This design comes from an exercise in tuning for small area and a short achievable clock period on the open sky130 flow, not from production work.
Where RTL was checked, it was by simulation tests only, not by an equivalence proof against the original.
The series may have gaps, and a smaller design here may also do less where the tests do not look.
Only the layout flow was run in runs 5 to 7; the RTL was not checked for function there.
Power figures rest on the tool's default switching activity, not on a simulated workload.

## flow/design.v in outline (module list and top-level ports)
// module fa: 6 lines
// module rca_8bit: 16 lines
// module rca_16bit: 11 lines
// module rca_32bit: 10 lines
// module mul_16bit: 5 lines
// module dff_16bit: 13 lines
// module fir_filter: 3745 lines
// module p_aoi21: 5 lines
// module p_maj3: 5 lines
// module p_nand2: 5 lines
// module p_nor2: 5 lines
// module p_oai21: 5 lines
// module p_xnor2: 5 lines
// module p_xor2: 5 lines
// module ha: 6 lines
module fir_filter (
    input clk,
    input reset,
    input [15:0] xin,
    output [31:0] yout
);
  // ...
==> flow/flow/run.sh <==
#!/bin/bash
# The standard layout (standard.sh), unchanged except that the port
# buffers that global placement inserts are buf_2 cells instead of the
# weakest (delay) buffer: flow/port_buffers.tcl runs before global placement
# and only marks the delay buffers and buf_1/clkbuf_1 don't-use for that step.
set -euo pipefail
export PRE_GLOBAL_PLACE_TCL="$(pwd)/flow/port_buffers.tcl"
bash standard.sh > standard_flow.log 2>&1
==> flow/flow/port_buffers.tcl <==
# Sourced by ORFS global_place.tcl just before buffer_ports: buffer_ports takes
# the weakest buffer that is not don't-use, so hide the delay cells and the
# size-1 buffers for this step; it then inserts sky130_fd_sc_hd__buf_2.
set_dont_use [get_lib_cells {sky130_fd_sc_hd__clkdlybuf4s* sky130_fd_sc_hd__dlygate* sky130_fd_sc_hd__dlymetal* sky130_fd_sc_hd__clkbuf_1 sky130_fd_sc_hd__buf_1}]
==> flow/standard.sh <==
#!/bin/bash
# synth_recipe.tcl (not shown) runs the flow's synth.tcl, then flattens the netlist and writes it again
# the make line also repeats each setting of config.mk as NAME=value (left out here)
make -C /OpenROAD-flow-scripts/flow DESIGN_CONFIG=/design/flow/config.mk WORK_HOME=/design/flow/orfs CLKGATE_MAP_FILE= SYNTH_SCRIPT=/design/flow/synth_recipe.tcl "${@:-finish}"
==> flow/config.mk <==
export PLATFORM = sky130hd
export DESIGN_NAME = fir_filter
export DESIGN_NICKNAME = fir_filter
export VERILOG_FILES = /design/flow/design.v
export SDC_FILE = /design/flow/constraint.sdc
export NUM_CORES = 4
export LEC_CHECK = 0
export CAP_MARGIN = 20
export CORE_MARGIN = 2
export CORE_UTILIZATION = 60
export SLEW_MARGIN = 20
export SYNTH_HIERARCHICAL = 1
export SYNTH_MINIMUM_KEEP_SIZE = 0
==> flow/constraint.sdc <==
create_clock -name core_clock -period 65.0 [get_ports {clk}]
set_input_delay 13.0000 -clock core_clock [delete_from_list [all_inputs] [get_ports {clk}]]
set_output_delay 13.0000 -clock core_clock [all_outputs]
set_load 0.01 [all_outputs]
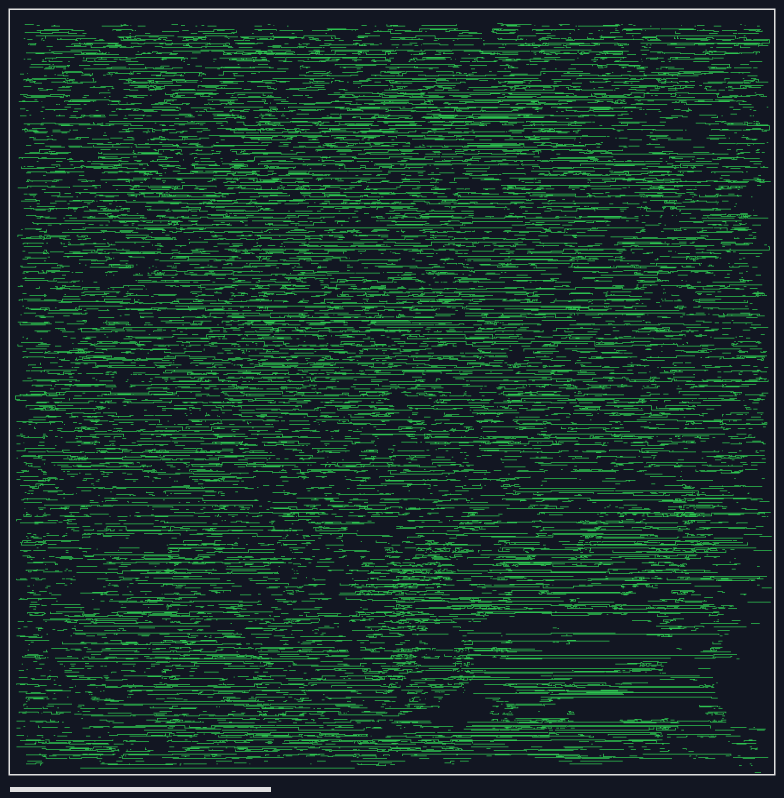
(run_1/layer_met1.png)
Bar = 100 microns.
share of all routed wire	41%
main direction	horizontal
wire length on this layer	50.8 mm
grt met1 use: 40.8%
total wire length after detailed routing: 123000 microns
number of vias after detailed routing: 27.3k

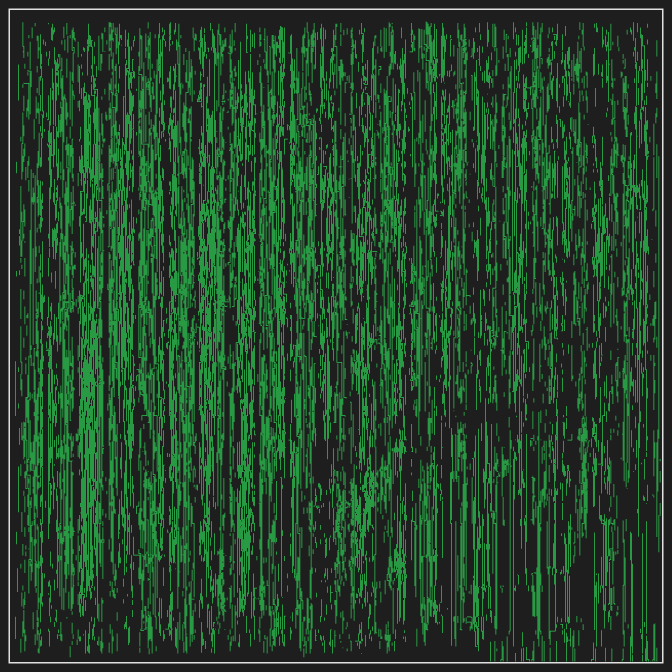
(run_1/layer_met2.png)
wire length on this layer	59.6 mm
longest straight run	127 microns
main direction	vertical
share of all routed wire	49%

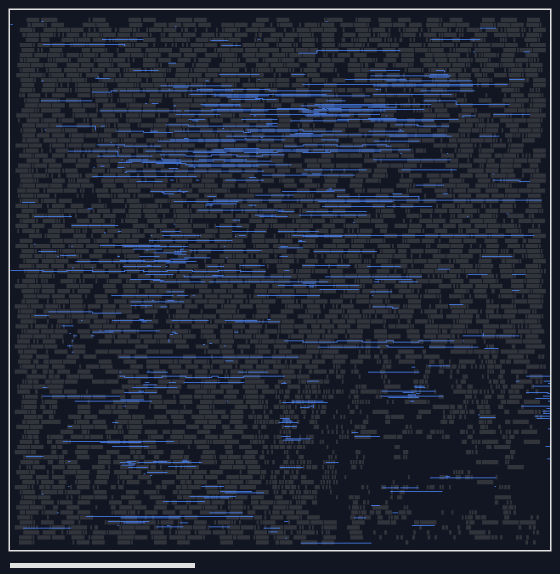
(run_1/layer_met3.png)
Bar = 100 microns.
longest straight run	178 microns
wire length on this layer	7820 microns
nets with wire on the layer	287
main direction	horizontal
met3 capacity usage during global routing: 6.80%

==> results.json, run 1 <==
{
  "worstHoldPathType": "register to register",
  "area_delta_synth_final_pct": 9.56,
  "drive_above_1_share_pct": 7.76,
  "worstPathCellList": "buf_2 > xor2_1 > xor2_1 > nor2_1 > nor2_1 > nand2_1 > o21ai_1 > a21oi_2 > o21ai_1 > xor2_1",
  "viasPerCell": 5.24,
  "hold-path-cell-count": 1,
  "finalInstanceArea_sq_um": 54600,
  "setup_ws_ns": 50.55,
  "port_buffers": 49,
  "dp_worst_setup_slack_ns": 49.89,
  "layout_common_cells": "sky130_fd_sc_hd__fa_1 (984), sky130_fd_sc_hd__dfxtp_1 (976), sky130_fd_sc_hd__nor2_1 (582)",
  "cts_sinks": 1011,
  "cp_slowest_cell": "sky130_fd_sc_hd__o21ai_1",
  "seqPwrFrac_pct": 38.1,
  "report.final.slew_viol_count": 0,
  "cpLargestDelayFamily": "compound AO/OA/AOI/OAI gates",
  "synth.top_cells.by_area": "sky130_fd_sc_hd__fa_1 (40%), sky130_fd_sc_hd__dfxtp_1 (39%), sky130_fd_sc_hd__nor2_1 (4.4%), sky130_fd_sc_hd__nand2_1 (4.2%), sky130_fd_sc_hd__inv_1 (2.2%)",
  "area_dominant_cell_class_after_layout": "multi-input combinational cells",
  "finClkSkew_ns": 0.0377,
  "layout.clock_buffers": 138,
  "worst_endpoint_required_time_ns": 65.61,
  "via_count_of_the_first_global_routing_pass": 30900,
  "power.static_leakage_nw": 22.8,
  "synth_compound_gate_area_share_pct": 1.91,
  "clk_root_buffer_cell": "sky130_fd_sc_hd__clkbuf_16",
  "asyncSetResetFlopFracSynth_pct": 3.46,
  "ys_seq_elements": 1011,
  "grt_max_degree": 160,
  "power_per_unit_of_standard_cell_area_nw_per_um2": 32.5,
  "detail_route.drc_violations": 0,
  "ff2ff_path_depth": 33,
  "max-cap-violations": 0,
  "worst_path_largest_cell_delay_ns": 0.41,
  "clock_power_share_pct": 33.6,
  "die_h_microns": 292,
  "combinational_power_mw": 0.502,
  "yosysTopAreaCellShare_pct": 39.5,
  "p_int_mw": 1.19,
  "final_util_pct": 66.4,
  "worst_slew_pin_slew_ns": 1.09,
  "average_cell_area_after_synthesis_sq_um": 12.5,
  "tritoncts.num_buffers": 99,
  "register_area_sq_um": 20400,
  "synthDistinctLibCells": 21,
  "worstSetupStartpointType": "input port",
  "num_rows": 105,
  "post-layout-total-power_mw": 1.78,
  "critical_path.max_fanout": 5,
  "p_comb_share_pct": 28.3,
  "layout.filler_cells": 6048,
  "worst_supply_voltage_drop_on_vdd_mv": 0.0267,
  "sw_frac_of_total_pct": 33.1,
  "floorplan.core_area_sq_um": 82200,
  "synthXorXnorAreaFrac_pct": 3.72,
  "initial_utilization_pct": 60.6,
  "layout.clock.cell_area_share_pct": 6.24,
  "sh_seq_area_pct": 37.4,
  "die_x_microns": 292,
  "drt_pass1_iterations": 7,
  "setup_viol": 0,
  "top_level_ports": 50,
  "numSequentialCells": 1011,
  "main_combinational_cell_family_by_area_after_synthesis": "adder cells",
  "min_period_over_period_pct": 22.2,
  "footprint_of_the_multi_input_gates_sq_um": 28000,
  "synth_simple_gate_area_share_pct": 9.02,
  "nonClockBufferCount": 63,
  "outcome": "finished clean",
  "fin_tns_setup_ns": 0,
  "worst_skew_pair.late_latency_ns": 0.69,
  "dpl_cell_area_sq_um": 51200,
  "post_cts.resized_instances": 0,
  "cts_htree_levels": 3,
  "synth-warning-count": 7,
  "grt.busiest_layer": "met2",
  "synth-edff-count": 0,
  "worstSetupPathDepth": 10,
  "netSwitchingPower_mw": 0.589,
  "place_inst": 5025,
  "postSynthCellCount": 3994
}
==> run_1/layer_met4.png <==
Bar = 100 microns.
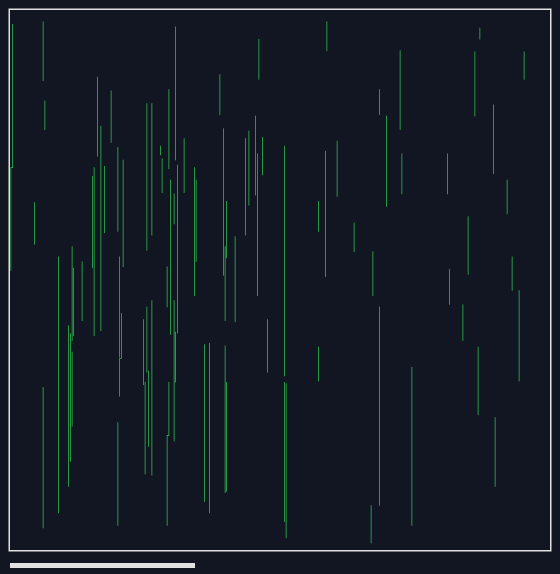

==> run 2: too many edits to list; what changed since run 1 <==
flow/design.v: 3853 -> 3821 lines; modules unchanged: 14
  fir_filter: edited, 3745 -> 3713 lines
--- a/flow/config.mk
+++ b/flow/config.mk
@@ -9,4 +9,7 @@
 export CORE_MARGIN = 2
 export CORE_UTILIZATION = 60
+export CTS_BUF_LIST = sky130_fd_sc_hd__clkbuf_16
+export CTS_CLUSTER_DIAMETER = 60
+export CTS_CLUSTER_SIZE = 28
 export SLEW_MARGIN = 20
 export SYNTH_HIERARCHICAL = 1
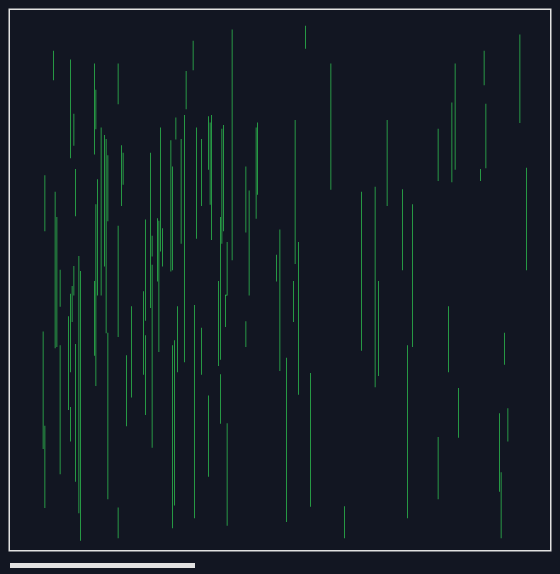
(run_2/layer_met4.png)
Bar = 100 microns.
share of all routed wire	4.6%
main direction	vertical
total wire length after detailed routing: 123000 microns
number of vias after detailed routing: 26.8k

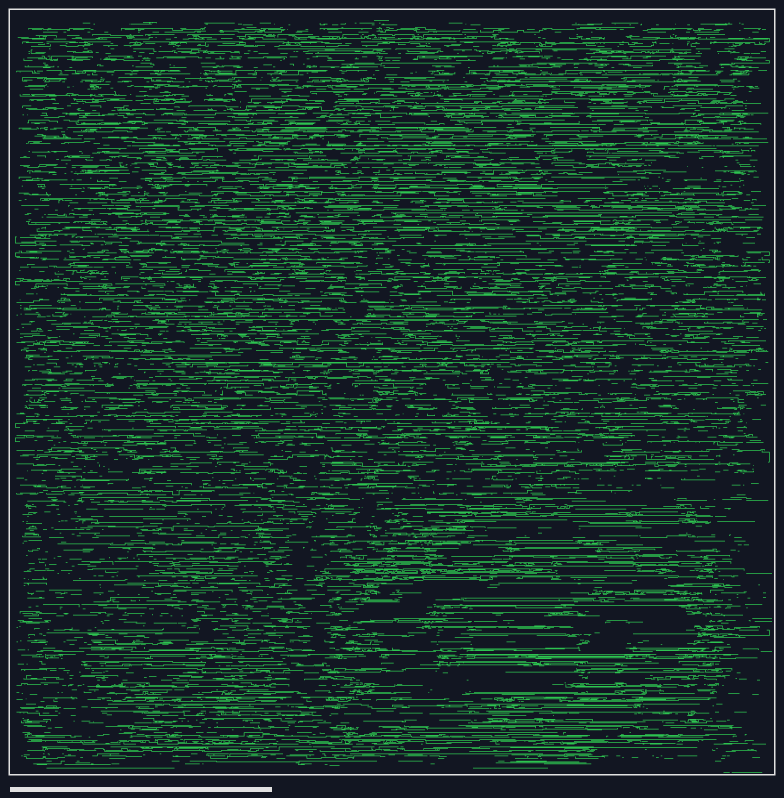
(run_2/layer_met1.png)
Bar = 100 microns.
main direction	horizontal
longest straight run	129 microns
wire length on this layer	49.8 mm
grt met1 use: 40.6%

==> run 2 against run 1 <==
Clock power is 16% lower. Flip-flop and latch count fell by 3. Register-to-register slack worse by 0.09 ns. Synthesized cell count decreased by 0.85%. Global-route usage rose by 0.29 points. Die area shrank 0.33%. Routed wire length hardly changed. Sequential share of layout area rose by 0.56 points. Clock-buffer cell count decreased by 67. Utilization fell by 1.1 points. Total power is 8.7% lower. Largest cell class unchanged. Highest routed layer unchanged.
==> results.json, run 2 <==
{
  "outcome": "finished clean",
  "sh_seq_area_pct": 37.9,
  "synth-edff-count": 0,
  "worst_slew_pin_slew_ns": 1.22,
  "synth_simple_gate_area_share_pct": 8.99,
  "cpMostUsedCell": "sky130_fd_sc_hd__xor2_1",
  "netSwitchingPower_mw": 0.568,
  "dpl_cell_area_sq_um": 51000,
  "port_buffers": 49,
  "gpl.final_weighted_congestion": 0.957,
  "worstSetupStartpointType": "input port",
  "combinational_power_mw": 0.453,
  "p_int_mw": 1.05,
  "met3_capacity_usage_during_global_routing_pct": 6.43,
  "synth.top_cells.by_area": "sky130_fd_sc_hd__fa_1 (40%), sky130_fd_sc_hd__dfxtp_1 (39%), sky130_fd_sc_hd__nor2_1 (4.4%), sky130_fd_sc_hd__nand2_1 (4.2%), sky130_fd_sc_hd__inv_1 (2.1%)",
  "area_delta_synth_final_pct": 7.97,
  "register_area_sq_um": 20400,
  "min_period_over_period_pct": 22.5,
  "initial_utilization_pct": 60.5,
  "layout_common_cells": "sky130_fd_sc_hd__fa_1 (984), sky130_fd_sc_hd__dfxtp_1 (974), sky130_fd_sc_hd__nor2_1 (579)",
  "cts_setup_buffers": 0,
  "hold_viol_final": 0,
  "footprint_of_the_multi_input_gates_sq_um": 27900,
  "finClkSkew_ns": 0.0321,
  "non_clock_inverters": 275,
  "area_dominant_cell_class_after_layout": "multi-input combinational cells",
  "post_cts.resized_instances": 0,
  "cpLargestDelayFamily": "compound AO/OA/AOI/OAI gates",
  "grt_max_degree": 208,
  "flip_flop_cell_with_the_highest_count_after_synthesis": "sky130_fd_sc_hd__dfxtp_1",
  "critical_path.max_fanout": 5,
  "ys_seq_elements": 1008,
  "finalInstanceArea_sq_um": 53700,
  "via_count_of_the_first_global_routing_pass": 31100,
  "layout.clock_buffers": 71,
  "setup_ws_ns": 50.39,
  "worstPathCellList": "buf_2 > xor2_1 > xor2_1 > nor2_1 > nor2_1 > nand2_1 > o21ai_1 > a21oi_2 > o21ai_1 > xor2_1",
  "average_cell_area_after_synthesis_sq_um": 12.6,
  "final_util_pct": 65.4,
  "sw_frac_of_total_pct": 35.0,
  "worst_skew_pair.late_latency_ns": 0.68,
  "synthDistinctLibCells": 22,
  "asyncSetResetFlopFracSynth_pct": 3.37,
  "yosysTopAreaCellShare_pct": 39.6,
  "pwr.group.clock_mw": 0.499,
  "top_level_ports": 50,
  "nonClockBufferCount": 60,
  "report.final.slew_viol_count": 0,
  "ff2ff_path_depth": 30,
  "worst_supply_voltage_drop_on_vdd_mv": 0.0280,
  "drt_first_iter_violations": 1713,
  "tritoncts.num_buffers": 70,
  "floorplan.core_area_sq_um": 82100,
  "cts_hold_repair.buffers": 0,
  "detail_route.drc_violations": 0,
  "worst_path_largest_cell_delay_ns": 0.56,
  "finalNetCount": 5055,
  "power_per_unit_of_standard_cell_area_nw_per_um2": 30.2,
  "synth-warning-count": 7,
  "synth_compound_gate_area_share_pct": 1.91,
  "cts_htree_levels": 3,
  "place_inst": 4988,
  "layout.filler_cells": 5938,
  "worstHoldPathType": "register to register",
  "seqPwrFrac_pct": 41.3,
  "die_x_microns": 292,
  "p_comb_share_pct": 27.9,
  "setup_viol": 0,
  "globalRoute.totalOverflow": 0,
  "max-cap-violations": 0,
  "drive_above_1_share_pct": 7.07,
  "main_combinational_cell_family_by_area_after_synthesis": "adder cells",
  "post-layout-total-power_mw": 1.62,
  "postSynthCellCount": 3960,
  "worstSetupPathDepth": 10,
  "worst_endpoint_required_time_ns": 65.58,
  "die_h_microns": 292,
  "hold-path-cell-count": 1,
  "cp_slowest_cell": "sky130_fd_sc_hd__o21ai_1",
  "synthXorXnorAreaFrac_pct": 3.76,
  "drt_pass1_iterations": 5,
  "power.static_leakage_nw": 22.3,
  "multi_input_area_share_pct": 52.1,
  "fin_tns_setup_ns": 0,
  "viasPerCell": 5.24,
  "grt.busiest_layer": "met2",
  "num_rows": 105,
  "dp_worst_setup_slack_ns": 49.81,
  "clk_root_buffer_cell": "sky130_fd_sc_hd__clkbuf_16",
  "layout.clock.cell_area_share_pct": 4.91,
  "clock_power_share_pct": 30.8
}
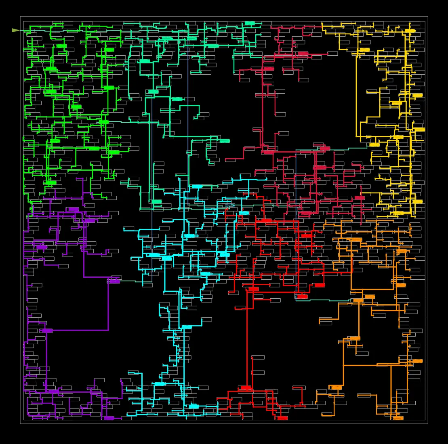
(run_2/clock_tree.png)
sequential cell count: 1008
clock sink count: 1008

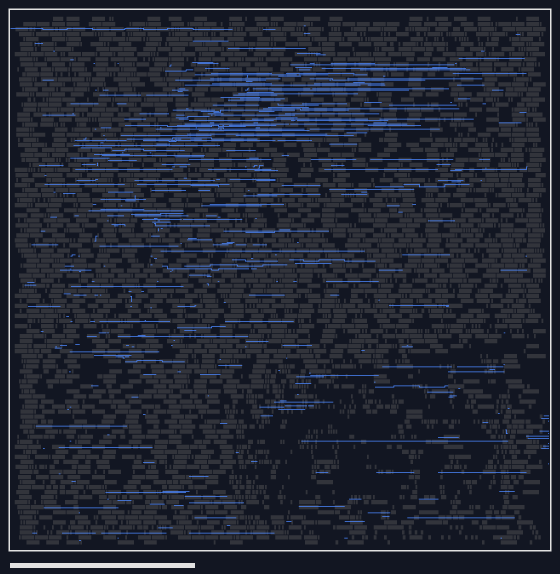
(run_2/layer_met3.png)
Bar = 100 microns.
wire length on this layer	7190 microns
nets with wire on the layer	266

==> run 2 -> run 3 <==
--- a/flow/config.mk
+++ b/flow/config.mk
@@ -7,10 +7,10 @@
 export LEC_CHECK = 0
 export CAP_MARGIN = 20
 export CORE_MARGIN = 2
-export CORE_UTILIZATION = 60
-export CTS_BUF_LIST = sky130_fd_sc_hd__clkbuf_16
+export CORE_UTILIZATION = 80
+export CTS_BUF_LIST = sky130_fd_sc_hd__clkbuf_8
 export CTS_CLUSTER_DIAMETER = 60
-export CTS_CLUSTER_SIZE = 28
+export CTS_CLUSTER_SIZE = 16
 export SLEW_MARGIN = 20
 export SYNTH_HIERARCHICAL = 1
 export SYNTH_MINIMUM_KEEP_SIZE = 0
==> run 3 against run 2 <==
The flow now stops in global routing (5_1_grt). Synthesized cell count is the same. Synthesized area is the same.
==> results.json, run 3 <==
{
  "outcome": "stopped before the end",
  "haltStage": "global routing (5_1_grt)",
  "stop_error": "[ERROR GRT-0232] Routing congestion too high. Check the congestion heatmap in the GUI.",
  "synth-warning-count": 7,
  "place_inst": 4755,
  "synthXorXnorAreaFrac_pct": 3.76,
  "cts_htree_levels": 3,
  "cts_sinks": 1008,
  "synthDominantAreaCellType": "sky130_fd_sc_hd__fa_1",
  "initial_utilization_pct": 80.7,
  "top_level_ports": 50,
  "post_cts.resized_instances": 0,
  "synth.cell_area_sq_um": 49700,
  "dp_worst_setup_slack_ns": 49.97,
  "grt_max_degree": 242,
  "synth.top_cells.by_area": "sky130_fd_sc_hd__fa_1 (40%), sky130_fd_sc_hd__dfxtp_1 (39%), sky130_fd_sc_hd__nor2_1 (4.4%), sky130_fd_sc_hd__nand2_1 (4.2%), sky130_fd_sc_hd__inv_1 (2.1%)",
  "cts_setup_buffers": 0,
  "port_buffers": 49,
  "cts.path.max_buffers": 3,
  "synthMuxAreaShare_pct": 0,
  "leading_cell_type_by_number_of_instances_after_synthesis": "sky130_fd_sc_hd__fa_1",
  "synth_simple_gate_area_share_pct": 8.99,
  "synth_seq_area_share_pct": 40.9,
  "synth_compound_gate_area_share_pct": 1.91,
  "ys_seq_elements": 1008,
  "cts_hold_repair.buffers": 0,
  "die_h_microns": 253,
  "average_cell_area_after_synthesis_sq_um": 12.6,
  "synthDistinctLibCells": 22,
  "clk_root_buffer_cell": "sky130_fd_sc_hd__clkbuf_8",
  "gpl.final_weighted_congestion": 1.01,
  "tritoncts.num_buffers": 78,
  "yosys.area_share.adder_pct": 41.5,
  "synth_top_cells_by_count": "sky130_fd_sc_hd__fa_1 (984), sky130_fd_sc_hd__dfxtp_1 (974), sky130_fd_sc_hd__nor2_1 (579)",
  "asyncSetResetFlopFracSynth_pct": 3.37,
  "num_rows": 91,
  "flip_flop_cell_with_the_highest_count_after_synthesis": "sky130_fd_sc_hd__dfxtp_1",
  "die_x_microns": 253,
  "synth-edff-count": 0,
  "postSynthCellCount": 3960,
  "yosysTopAreaCellShare_pct": 39.6,
  "main_combinational_cell_family_by_area_after_synthesis": "adder cells",
  "dpl_cell_area_sq_um": 50700,
  "place.detailed.hpwl_microns": 121000
}
==> run 3 -> run 4 <==
--- a/flow/config.mk
+++ b/flow/config.mk
@@ -7,7 +7,7 @@
 export LEC_CHECK = 0
 export CAP_MARGIN = 20
 export CORE_MARGIN = 2
-export CORE_UTILIZATION = 80
+export CORE_UTILIZATION = 70
 export CTS_BUF_LIST = sky130_fd_sc_hd__clkbuf_8
 export CTS_CLUSTER_DIAMETER = 60
 export CTS_CLUSTER_SIZE = 16
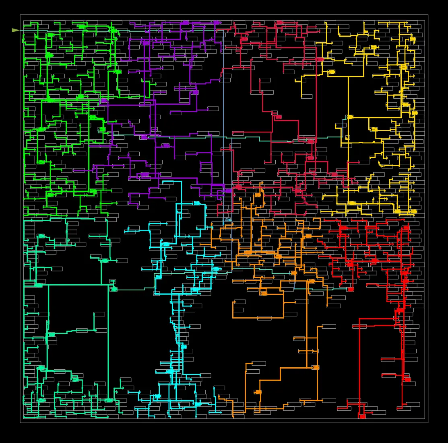
(run_4/clock_tree.png)
level count of the clock H-tree: 3
Clock Tree Root: sky130_fd_sc_hd__clkbuf_8
CTS buffer count: 80

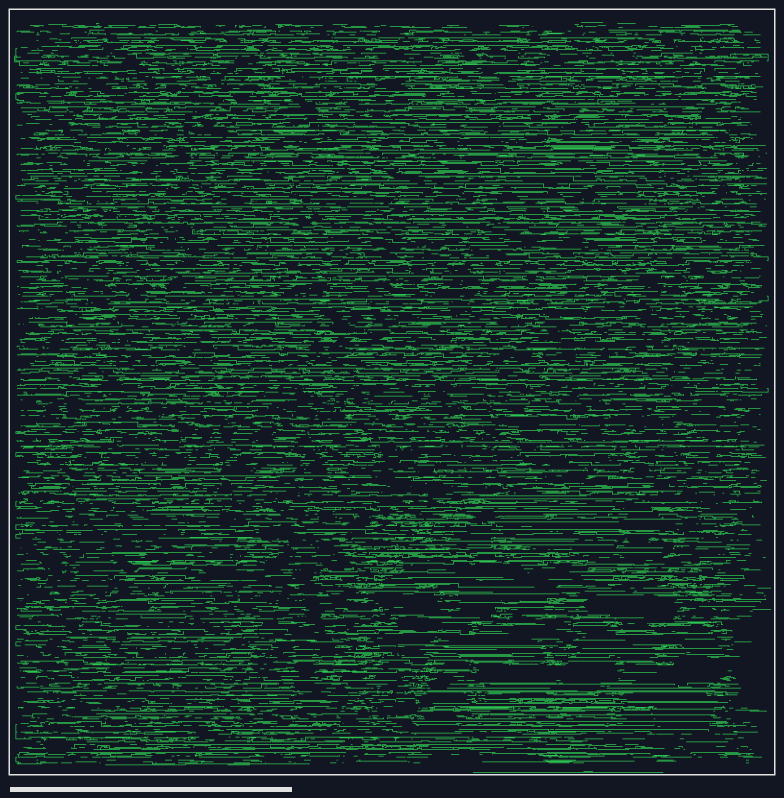
(run_4/layer_met1.png)
Bar = 100 microns.
share of all routed wire	38%
longest straight run	111 microns
wire length on this layer	46.9 mm
nets with wire on the layer	4883
grt met1 use: 45.8%
number of vias after detailed routing: 27.9k
total wire length after detailed routing: 123000 microns

==> run 4 against run 3 <==
Now clean on timing, DRC and antenna. Synthesized cell count stayed put. Synthesized area stayed put.
==> results.json, run 4 <==
{
  "power.static_leakage_nw": 21.8,
  "top_level_ports": 50,
  "layout.clock.cell_area_share_pct": 2.77,
  "cts.clk_slew.worst_paths_ns": 0.09,
  "flip_flop_cell_with_the_highest_count_after_synthesis": "sky130_fd_sc_hd__dfxtp_1",
  "main_combinational_cell_family_by_area_after_synthesis": "adder cells",
  "finalNetCount": 5065,
  "pwr.group.clock_mw": 0.346,
  "sh_seq_area_pct": 38.9,
  "yosys.area_share.adder_pct": 41.5,
  "place.detailed.hpwl_microns": 103000,
  "place_inst": 4859,
  "synthXorXnorAreaFrac_pct": 3.76,
  "num_rows": 97,
  "routed_wl_met2_microns": 60800,
  "worst_slew_pin_slew_ns": 1.10,
  "first_pass_grt_wire_length_microns": 190000,
  "nonClockBufferCount": 60,
  "leading_cell_type_by_number_of_instances_after_synthesis": "sky130_fd_sc_hd__fa_1",
  "drt_first_iter_violations": 2275,
  "worst_slew_margin_rel_pct": 26.8,
  "average_cell_area_after_synthesis_sq_um": 12.6,
  "combinational_power_mw": 0.450,
  "dominant_power_group": "registers",
  "footprint_of_the_multi_input_gates_sq_um": 27900,
  "hold_viol_final": 0,
  "asyncSetResetFlopFracSynth_pct": 3.37,
  "fin_tns_setup_ns": 0,
  "synth_simple_gate_area_share_pct": 8.99,
  "yosysTopAreaCellShare_pct": 39.6,
  "layout_common_cells": "sky130_fd_sc_hd__fa_1 (984), sky130_fd_sc_hd__dfxtp_1 (974), sky130_fd_sc_hd__nor2_1 (579)",
  "clock_power_share_pct": 23.6,
  "stdcell_count": 4972,
  "worstPathCellList": "buf_2 > xor2_1 > xor2_1 > nor2_1 > nor2_1 > nand2_1 > o21ai_1 > inv_1 > o21ai_1 > xor2_1",
  "worstPathArrival_ns": 14.98,
  "layout.clock_buffers": 82,
  "synthDistinctLibCells": 22,
  "outcome": "finished clean",
  "worstHoldPathType": "register to register",
  "setup_repair_after_global_routing_missed_its_margin": "false",
  "critical_path.max_fanout": 5,
  "synth.cell_area_sq_um": 49700,
  "synth_seq_area_share_pct": 40.9,
  "synth.top_cells.by_area": "sky130_fd_sc_hd__fa_1 (40%), sky130_fd_sc_hd__dfxtp_1 (39%), sky130_fd_sc_hd__nor2_1 (4.4%), sky130_fd_sc_hd__nand2_1 (4.2%), sky130_fd_sc_hd__inv_1 (2.1%)",
  "post_cts.resized_instances": 0,
  "dp_worst_setup_slack_ns": 49.92,
  "grt.busiest_layer": "met2",
  "synth_top_cells_by_count": "sky130_fd_sc_hd__fa_1 (984), sky130_fd_sc_hd__dfxtp_1 (974), sky130_fd_sc_hd__nor2_1 (579)",
  "worst_skew_pair.late_latency_ns": 0.75,
  "met3RoutedLength_microns": 8770,
  "dpl_cell_area_sq_um": 50800,
  "non_clock_inverters": 275,
  "p_int_mw": 0.950,
  "cts_hold_repair.buffers": 0,
  "synthMuxAreaShare_pct": 0,
  "ys_seq_elements": 1008,
  "grt_max_degree": 212,
  "initial_utilization_pct": 70.9,
  "finalInstanceArea_sq_um": 52300,
  "numSequentialCells": 1008,
  "gpl.final_weighted_congestion": 0.984,
  "cp_slowest_cell": "sky130_fd_sc_hd__o21ai_1",
  "area_delta_synth_final_pct": 5.21,
  "cts.path.max_buffers": 3,
  "die_x_microns": 270,
  "port_buffers": 49,
  "synth-edff-count": 0,
  "die_h_microns": 270,
  "synthDominantAreaCellType": "sky130_fd_sc_hd__fa_1",
  "maxUsedRoutingLayer": "met4",
  "postSynthCellCount": 3960,
  "cts_setup_buffers": 0,
  "min_period_over_period_pct": 22.1,
  "synth_compound_gate_area_share_pct": 1.91,
  "synth-warning-count": 7,
  "cts_sinks": 1008
}
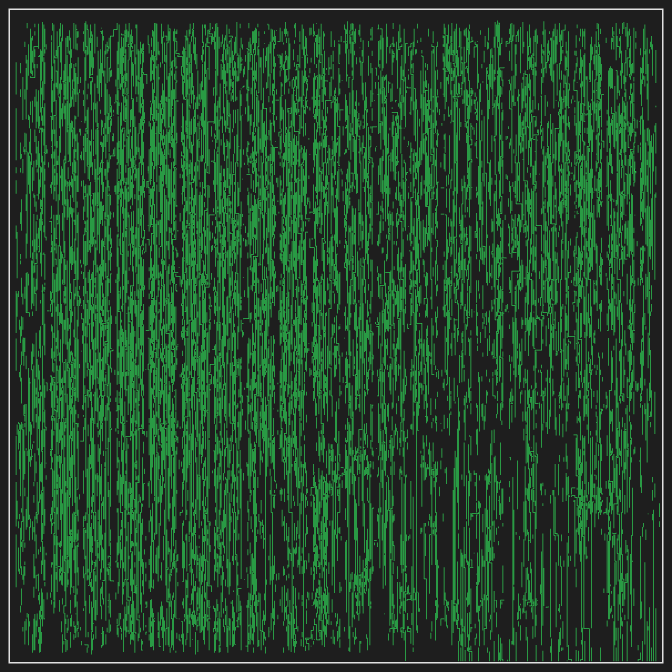
(run_4/layer_met2.png)
global routing met2 resource utilization: 58.7%

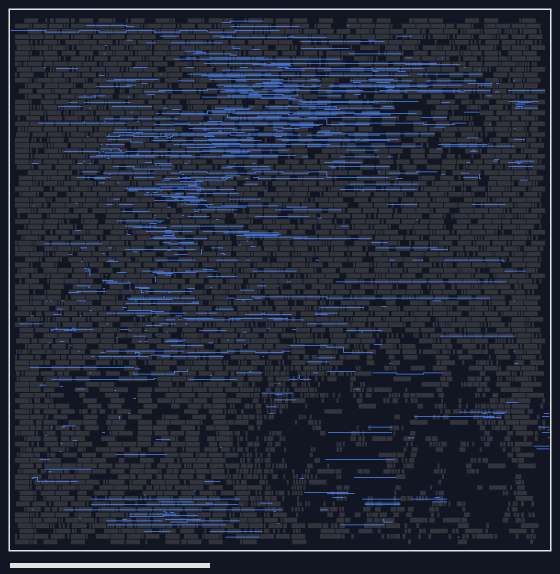
(run_4/layer_met3.png)
Bar = 100 microns.
main direction	horizontal
wire length on this layer	8770 microns

==> run_4/layer_met4.png <==
Bar = 100 microns.
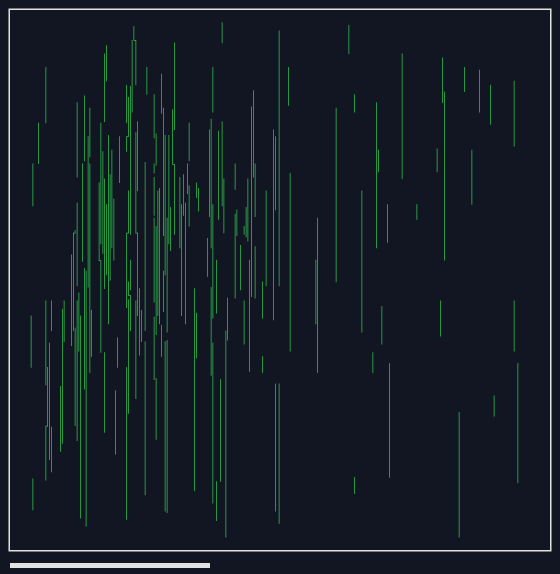

==> run 4 -> run 5 <==
--- a/flow/design.v
+++ b/flow/design.v
@@ -1074,7 +1074,7 @@
   fa us883 (.a(n850), .b(s728), .c(c882), .sum(s883), .carry(c884));
   wire s885 = s728 ^ n850 ^ c884;
   wire s886, c887;
-  ha us886 (.a(s694), .b(s312), .sum(s886), .carry(c887));
+  ha us886 (.a(s312), .b(s694), .sum(s886), .carry(c887));
   wire s888, c889;
   fa us888 (.a(s314), .b(c887), .c(s696), .sum(s888), .carry(c889));
   wire s890, c891;
@@ -1111,7 +1111,7 @@
   fa us920 (.a(s346), .b(s881), .c(c919), .sum(s920), .carry(c921));
   wire s922, c923;
   fa us922 (.a(s346), .b(s883), .c(c921), .sum(s922), .carry(c923));
-  wire s924 = s885 ^ s346 ^ c923;
+  wire s924 = s346 ^ s885 ^ c923;
   wire s925, c926;
   ha us925 (.a(s729), .b(s242), .sum(s925), .carry(c926));
   wire s927, c928;
@@ -1466,7 +1466,7 @@
   fa us1275 (.a(n1240), .b(s1219), .c(c1274), .sum(s1275), .carry(c1276));
   wire s1277, c1278;
   fa us1277 (.a(n1240), .b(s1221), .c(c1276), .sum(s1277), .carry(c1278));
-  wire s1279 = s1223 ^ n1240 ^ c1278;
+  wire s1279 = n1240 ^ s1223 ^ c1278;
   wire n1280 = ~s512;
   wire n1281 = ~s514;
   wire n1282 = ~s516;
@@ -1485,7 +1485,7 @@
   wire n1295 = ~s542;
   wire n1296 = ~s544;
   wire s1297, c1298;
-  ha us1297 (.a(s34), .b(n1280), .sum(s1297), .carry(c1298));
+  ha us1297 (.a(n1280), .b(s34), .sum(s1297), .carry(c1298));
   wire s1299, c1300;
   fa us1299 (.a(c1298), .b(n1281), .c(s997), .sum(s1299), .carry(c1300));
   wire s1301, c1302;
@@ -1526,7 +1526,7 @@
   fa us1335 (.a(n1296), .b(s1088), .c(c1334), .sum(s1335), .carry(c1336));
   wire s1337, c1338;
   fa us1337 (.a(n1296), .b(s1090), .c(c1336), .sum(s1337), .carry(c1338));
-  wire s1339 = s1090 ^ n1296 ^ c1338;
+  wire s1339 = n1296 ^ s1090 ^ c1338;
   wire n1340 = ~s578;
   wire n1341 = ~s580;
   wire n1342 = ~s582;
--- a/flow/config.mk
+++ b/flow/config.mk
@@ -7,7 +7,7 @@
 export LEC_CHECK = 0
 export CAP_MARGIN = 20
 export CORE_MARGIN = 2
-export CORE_UTILIZATION = 70
+export CORE_UTILIZATION = 60
 export CTS_BUF_LIST = sky130_fd_sc_hd__clkbuf_8
 export CTS_CLUSTER_DIAMETER = 60
 export CTS_CLUSTER_SIZE = 16
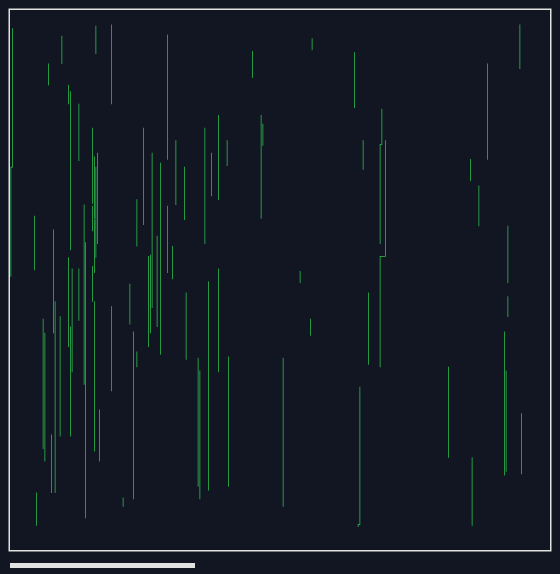
(run_5/layer_met4.png)
Bar = 100 microns.
number of vias after detailed routing: 27.0k
total wire length after detailed routing: 122000 microns

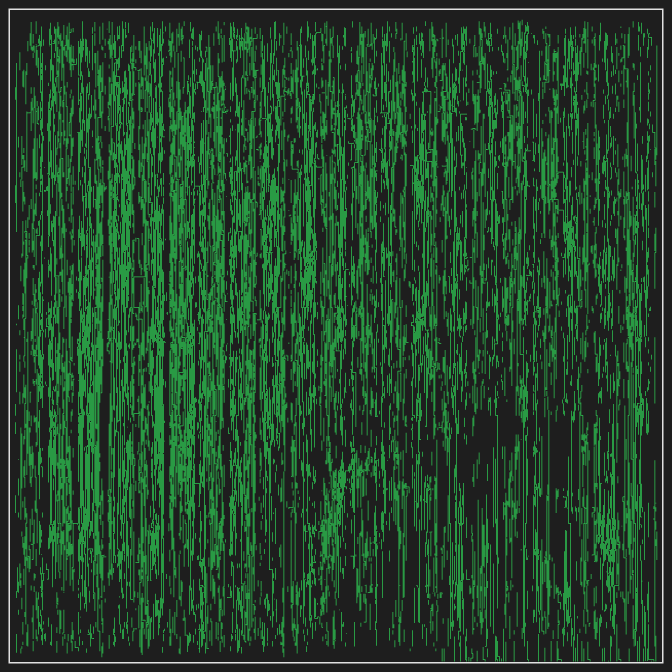
(run_5/layer_met2.png)
main direction	vertical
share of all routed wire	50%
wire length on this layer	61.3 mm
longest straight run	126 microns
nets with wire on the layer	4513
global routing met2 resource utilization: 50.6%

==> run 5 against run 4 <==
Flip-flop and latch count did not move. Final cell count rose by 2.9%. Non-clock buffer count did not move. Clock-buffer cell count rose by 7. Critical path depth did not move. Synthesized area barely moved. Synthesized cell count barely moved. Design area rose by 0.69%. Via count fell by 3.1%. Sequential share of layout area fell by 0.27 points. Critical endpoint unchanged. Largest cell class unchanged.
==> results.json, run 5 <==
{
  "cp_slowest_cell": "sky130_fd_sc_hd__o21ai_1",
  "cts_hold_repair.buffers": 0,
  "cts.clk_slew.worst_paths_ns": 0.09,
  "fin_tns_setup_ns": 0,
  "synthDistinctLibCells": 26,
  "dpl_cell_area_sq_um": 51000,
  "initial_utilization_pct": 60.6,
  "asyncSetResetFlopFracSynth_pct": 3.37,
  "cts_htree_levels": 3,
  "yosys.area_share.adder_pct": 41.5,
  "worst_skew_pair.late_latency_ns": 0.76,
  "pwr.group.clock_mw": 0.360,
  "combinational_power_mw": 0.443,
  "area_delta_synth_final_pct": 5.90,
  "maxUsedRoutingLayer": "met4",
  "grt.busiest_layer": "met2",
  "post_cts.resized_instances": 0,
  "synth-warning-count": 7,
  "sh_seq_area_pct": 38.7,
  "average_cell_area_after_synthesis_sq_um": 12.6,
  "non_clock_inverters": 275,
  "power.static_leakage_nw": 21.9,
  "outcome": "finished clean",
  "worstPathArrival_ns": 15.06,
  "worstHoldPathType": "register to register",
  "top_level_ports": 50,
  "synth_top_cells_by_count": "sky130_fd_sc_hd__fa_1 (984), sky130_fd_sc_hd__dfxtp_1 (974), sky130_fd_sc_hd__nor2_1 (579)",
  "port_buffers": 49,
  "ys_seq_elements": 1008,
  "place.detailed.hpwl_microns": 103000,
  "finalNetCount": 5069,
  "yosysTopAreaCellShare_pct": 39.6,
  "synth.cell_area_sq_um": 49700,
  "synth-edff-count": 0,
  "footprint_of_the_multi_input_gates_sq_um": 28000,
  "num_rows": 105,
  "layout.clock.cell_area_share_pct": 3.09,
  "clock_power_share_pct": 24.4,
  "synthMuxAreaShare_pct": 0,
  "synth_simple_gate_area_share_pct": 8.99,
  "dominant_power_group": "registers",
  "grt_max_degree": 228,
  "leading_cell_type_by_number_of_instances_after_synthesis": "sky130_fd_sc_hd__fa_1",
  "layout_common_cells": "sky130_fd_sc_hd__fa_1 (984), sky130_fd_sc_hd__dfxtp_1 (974), sky130_fd_sc_hd__nor2_1 (579)",
  "synth.top_cells.by_area": "sky130_fd_sc_hd__fa_1 (40%), sky130_fd_sc_hd__dfxtp_1 (39%), sky130_fd_sc_hd__nor2_1 (4.4%), sky130_fd_sc_hd__nand2_1 (4.2%), sky130_fd_sc_hd__inv_1 (2.1%)",
  "drt_first_iter_violations": 1802
}
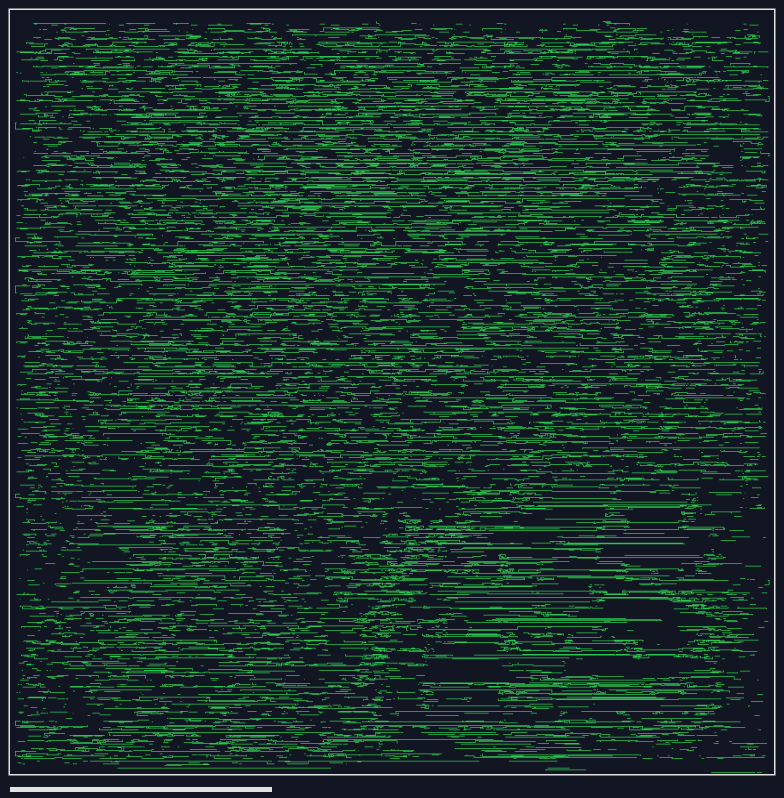
(run_5/layer_met1.png)
Bar = 100 microns.
nets with wire on the layer	4882
main direction	horizontal
share of all routed wire	42%
longest straight run	127 microns
grt met1 use: 41.1%

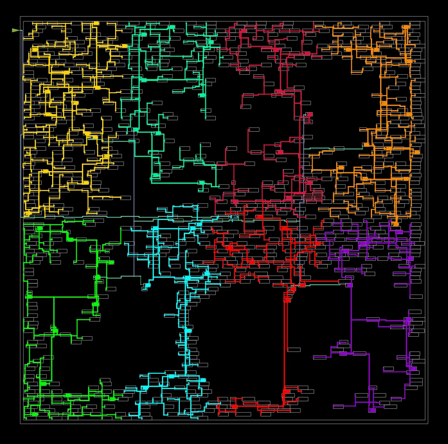
(run_5/clock_tree.png)
CTS buffer count: 86

==> run_5/layer_met3.png <==
Bar = 100 microns.
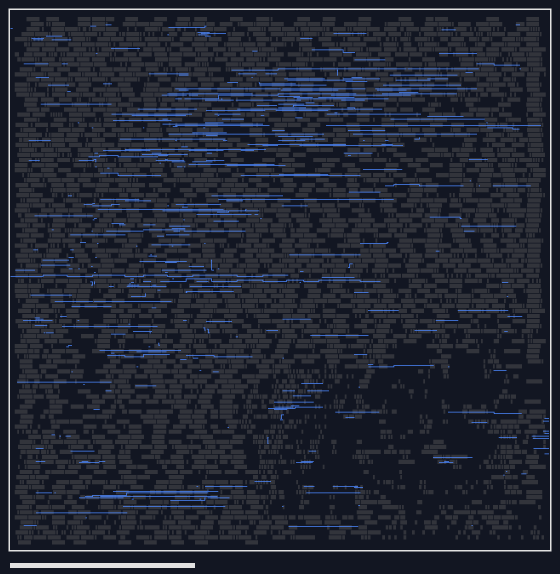

## Run 6: large edit since run 5, in outline
flow/design.v: 3821 -> 4261 lines; modules unchanged: 14
  fir_filter: edited, 3713 -> 4153 lines
==> flow/run.sh (new file) <==
#!/bin/bash
# synth_recipe.tcl (not shown) runs the flow's synth.tcl, then flattens the netlist and writes it again
# the make line also repeats each setting of config.mk as NAME=value (left out here)
make -C /OpenROAD-flow-scripts/flow DESIGN_CONFIG=/design/flow/config.mk WORK_HOME=/design/flow/orfs CLKGATE_MAP_FILE= SYNTH_SCRIPT=/design/flow/synth_recipe.tcl finish
--- a/flow/config.mk
+++ b/flow/config.mk
@@ -8,8 +8,5 @@
 export CAP_MARGIN = 20
 export CORE_MARGIN = 2
-export CORE_UTILIZATION = 60
-export CTS_BUF_LIST = sky130_fd_sc_hd__clkbuf_8
-export CTS_CLUSTER_DIAMETER = 60
-export CTS_CLUSTER_SIZE = 16
+export CORE_UTILIZATION = 50
 export SLEW_MARGIN = 20
 export SYNTH_HIERARCHICAL = 1
removed: flow/flow/run.sh
removed: flow/flow/port_buffers.tcl
removed: flow/standard.sh
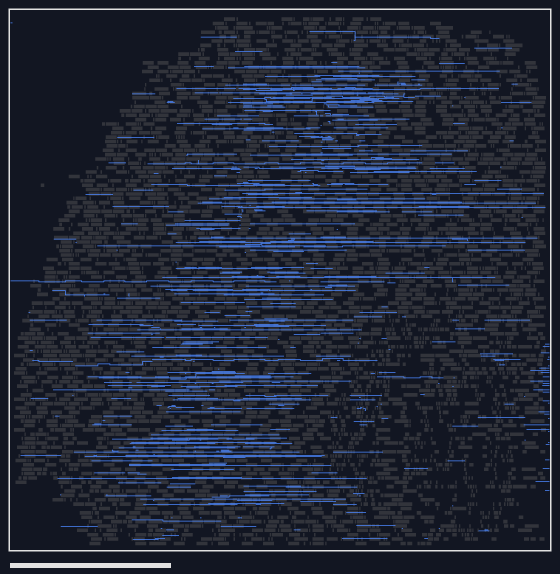
(run_6/layer_met3.png)
Bar = 100 microns.
main direction	horizontal
share of all routed wire	9.4%
total wire length after detailed routing: 142000 microns
number of vias after detailed routing: 29.5k
met3 capacity usage during global routing: 9.21%

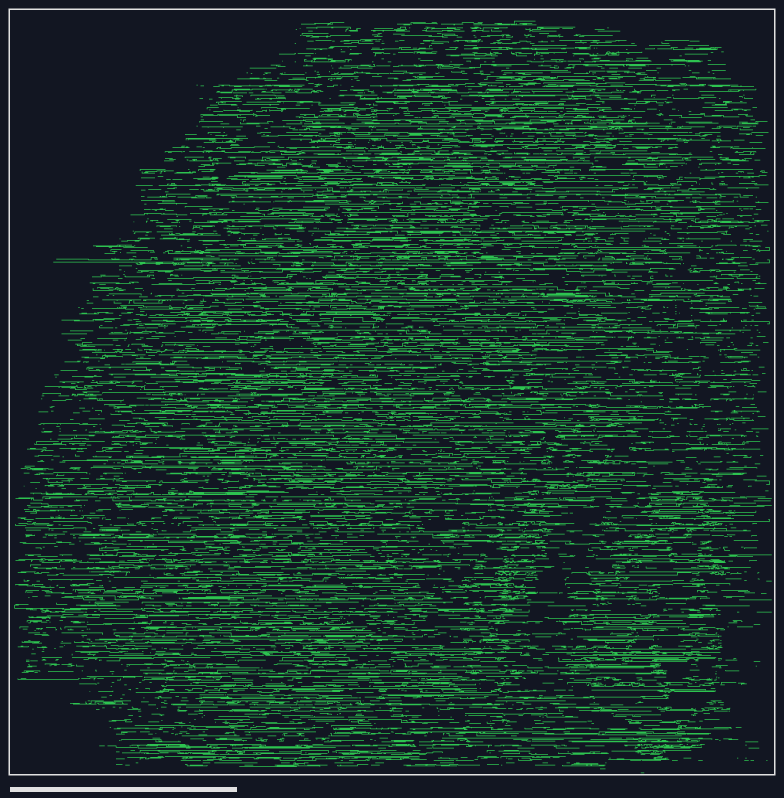
(run_6/layer_met1.png)
Bar = 100 microns.
grt met1 use: 36.2%

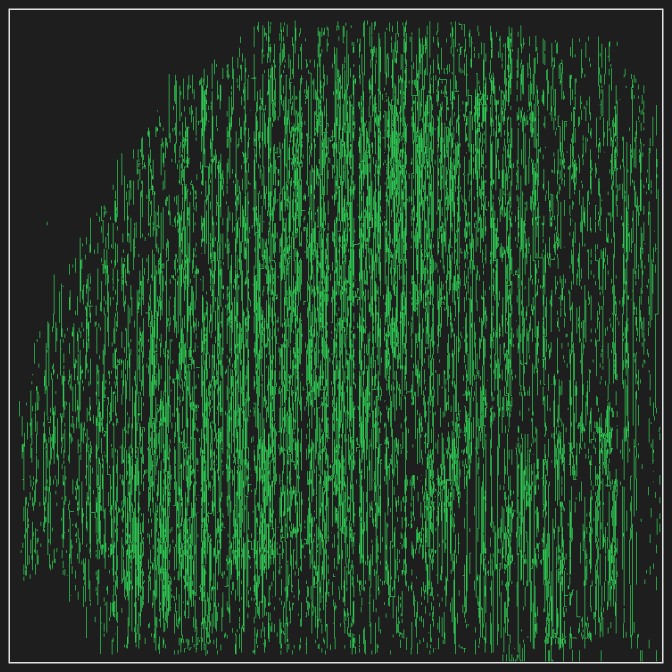
(run_6/layer_met2.png)
global routing met2 resource utilization: 40.8%

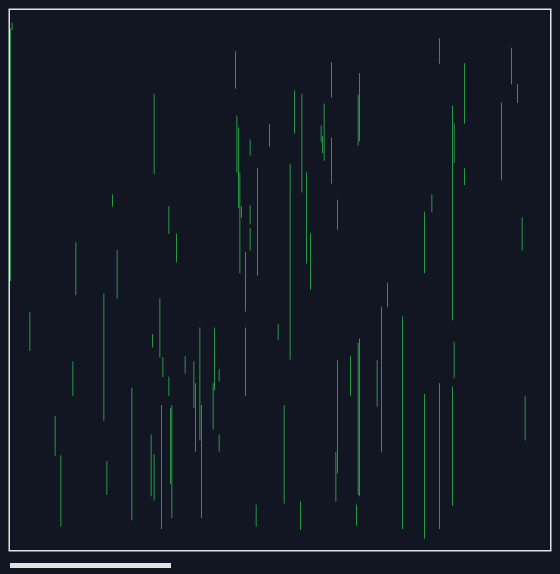
(run_6/layer_met4.png)
Bar = 100 microns.

==> run 6 against run 5 <==
Still clean. Critical path depth is the same. Maximum frequency decreased by 3.9%. Routed wire length rose by 17%. First-iteration DRC count rose by 15%. Register-to-register slack worse by 0.43 ns. Sequential power fell by 2%. Flip-flop and latch count down 22.
==> results.json, run 6 <==
{
  "synth-warning-count": 7,
  "netSwitchingPower_mw": 1.06,
  "synth_top_cells_by_count": "sky130_fd_sc_hd__fa_1 (1276), sky130_fd_sc_hd__dfxtp_1 (920), sky130_fd_sc_hd__nor2_1 (573)",
  "synth.top_cells.by_area": "sky130_fd_sc_hd__fa_1 (46%), sky130_fd_sc_hd__dfxtp_1 (33%), sky130_fd_sc_hd__nor2_1 (3.9%), sky130_fd_sc_hd__nand2_1 (3.8%), sky130_fd_sc_hd__dfrtp_1 (2.9%)",
  "area_delta_synth_final_pct": 10.0,
  "footprint_of_the_multi_input_gates_sq_um": 34000,
  "synth_seq_area_share_pct": 36.4,
  "fin_tns_setup_ns": 0,
  "cp_slowest_cell": "sky130_fd_sc_hd__buf_2",
  "worstPathCellList": "buf_2 > xor2_1 > xor2_1 > nor2_1 > nor2_1 > nand2_1 > nor2_1 > nand2_1 > o21ai_1 > xor2_1",
  "combinational_power_mw": 1.31,
  "non_clock_inverters": 151,
  "finalNetCount": 5593,
  "synth_simple_gate_area_share_pct": 8.43,
  "power.static_leakage_nw": 24.0,
  "cts_hold_repair.buffers": 0,
  "sh_seq_area_pct": 33.1,
  "dominant_power_group": "combinational cells",
  "worstHoldPathType": "register to register",
  "sw_frac_of_total_pct": 41.3,
  "synthDistinctLibCells": 21,
  "maxUsedRoutingLayer": "met4",
  "ys_seq_elements": 986,
  "cts.path.max_buffers": 3,
  "clock_power_share_pct": 23.6,
  "critPathCaptureType": "register",
  "drt_first_iter_violations": 2068,
  "grt.busiest_layer": "met2",
  "antenna_left": 0,
  "worstPathArrival_ns": 15.58,
  "grt_max_degree": 188,
  "leading_cell_type_by_number_of_instances_after_synthesis": "sky130_fd_sc_hd__fa_1",
  "layout.clock.cell_area_share_pct": 5.81,
  "cts_htree_levels": 3,
  "synth-edff-count": 0,
  "synth.cell_area_sq_um": 55200,
  "asyncSetResetFlopFracSynth_pct": 6.69,
  "hold-path-cell-count": 1,
  "p_comb_share_pct": 50.8,
  "port_buffers": 49,
  "global_route.usage.total_pct": 26.5,
  "post_cts.resized_instances": 0,
  "yosysTopAreaCellShare_pct": 46.3,
  "worst_endpoint_required_time_ns": 65.60,
  "tritoncts.num_buffers": 101,
  "num_rows": 121,
  "worst_skew_pair.late_latency_ns": 0.72,
  "dpl_cell_area_sq_um": 57200,
  "flip_flop_cell_with_the_highest_count_after_synthesis": "sky130_fd_sc_hd__dfxtp_1",
  "yosys.area_share.adder_pct": 47.6,
  "pwr.group.clock_mw": 0.608,
  "floorplan.core_area_sq_um": 109000,
  "place.detailed.hpwl_microns": 119000,
  "initial_utilization_pct": 50.5,
  "worstSetupPathDepth": 10,
  "outcome": "finished clean",
  "cts.clk_slew.worst_paths_ns": 0.06,
  "average_cell_area_after_synthesis_sq_um": 13.2,
  "top_level_ports": 50,
  "finClkSkew_ns": 0.0570,
  "non_clock_buffer_area_share_pct": 1.06,
  "synthMuxAreaShare_pct": 0
}
==> run_6/clock_tree.png <==
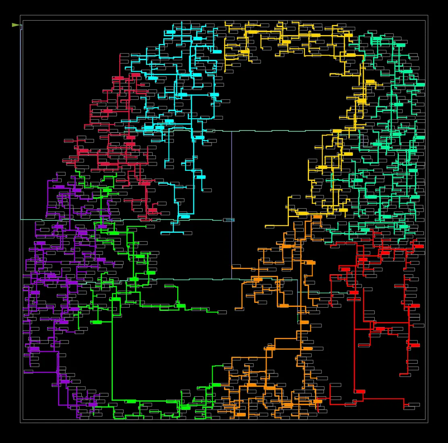

==> run 7: too many edits to list; what changed since run 6 <==
flow/design.v: 4261 -> 3737 lines; modules unchanged: 14
  fir_filter: edited, 4153 -> 3629 lines
==> flow/flow/run.sh (new file) <==
#!/bin/bash
# The standard layout (standard.sh), unchanged except that the port
# buffers that global placement inserts are buf_2 cells instead of the
# weakest (delay) buffer: flow/port_buffers.tcl runs before global placement
# and only marks the delay buffers and buf_1/clkbuf_1 don't-use for that step.
set -euo pipefail
export PRE_GLOBAL_PLACE_TCL="$(pwd)/flow/port_buffers.tcl"
bash standard.sh > standard_flow.log 2>&1
==> flow/flow/port_buffers.tcl (new file) <==
# Sourced by ORFS global_place.tcl just before buffer_ports: buffer_ports takes
# the weakest buffer that is not don't-use, so hide the delay cells and the
# size-1 buffers for this step; it then inserts sky130_fd_sc_hd__buf_2.
set_dont_use [get_lib_cells {sky130_fd_sc_hd__clkdlybuf4s* sky130_fd_sc_hd__dlygate* sky130_fd_sc_hd__dlymetal* sky130_fd_sc_hd__clkbuf_1 sky130_fd_sc_hd__buf_1}]
==> flow/standard.sh (new file) <==
#!/bin/bash
# synth_recipe.tcl (not shown) runs the flow's synth.tcl, then flattens the netlist and writes it again
# the make line also repeats each setting of config.mk as NAME=value (left out here)
make -C /OpenROAD-flow-scripts/flow DESIGN_CONFIG=/design/flow/config.mk WORK_HOME=/design/flow/orfs CLKGATE_MAP_FILE= SYNTH_SCRIPT=/design/flow/synth_recipe.tcl "${@:-finish}"
--- a/flow/config.mk
+++ b/flow/config.mk
@@ -8,5 +8,8 @@
 export CAP_MARGIN = 20
 export CORE_MARGIN = 2
-export CORE_UTILIZATION = 50
+export CORE_UTILIZATION = 70
+export CTS_BUF_LIST = sky130_fd_sc_hd__clkbuf_8
+export CTS_CLUSTER_DIAMETER = 60
+export CTS_CLUSTER_SIZE = 16
 export SLEW_MARGIN = 20
 export SYNTH_HIERARCHICAL = 1
removed: flow/run.sh
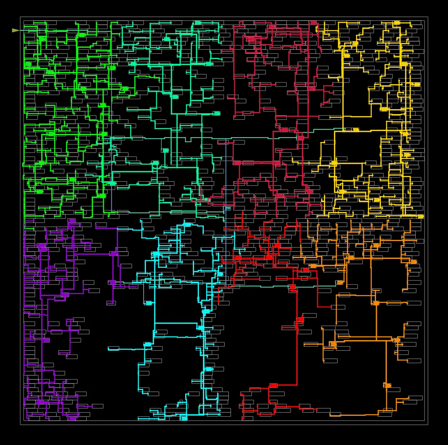
(run_7/clock_tree.png)
CTS buffer count: 82
clock sink count: 1007
sequential cell count: 1007

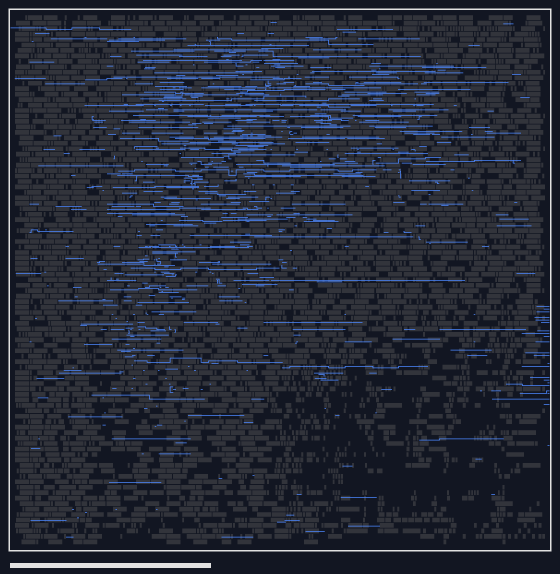
(run_7/layer_met3.png)
Bar = 100 microns.
main direction	horizontal
share of all routed wire	6.5%
nets with wire on the layer	449
met3 capacity usage during global routing: 7.02%
number of vias after detailed routing: 27.9k
total wire length after detailed routing: 123000 microns

==> run 7 against run 6 <==
Die area fell by 36%. Critical path depth stayed put. Design area down 15%. Largest cell class unchanged. Global-route usage grew 9.0 points. Register-to-register slack better by 0.19 ns. Routed wire length decreased by 14%. Non-clock buffer count shrank 7. First-iteration DRC count grew 7.1%. Maximum frequency is 3.9% higher. Utilization increased by 19 points. Flip-flop and latch count grew 21. Sequential power is 3% higher.
==> results.json, run 7 <==
{
  "global_route.usage.total_pct": 35.6,
  "clock_power_share_pct": 22.3,
  "initial_utilization_pct": 70.5,
  "footprint_of_the_multi_input_gates_sq_um": 27400,
  "netSwitchingPower_mw": 0.577,
  "synth.cell_area_sq_um": 49200,
  "synthMuxAreaShare_pct": 0,
  "worst_skew_pair.late_latency_ns": 0.77,
  "yosys.area_share.adder_pct": 40.9,
  "dpl_cell_area_sq_um": 50300,
  "clk_root_buffer_cell": "sky130_fd_sc_hd__clkbuf_8",
  "maxUsedRoutingLayer": "met4",
  "synth_top_cells_by_count": "sky130_fd_sc_hd__dfxtp_1 (973), sky130_fd_sc_hd__fa_1 (960), sky130_fd_sc_hd__nor2_1 (576)",
  "die_x_microns": 269,
  "sh_seq_area_pct": 39.2,
  "critPathCaptureType": "register",
  "ys_seq_elements": 1007,
  "cts_htree_levels": 3,
  "antenna_left": 0,
  "top_level_ports": 50,
  "port_buffers": 49,
  "non_clock_buffer_area_share_pct": 0.726,
  "grt.busiest_layer": "met2",
  "flip_flop_cell_with_the_highest_count_after_synthesis": "sky130_fd_sc_hd__dfxtp_1",
  "synth-warning-count": 7,
  "place.detailed.hpwl_microns": 101000,
  "sw_frac_of_total_pct": 36.4,
  "fin_tns_setup_ns": 0,
  "cts.clk_slew.worst_paths_ns": 0.09,
  "grt_max_degree": 174,
  "worstPathCellList": "buf_2 > xor2_1 > xor2_1 > nor2_1 > nor2_1 > nand2_1 > o21ai_1 > a21oi_2 > o21ai_1 > xor2_1",
  "worst_endpoint_required_time_ns": 65.61,
  "non_clock_inverters": 283,
  "synth-edff-count": 0,
  "dominant_power_group": "registers",
  "worstHoldPathType": "register to register",
  "worstPathArrival_ns": 15.02,
  "cp_slowest_cell": "sky130_fd_sc_hd__o21ai_1",
  "synth_seq_area_share_pct": 41.3,
  "first_pass_grt_wire_length_microns": 185000,
  "leading_cell_type_by_number_of_instances_after_synthesis": "sky130_fd_sc_hd__dfxtp_1",
  "pwr.group.clock_mw": 0.354,
  "cts_hold_repair.buffers": 0,
  "combinational_power_mw": 0.558,
  "synthDistinctLibCells": 23,
  "floorplan.core_area_sq_um": 69800,
  "asyncSetResetFlopFracSynth_pct": 3.38,
  "clock_tree_from_tritoncts": "built",
  "finClkSkew_ns": 0.0833,
  "outcome": "finished clean",
  "met2_usage_pct": 59.5,
  "num-multi-input-gates": 2542,
  "synth.top_cells.by_area": "sky130_fd_sc_hd__dfxtp_1 (40%), sky130_fd_sc_hd__fa_1 (39%), sky130_fd_sc_hd__nor2_1 (4.4%), sky130_fd_sc_hd__nand2_1 (4.2%), sky130_fd_sc_hd__inv_1 (2.2%)",
  "num_rows": 97,
  "cpMostUsedCell": "sky130_fd_sc_hd__xor2_1",
  "average_cell_area_after_synthesis_sq_um": 12.5,
  "hold-path-cell-count": 1,
  "report.final.slew_viol_count": 0,
  "area_delta_synth_final_pct": 5.54,
  "drt_first_iter_violations": 2215,
  "r2r_slack_ns": 51.12,
  "yosysTopAreaCellShare_pct": 39.6,
  "path_class": "input port to register",
  "finalNetCount": 5011
}
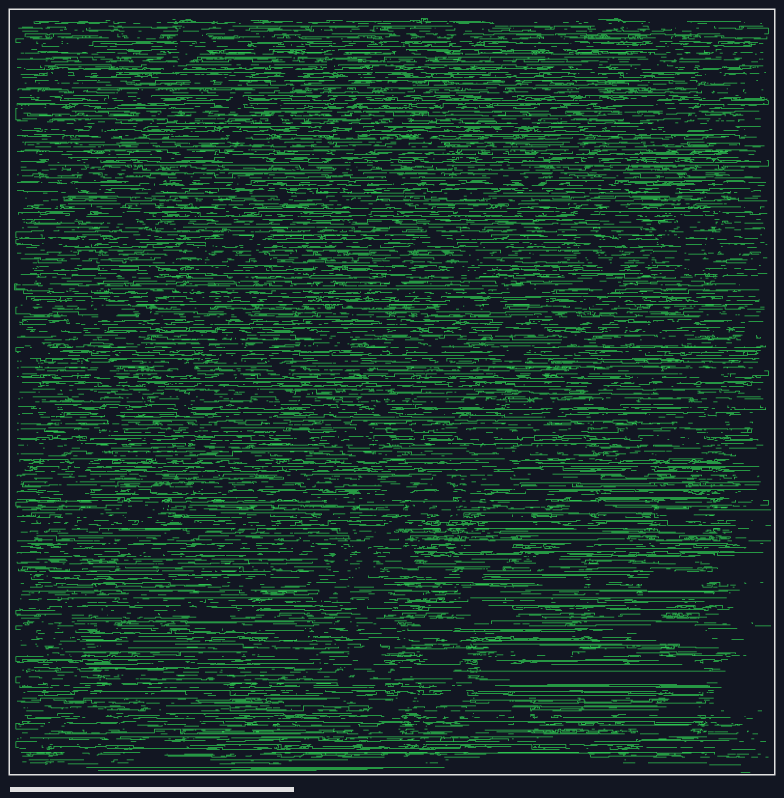
(run_7/layer_met1.png)
Bar = 100 microns.
main direction	horizontal
share of all routed wire	39%
nets with wire on the layer	4831
grt met1 use: 46.0%

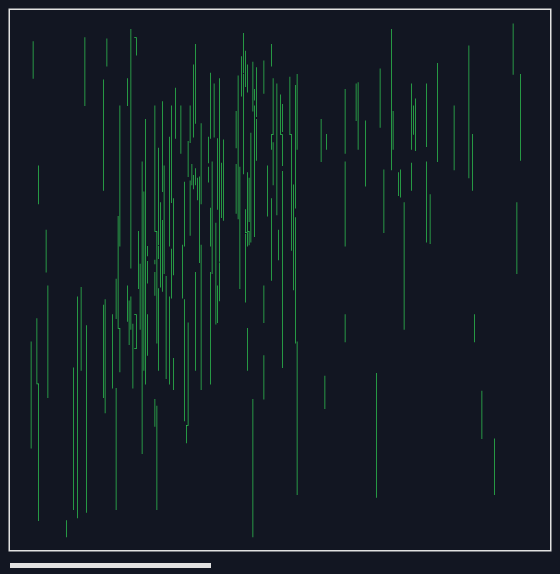
(run_7/layer_met4.png)
Bar = 100 microns.

==> run_7/layer_met2.png <==
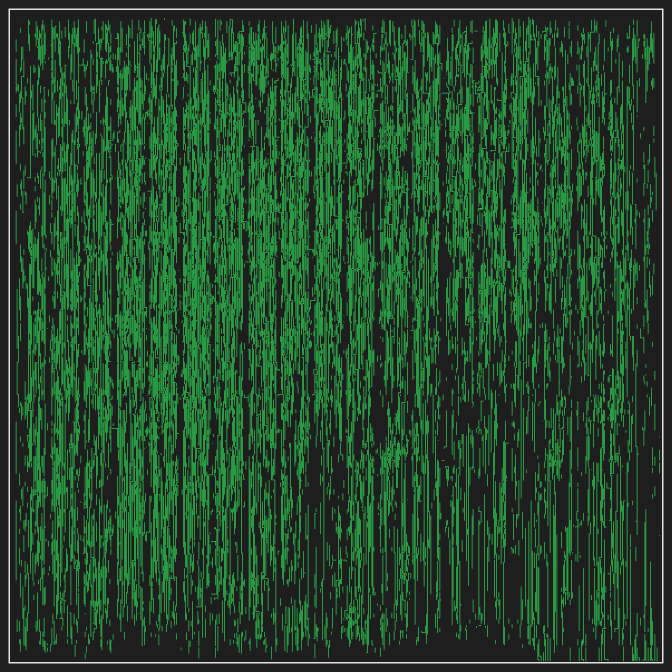

--- run 8: outline of the changes from run 7 ---
flow/design.v: 3737 -> 3767 lines; modules unchanged: 14
  fir_filter: edited, 3629 -> 3659 lines
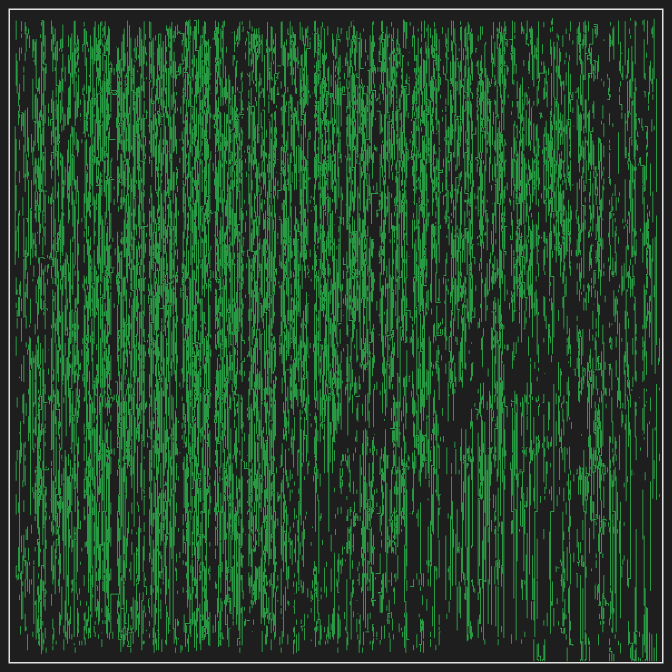
(run_8/layer_met2.png)
global routing met2 resource utilization: 57.2%
total wire length after detailed routing: 121000 microns
number of vias after detailed routing: 27.5k

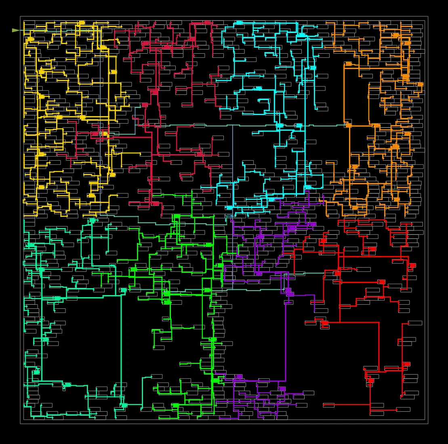
(run_8/clock_tree.png)
CTS buffer count: 79

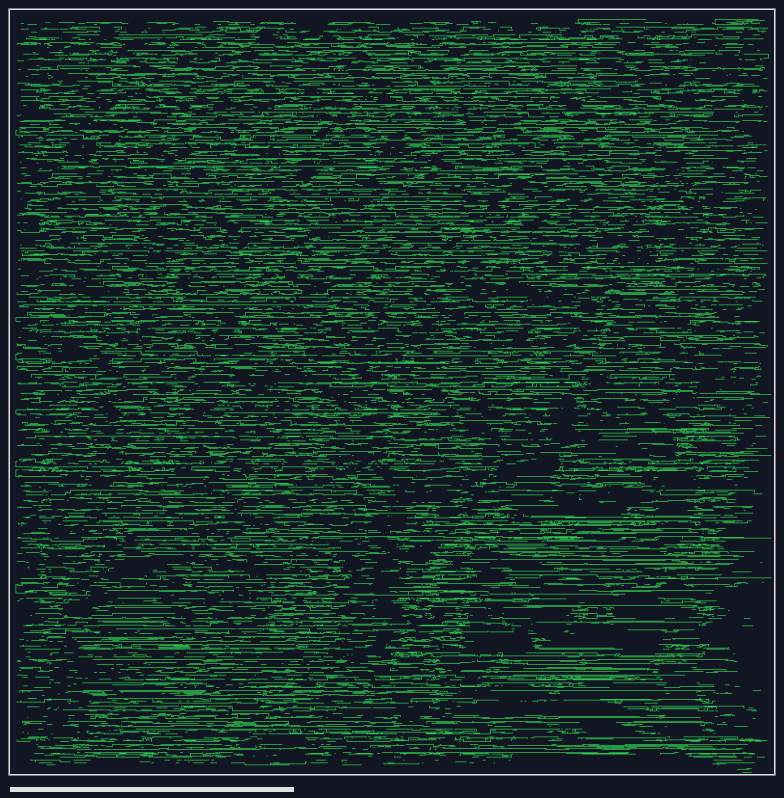
(run_8/layer_met1.png)
Bar = 100 microns.
grt met1 use: 44.9%

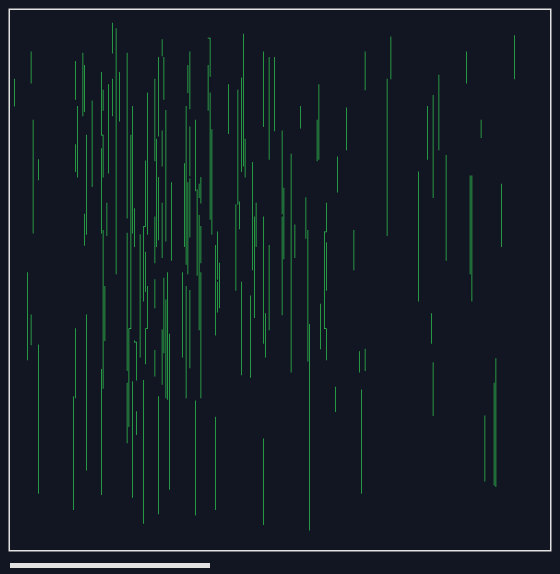
(run_8/layer_met4.png)
Bar = 100 microns.
nets with wire on the layer	120
wire length on this layer	5970 microns
share of all routed wire	4.9%
main direction	vertical

==> run 8 against run 7 <==
Still clean on timing, DRC and antenna. Maximum frequency grew 0.22%. Clock power shrank 6.5%. Hold slack gained 0.018 ns. Design area shrank 0.23%. Critical endpoint is now yout[29]. Routed wire length shrank 1.4%. Synthesized cell count grew 0.38%. Sequential power is essentially flat. First-iteration DRC count grew 4.7%. Synthesized area grew 0.27%. Largest cell class unchanged. Highest routed layer unchanged. Utilization shrank 0.30 points. Die area grew 0.26%.
==> results.json, run 8 <==
{
  "synth-edff-count": 0,
  "cts_hold_repair.buffers": 0,
  "synthMuxAreaShare_pct": 0,
  "num-multi-input-gates": 2557,
  "clock_tree_from_tritoncts": "built",
  "r2r_slack_ns": 51.10,
  "worst_skew_pair.late_latency_ns": 0.75,
  "numSequentialCells": 1007,
  "dpl_cell_area_sq_um": 50400,
  "met3_capacity_usage_during_global_routing_pct": 9.06,
  "place.detailed.hpwl_microns": 99900,
  "synth.cell_area_sq_um": 49300,
  "footprint_of_the_multi_input_gates_sq_um": 27500,
  "layout.cells.most_common": "sky130_fd_sc_hd__dfxtp_1",
  "initial_utilization_pct": 70.5,
  "first_pass_grt_wire_length_microns": 186000,
  "worst_endpoint_required_time_ns": 52.00,
  "cts_htree_levels": 3,
  "cp_slowest_cell": "sky130_fd_sc_hd__dfrtp_1",
  "port_buffers": 49,
  "worst_path_largest_cell_delay_ns": 0.47,
  "asyncSetResetFlopFracSynth_pct": 3.38,
  "hold_slack_ns": 0.357,
  "synth_top_cells_by_count": "sky130_fd_sc_hd__dfxtp_1 (973), sky130_fd_sc_hd__fa_1 (960), sky130_fd_sc_hd__nor2_1 (576)",
  "floorplan.core_area_sq_um": 69900,
  "ys_seq_elements": 1007,
  "finalNetCount": 5021,
  "netSwitchingPower_mw": 0.570,
  "sh_seq_area_pct": 39.3,
  "synth.top_cells.by_area": "sky130_fd_sc_hd__dfxtp_1 (40%), sky130_fd_sc_hd__fa_1 (39%), sky130_fd_sc_hd__nor2_1 (4.4%), sky130_fd_sc_hd__nand2_1 (4.2%), sky130_fd_sc_hd__inv_1 (2.2%)",
  "cts.clk_slew.worst_paths_ns": 0.10,
  "global_route.usage.total_pct": 35.0,
  "area_delta_synth_final_pct": 5.01,
  "dominant_power_group": "registers",
  "grt.busiest_layer": "met2",
  "worstPathCellList": "buf_2",
  "wl_per_cell_microns": 24.4,
  "non_clock_inverters": 283,
  "outcome": "finished clean",
  "path_class": "register to output pin",
  "multi_input_area_share_pct": 53.2,
  "clock_power_share_pct": 21.2,
  "synthDistinctLibCells": 23,
  "sw_frac_of_total_pct": 36.4,
  "grt_max_degree": 136,
  "synth-warning-count": 7,
  "die_x_microns": 269,
  "worstHoldPathType": "register to register",
  "drt_first_iter_violations": 2319,
  "cts_sinks": 1007,
  "critPathCaptureType": "output pin",
  "num_rows": 97,
  "clk_root_buffer_cell": "sky130_fd_sc_hd__clkbuf_8",
  "fin_tns_setup_ns": 0,
  "finClkSkew_ns": 0.0551,
  "antenna_left": 0,
  "average_cell_area_after_synthesis_sq_um": 12.5,
  "yosys.area_share.adder_pct": 40.8,
  "pwr.group.clock_mw": 0.331,
  "worstPathArrival_ns": 1.38,
  "synth_compound_gate_area_share_pct": 1.91,
  "non_clock_buffer_area_share_pct": 0.614,
  "hold-path-cell-count": 1
}
==> run_8/layer_met3.png <==
Bar = 100 microns.
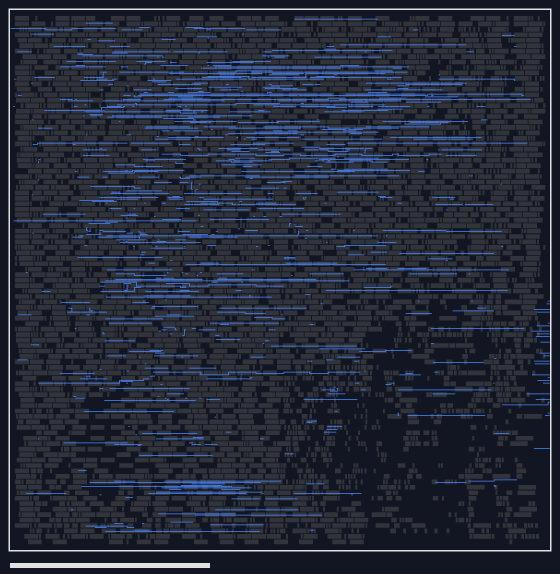

--- run 9: outline of the changes from run 8 ---
flow/design.v: 3767 -> 3425 lines; modules unchanged: 14
  fir_filter: edited, 3659 -> 3317 lines
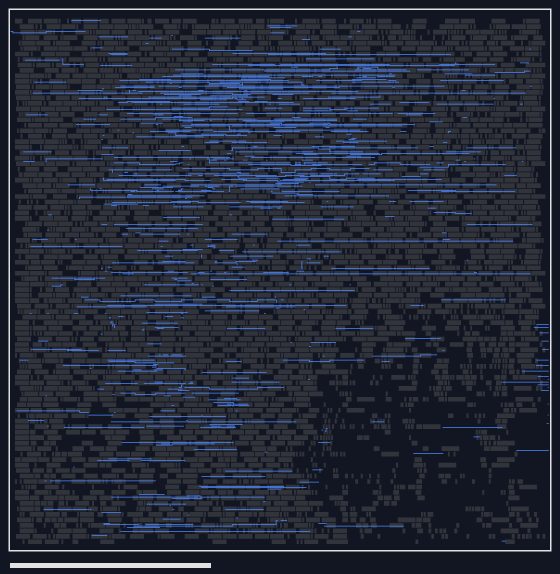
(run_9/layer_met3.png)
Bar = 100 microns.
longest straight run	168 microns
nets with wire on the layer	331
total wire length after detailed routing: 115000 microns
number of vias after detailed routing: 26.2k
met3 capacity usage during global routing: 10.4%

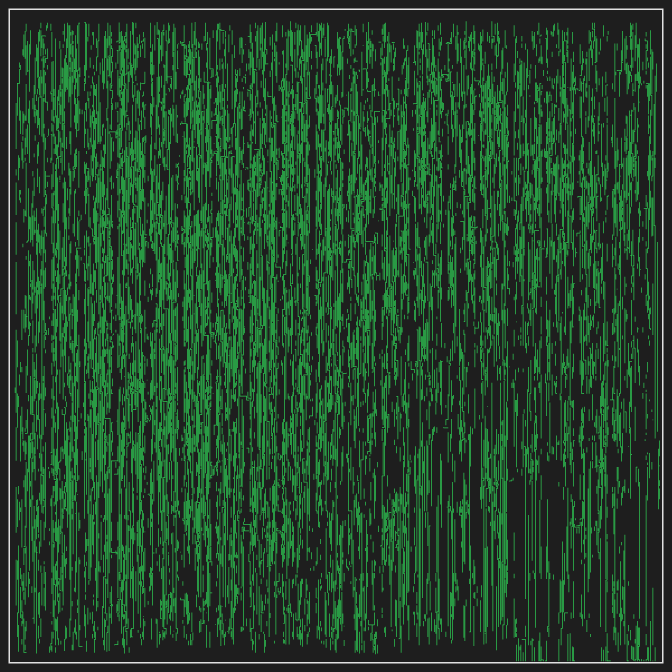
(run_9/layer_met2.png)
main direction	vertical
longest straight run	100 microns
share of all routed wire	48%
nets with wire on the layer	4410
global routing met2 resource utilization: 54.7%

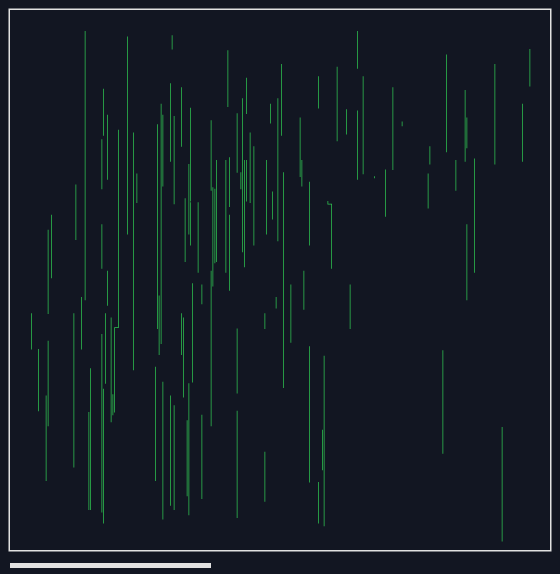
(run_9/layer_met4.png)
Bar = 100 microns.
longest straight run	133 microns
share of all routed wire	3.9%

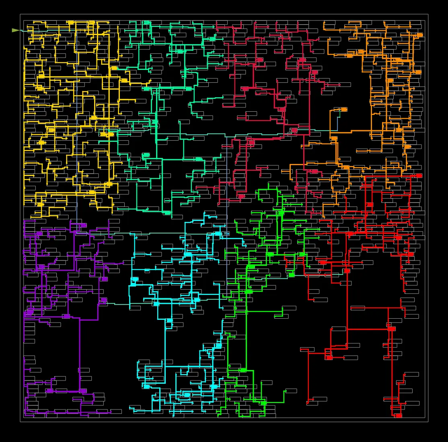
(run_9/clock_tree.png)
CTS buffer count: 81

==> run 9 against run 8 <==
Maximum frequency is 0.14% lower. Clock-buffer cell count rose by 5. Largest power group unchanged. Non-clock buffer count unchanged. Synthesized cell count decreased by 4.0%. Clock power grew 6.3%. Total power shrank 3.6%. Final cell count is 2.9% lower. Global-route usage down 0.94 points. Sequential share of layout area up 0.19 points.
==> results.json, run 9 <==
{
  "outcome": "finished clean",
  "synth_top_cells_by_count": "sky130_fd_sc_hd__fa_1 (989), sky130_fd_sc_hd__dfxtp_1 (973), sky130_fd_sc_hd__nor2_1 (527)",
  "p_int_mw": 0.988,
  "ys_seq_elements": 1007,
  "cts.clk_slew.worst_paths_ns": 0.10,
  "clock_power_share_pct": 23.3,
  "num_rows": 96,
  "main_combinational_cell_family_by_area_after_synthesis": "adder cells",
  "worst_skew_pair.late_latency_ns": 0.75,
  "synth-edff-count": 0,
  "hold_slack_ns": 0.341,
  "critPathCaptureType": "output pin",
  "multi_input_area_share_pct": 52.4,
  "min_period_over_period_pct": 22.2,
  "synth-warning-count": 7,
  "finalNetCount": 4903,
  "cts_htree_levels": 3,
  "clock_tree_from_tritoncts": "built",
  "finClkSkew_ns": 0.0504,
  "clk_root_buffer_cell": "sky130_fd_sc_hd__clkbuf_8",
  "path_class": "register to output pin",
  "via_count_of_the_first_global_routing_pass": 30000,
  "cts_hold_repair.buffers": 0,
  "num_antenna_cells": 2,
  "place.detailed.hpwl_microns": 95000,
  "floorplan.core_area_sq_um": 68800,
  "grt_max_degree": 172,
  "detail_route.drc_violations": 0,
  "sh_seq_area_pct": 39.5,
  "yosys.area_share.adder_pct": 42.4,
  "cp_slowest_cell": "sky130_fd_sc_hd__dfrtp_1",
  "sw_frac_of_total_pct": 34.5,
  "met1_length_microns": 45200,
  "largest_reg_flops": 31,
  "post_cts.resized_instances": 0,
  "post-layout-total-power_mw": 1.51,
  "cts_setup_buffers": 0,
  "synthDistinctLibCells": 23,
  "non_clock_inverters": 292,
  "r2r_slack_ns": 51.22,
  "drt_first_iter_violations": 2067,
  "worst_endpoint_required_time_ns": 52.00,
  "worstHoldPathType": "register to register",
  "numSequentialCells": 1007,
  "cpLargestDelayFamily": "flip-flops",
  "port_buffers": 49,
  "cts_sinks": 1007,
  "asyncSetResetFlopFracSynth_pct": 3.38,
  "synth_compound_gate_area_share_pct": 1.14,
  "die_x_microns": 268,
  "synth.top_cells.by_area": "sky130_fd_sc_hd__fa_1 (41%), sky130_fd_sc_hd__dfxtp_1 (40%), sky130_fd_sc_hd__nor2_1 (4.1%), sky130_fd_sc_hd__nand2_1 (3.9%), sky130_fd_sc_hd__inv_1 (2.2%)",
  "place_inst": 4684,
  "area_delta_synth_final_pct": 5.61,
  "flip_flop_cell_with_the_highest_count_after_synthesis": "sky130_fd_sc_hd__dfxtp_1",
  "layout.clock.cell_area_share_pct": 2.98,
  "initial_utilization_pct": 70.9,
  "netSwitchingPower_mw": 0.520,
  "report.final.slew_viol_count": 0,
  "critical_path.n_buffers_inverters": 1,
  "synth_seq_area_share_pct": 41.7,
  "grt.busiest_layer": "met2",
  "worstSetupStartpointType": "register",
  "worstSetupPathDepth": 1,
  "power.static_leakage_nw": 21.3,
  "gpl.final_weighted_congestion": 0.959,
  "pwr.group.clock_mw": 0.352,
  "die-area_sq_um": 71800,
  "non_clock_buffer_area_share_pct": 0.726,
  "dpl_cell_area_sq_um": 49900,
  "dominant_power_group": "registers",
  "worst_slew_margin_rel_pct": 30.9,
  "synth.cell_area_sq_um": 48800,
  "fin_tns_setup_ns": 0,
  "worstPathCellList": "buf_2",
  "globalRoute.totalOverflow": 0,
  "p_comb_share_pct": 32.1,
  "worst_path_largest_cell_delay_ns": 0.48,
  "wl_per_cell_microns": 23.9,
  "cts.path.max_buffers": 3,
  "first_pass_grt_wire_length_microns": 176000,
  "num-multi-input-gates": 2398,
  "hold-path-cell-count": 1,
  "synthMuxAreaShare_pct": 0,
  "average_cell_area_after_synthesis_sq_um": 12.9,
  "antenna_left": 0,
  "setup_repair_after_global_routing_missed_its_margin": "false",
  "maxUsedRoutingLayer": "met5",
  "grt_util_met1_pct": 44.6,
  "global_route.usage.total_pct": 34.1,
  "footprint_of_the_multi_input_gates_sq_um": 27000,
  "synthDominantAreaCellType": "sky130_fd_sc_hd__fa_1",
  "layout.filler_cells": 4175,
  "register_area_sq_um": 20300,
  "worstPathArrival_ns": 1.40,
  "layout.cells.most_common": "sky130_fd_sc_hd__fa_1"
}
==> run_9/layer_met1.png <==
Bar = 100 microns.
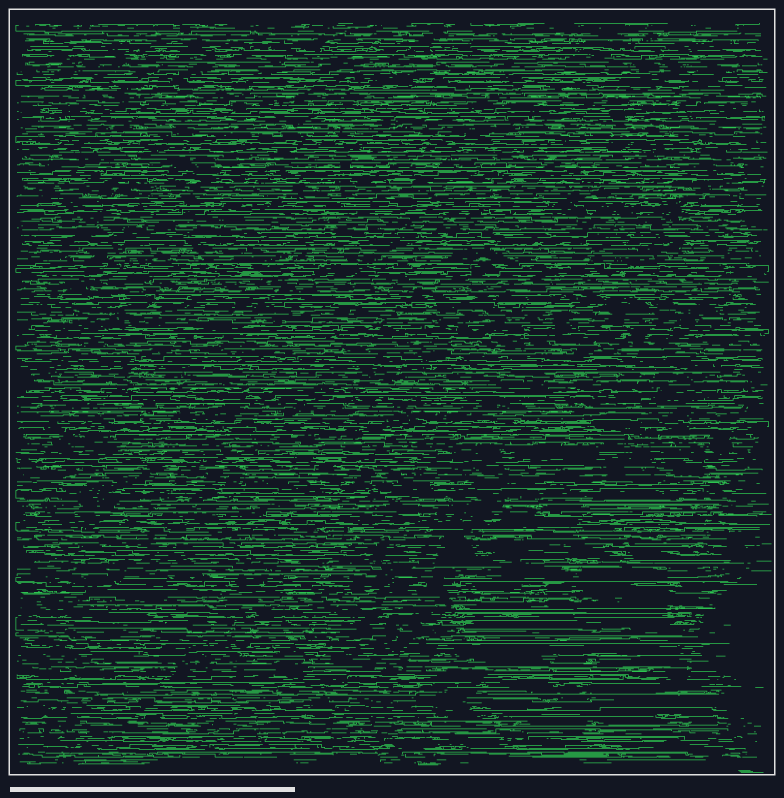

==> run 9 -> run 10 <==
--- a/flow/config.mk
+++ b/flow/config.mk
@@ -7,7 +7,7 @@
 export LEC_CHECK = 0
 export CAP_MARGIN = 20
 export CORE_MARGIN = 2
-export CORE_UTILIZATION = 70
+export CORE_UTILIZATION = 75
 export CTS_BUF_LIST = sky130_fd_sc_hd__clkbuf_8
 export CTS_CLUSTER_DIAMETER = 60
 export CTS_CLUSTER_SIZE = 16
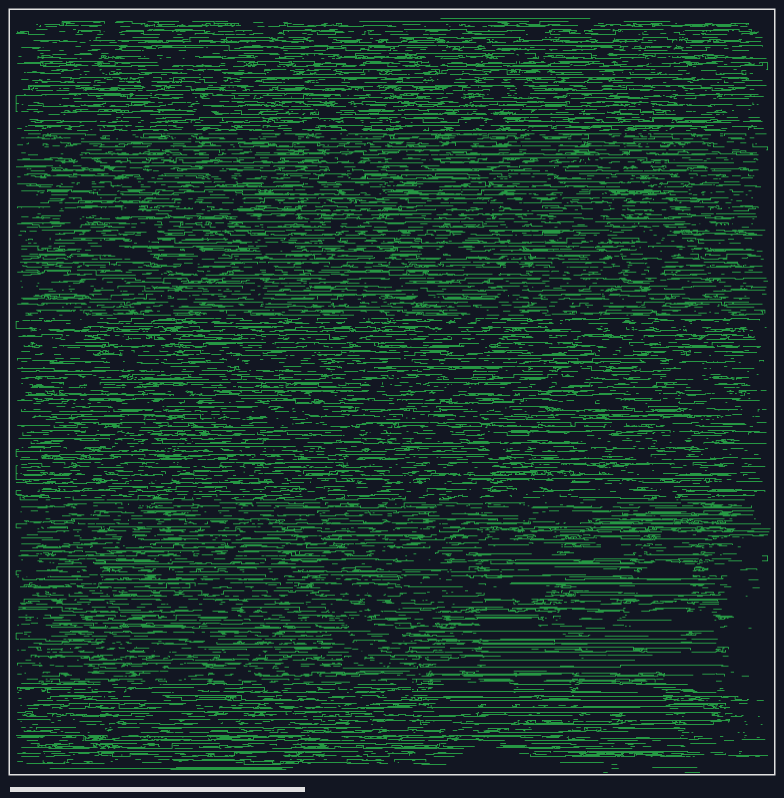
(run_10/layer_met1.png)
Bar = 100 microns.
main direction	horizontal
share of all routed wire	34%
longest straight run	99.8 microns
nets with wire on the layer	4714
wire length on this layer	44.8 mm

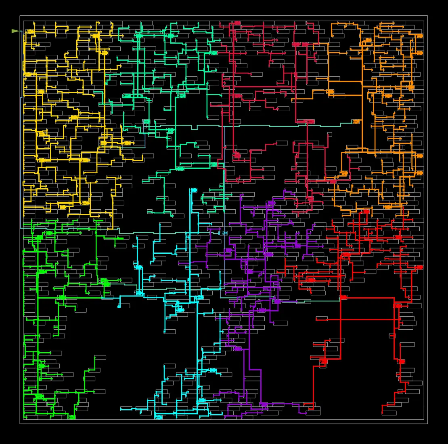
(run_10/clock_tree.png)
CTS buffer count: 77

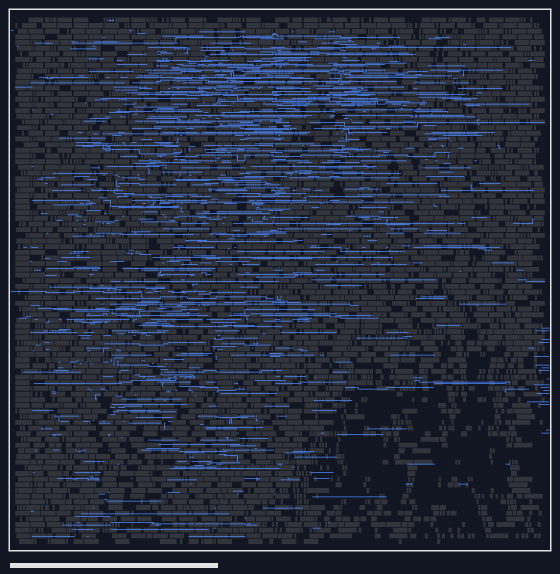
(run_10/layer_met3.png)
Bar = 100 microns.
share of all routed wire	9.2%
wire length on this layer	12100 microns
main direction	horizontal
nets with wire on the layer	637
longest straight run	121 microns
total wire length after detailed routing: 132000 microns
met3 capacity usage during global routing: 11.0%
number of vias after detailed routing: 28.1k

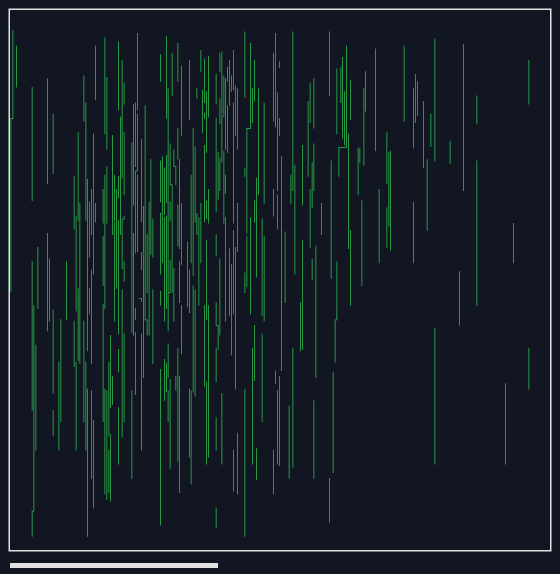
(run_10/layer_met4.png)
Bar = 100 microns.
nets with wire on the layer	240
share of all routed wire	7.4%
longest straight run	103 microns
main direction	vertical
wire length on this layer	9750 microns

==> run 10 against run 9 <==
Total power increased by 0.94%. Via count rose by 7.0%. Synthesized area unchanged. Register-to-register slack lost 0.38 ns. Hold slack improved by 0.032 ns. Synthesized cell count did not move. Final cell count fell by 1.9%. Maximum frequency increased by 0.26%. Flip-flop and latch count did not move. Clock-buffer cell count is 9 lower. First-iteration DRC count up 24%.
==> results.json, run 10 <==
{
  "critical_path.n_buffers_inverters": 1,
  "grt.busiest_layer": "met2",
  "wl_per_cell_microns": 28.0,
  "non_clock_inverters": 292,
  "dominant_power_group": "registers",
  "clock_power_share_pct": 21.8,
  "synth-warning-count": 7,
  "layout.cells.most_common": "sky130_fd_sc_hd__fa_1",
  "cts_hold_repair.buffers": 0,
  "netSwitchingPower_mw": 0.539,
  "top_level_ports": 50,
  "worstPathCellList": "buf_2",
  "cts.path.max_buffers": 3,
  "cpLargestDelayFamily": "flip-flops",
  "first_pass_grt_wire_length_microns": 199000,
  "layout.filler_cells": 3336,
  "place_inst": 4611,
  "antenna_left": 0,
  "worstHoldPathType": "register to register",
  "layout.clock.cell_area_share_pct": 2.58,
  "globalRoute.totalOverflow": 0,
  "drt_first_iter_violations": 2558,
  "worst_skew_pair.late_latency_ns": 0.75,
  "area_delta_synth_final_pct": 4.87,
  "footprint_of_the_multi_input_gates_sq_um": 27000,
  "cts.clk_slew.worst_paths_ns": 0.11,
  "maxUsedRoutingLayer": "met4",
  "grt_util_met1_pct": 49.5,
  "cts_sinks": 1007,
  "critPathCaptureType": "output pin",
  "r2r_slack_ns": 50.84,
  "fin_tns_setup_ns": 0,
  "synth_compound_gate_area_share_pct": 1.14,
  "num-multi-input-gates": 2398,
  "p_int_mw": 0.983,
  "synthDominantAreaCellType": "sky130_fd_sc_hd__fa_1",
  "yosys.area_share.adder_pct": 42.4,
  "synthDistinctLibCells": 23,
  "post-layout-total-power_mw": 1.52,
  "power.static_leakage_nw": 21.1,
  "worst_path_largest_cell_delay_ns": 0.46,
  "pwr.group.clock_mw": 0.332,
  "cp_slowest_cell": "sky130_fd_sc_hd__dfrtp_1",
  "gpl.final_weighted_congestion": 0.954,
  "clock_tree_from_tritoncts": "built",
  "finalNetCount": 4900,
  "synth_top_cells_by_count": "sky130_fd_sc_hd__fa_1 (989), sky130_fd_sc_hd__dfxtp_1 (973), sky130_fd_sc_hd__nor2_1 (527)",
  "synthMuxAreaShare_pct": 0,
  "viasPerCell": 5.96,
  "grt_max_degree": 210,
  "area_dominant_cell_class_after_layout": "multi-input combinational cells",
  "non_clock_buffer_area_share_pct": 0.641,
  "setup_repair_after_global_routing_missed_its_margin": "false",
  "path_class": "register to output pin",
  "finClkSkew_ns": 0.0328,
  "hold_slack_ns": 0.373,
  "worstPathArrival_ns": 1.36,
  "main_combinational_cell_family_by_area_after_synthesis": "adder cells",
  "sh_seq_area_pct": 39.8,
  "worst_slew_margin_rel_pct": 16.6,
  "global_route.usage.total_pct": 41.7,
  "outcome": "finished clean",
  "flip_flop_cell_with_the_highest_count_after_synthesis": "sky130_fd_sc_hd__dfxtp_1",
  "yosysTopAreaCellShare_pct": 40.6,
  "multi_input_area_share_pct": 52.8,
  "initial_utilization_pct": 75.8,
  "clk_root_buffer_cell": "sky130_fd_sc_hd__clkbuf_8",
  "worst_endpoint_required_time_ns": 52.00,
  "numSequentialCells": 1007,
  "worstSetupStartpointType": "register",
  "ys_seq_elements": 1007,
  "die-area_sq_um": 67100,
  "synth.cell_area_sq_um": 48800,
  "register_area_sq_um": 20300,
  "max-cap-violations": 0,
  "port_buffers": 49,
  "p_comb_share_pct": 34.0,
  "average_cell_area_after_synthesis_sq_um": 12.9,
  "largest_reg_flops": 31,
  "die_x_microns": 259,
  "synth-edff-count": 0,
  "detail_route.drc_violations": 0,
  "combinational_power_mw": 0.518,
  "final_util_pct": 79.5,
  "post_cts.resized_instances": 0,
  "num_rows": 93,
  "synth.top_cells.by_area": "sky130_fd_sc_hd__fa_1 (41%), sky130_fd_sc_hd__dfxtp_1 (40%), sky130_fd_sc_hd__nor2_1 (4.1%), sky130_fd_sc_hd__nand2_1 (3.9%), sky130_fd_sc_hd__inv_1 (2.2%)",
  "cts_htree_levels": 3,
  "leading_cell_type_by_number_of_instances_after_synthesis": "sky130_fd_sc_hd__fa_1",
  "synth_seq_area_share_pct": 41.7,
  "via_count_of_the_first_global_routing_pass": 33100,
  "floorplan.core_area_sq_um": 64300,
  "place.detailed.hpwl_microns": 103000,
  "dpl_cell_area_sq_um": 49800,
  "worstSetupPathDepth": 1,
  "asyncSetResetFlopFracSynth_pct": 3.38,
  "met1_length_microns": 44800,
  "num_antenna_cells": 1,
  "min_period_over_period_pct": 22.1,
  "hold-path-cell-count": 1,
  "sw_frac_of_total_pct": 35.4,
  "cts_setup_buffers": 0,
  "report.final.slew_viol_count": 0,
  "met2_usage_pct": 69.0
}

what the ideal ports hide:
In the flow no input, the clock included, has a driving cell. The finished layouts below were timed again as built, in two steps.
Step 1 assumes that a clkbuf_16 drives the clock port and a buf_2 every other input.
Step 2, shift: input delay + t, output delay - t, t = (earliest + latest rising clock arrival at the registers) / 2. This alone moves slack from input paths to output paths.
a / b / c = ideal ports / drivers / drivers and shift; a / b = the first two.
run	t (ns)	slack for setup (ns)	cell pins on the clock port's net
run 1	0.738	50.550 / 50.586 / 49.848	1
run 2	0.724	50.394 / 50.444 / 49.721	1
run 4	0.786	50.654 / 50.603 / 49.886	1
run 5	0.800	50.602 / 50.598 / 49.839	1
run 6	0.757	50.023 / 50.066 / 49.309	1
run 7	0.791	50.590 / 50.620 / 49.832	1
run 8	0.788	50.621 / 50.551 / 49.962	1
run 9	0.791	50.601 / 50.529 / 49.938	1
run 10	0.792	50.638 / 50.575 / 49.956	1
After both steps setup and hold are still met in every run listed. The setup slack of run 4, which loses most, moves by -0.051 ns with the drivers and by -0.768 ns with both steps.
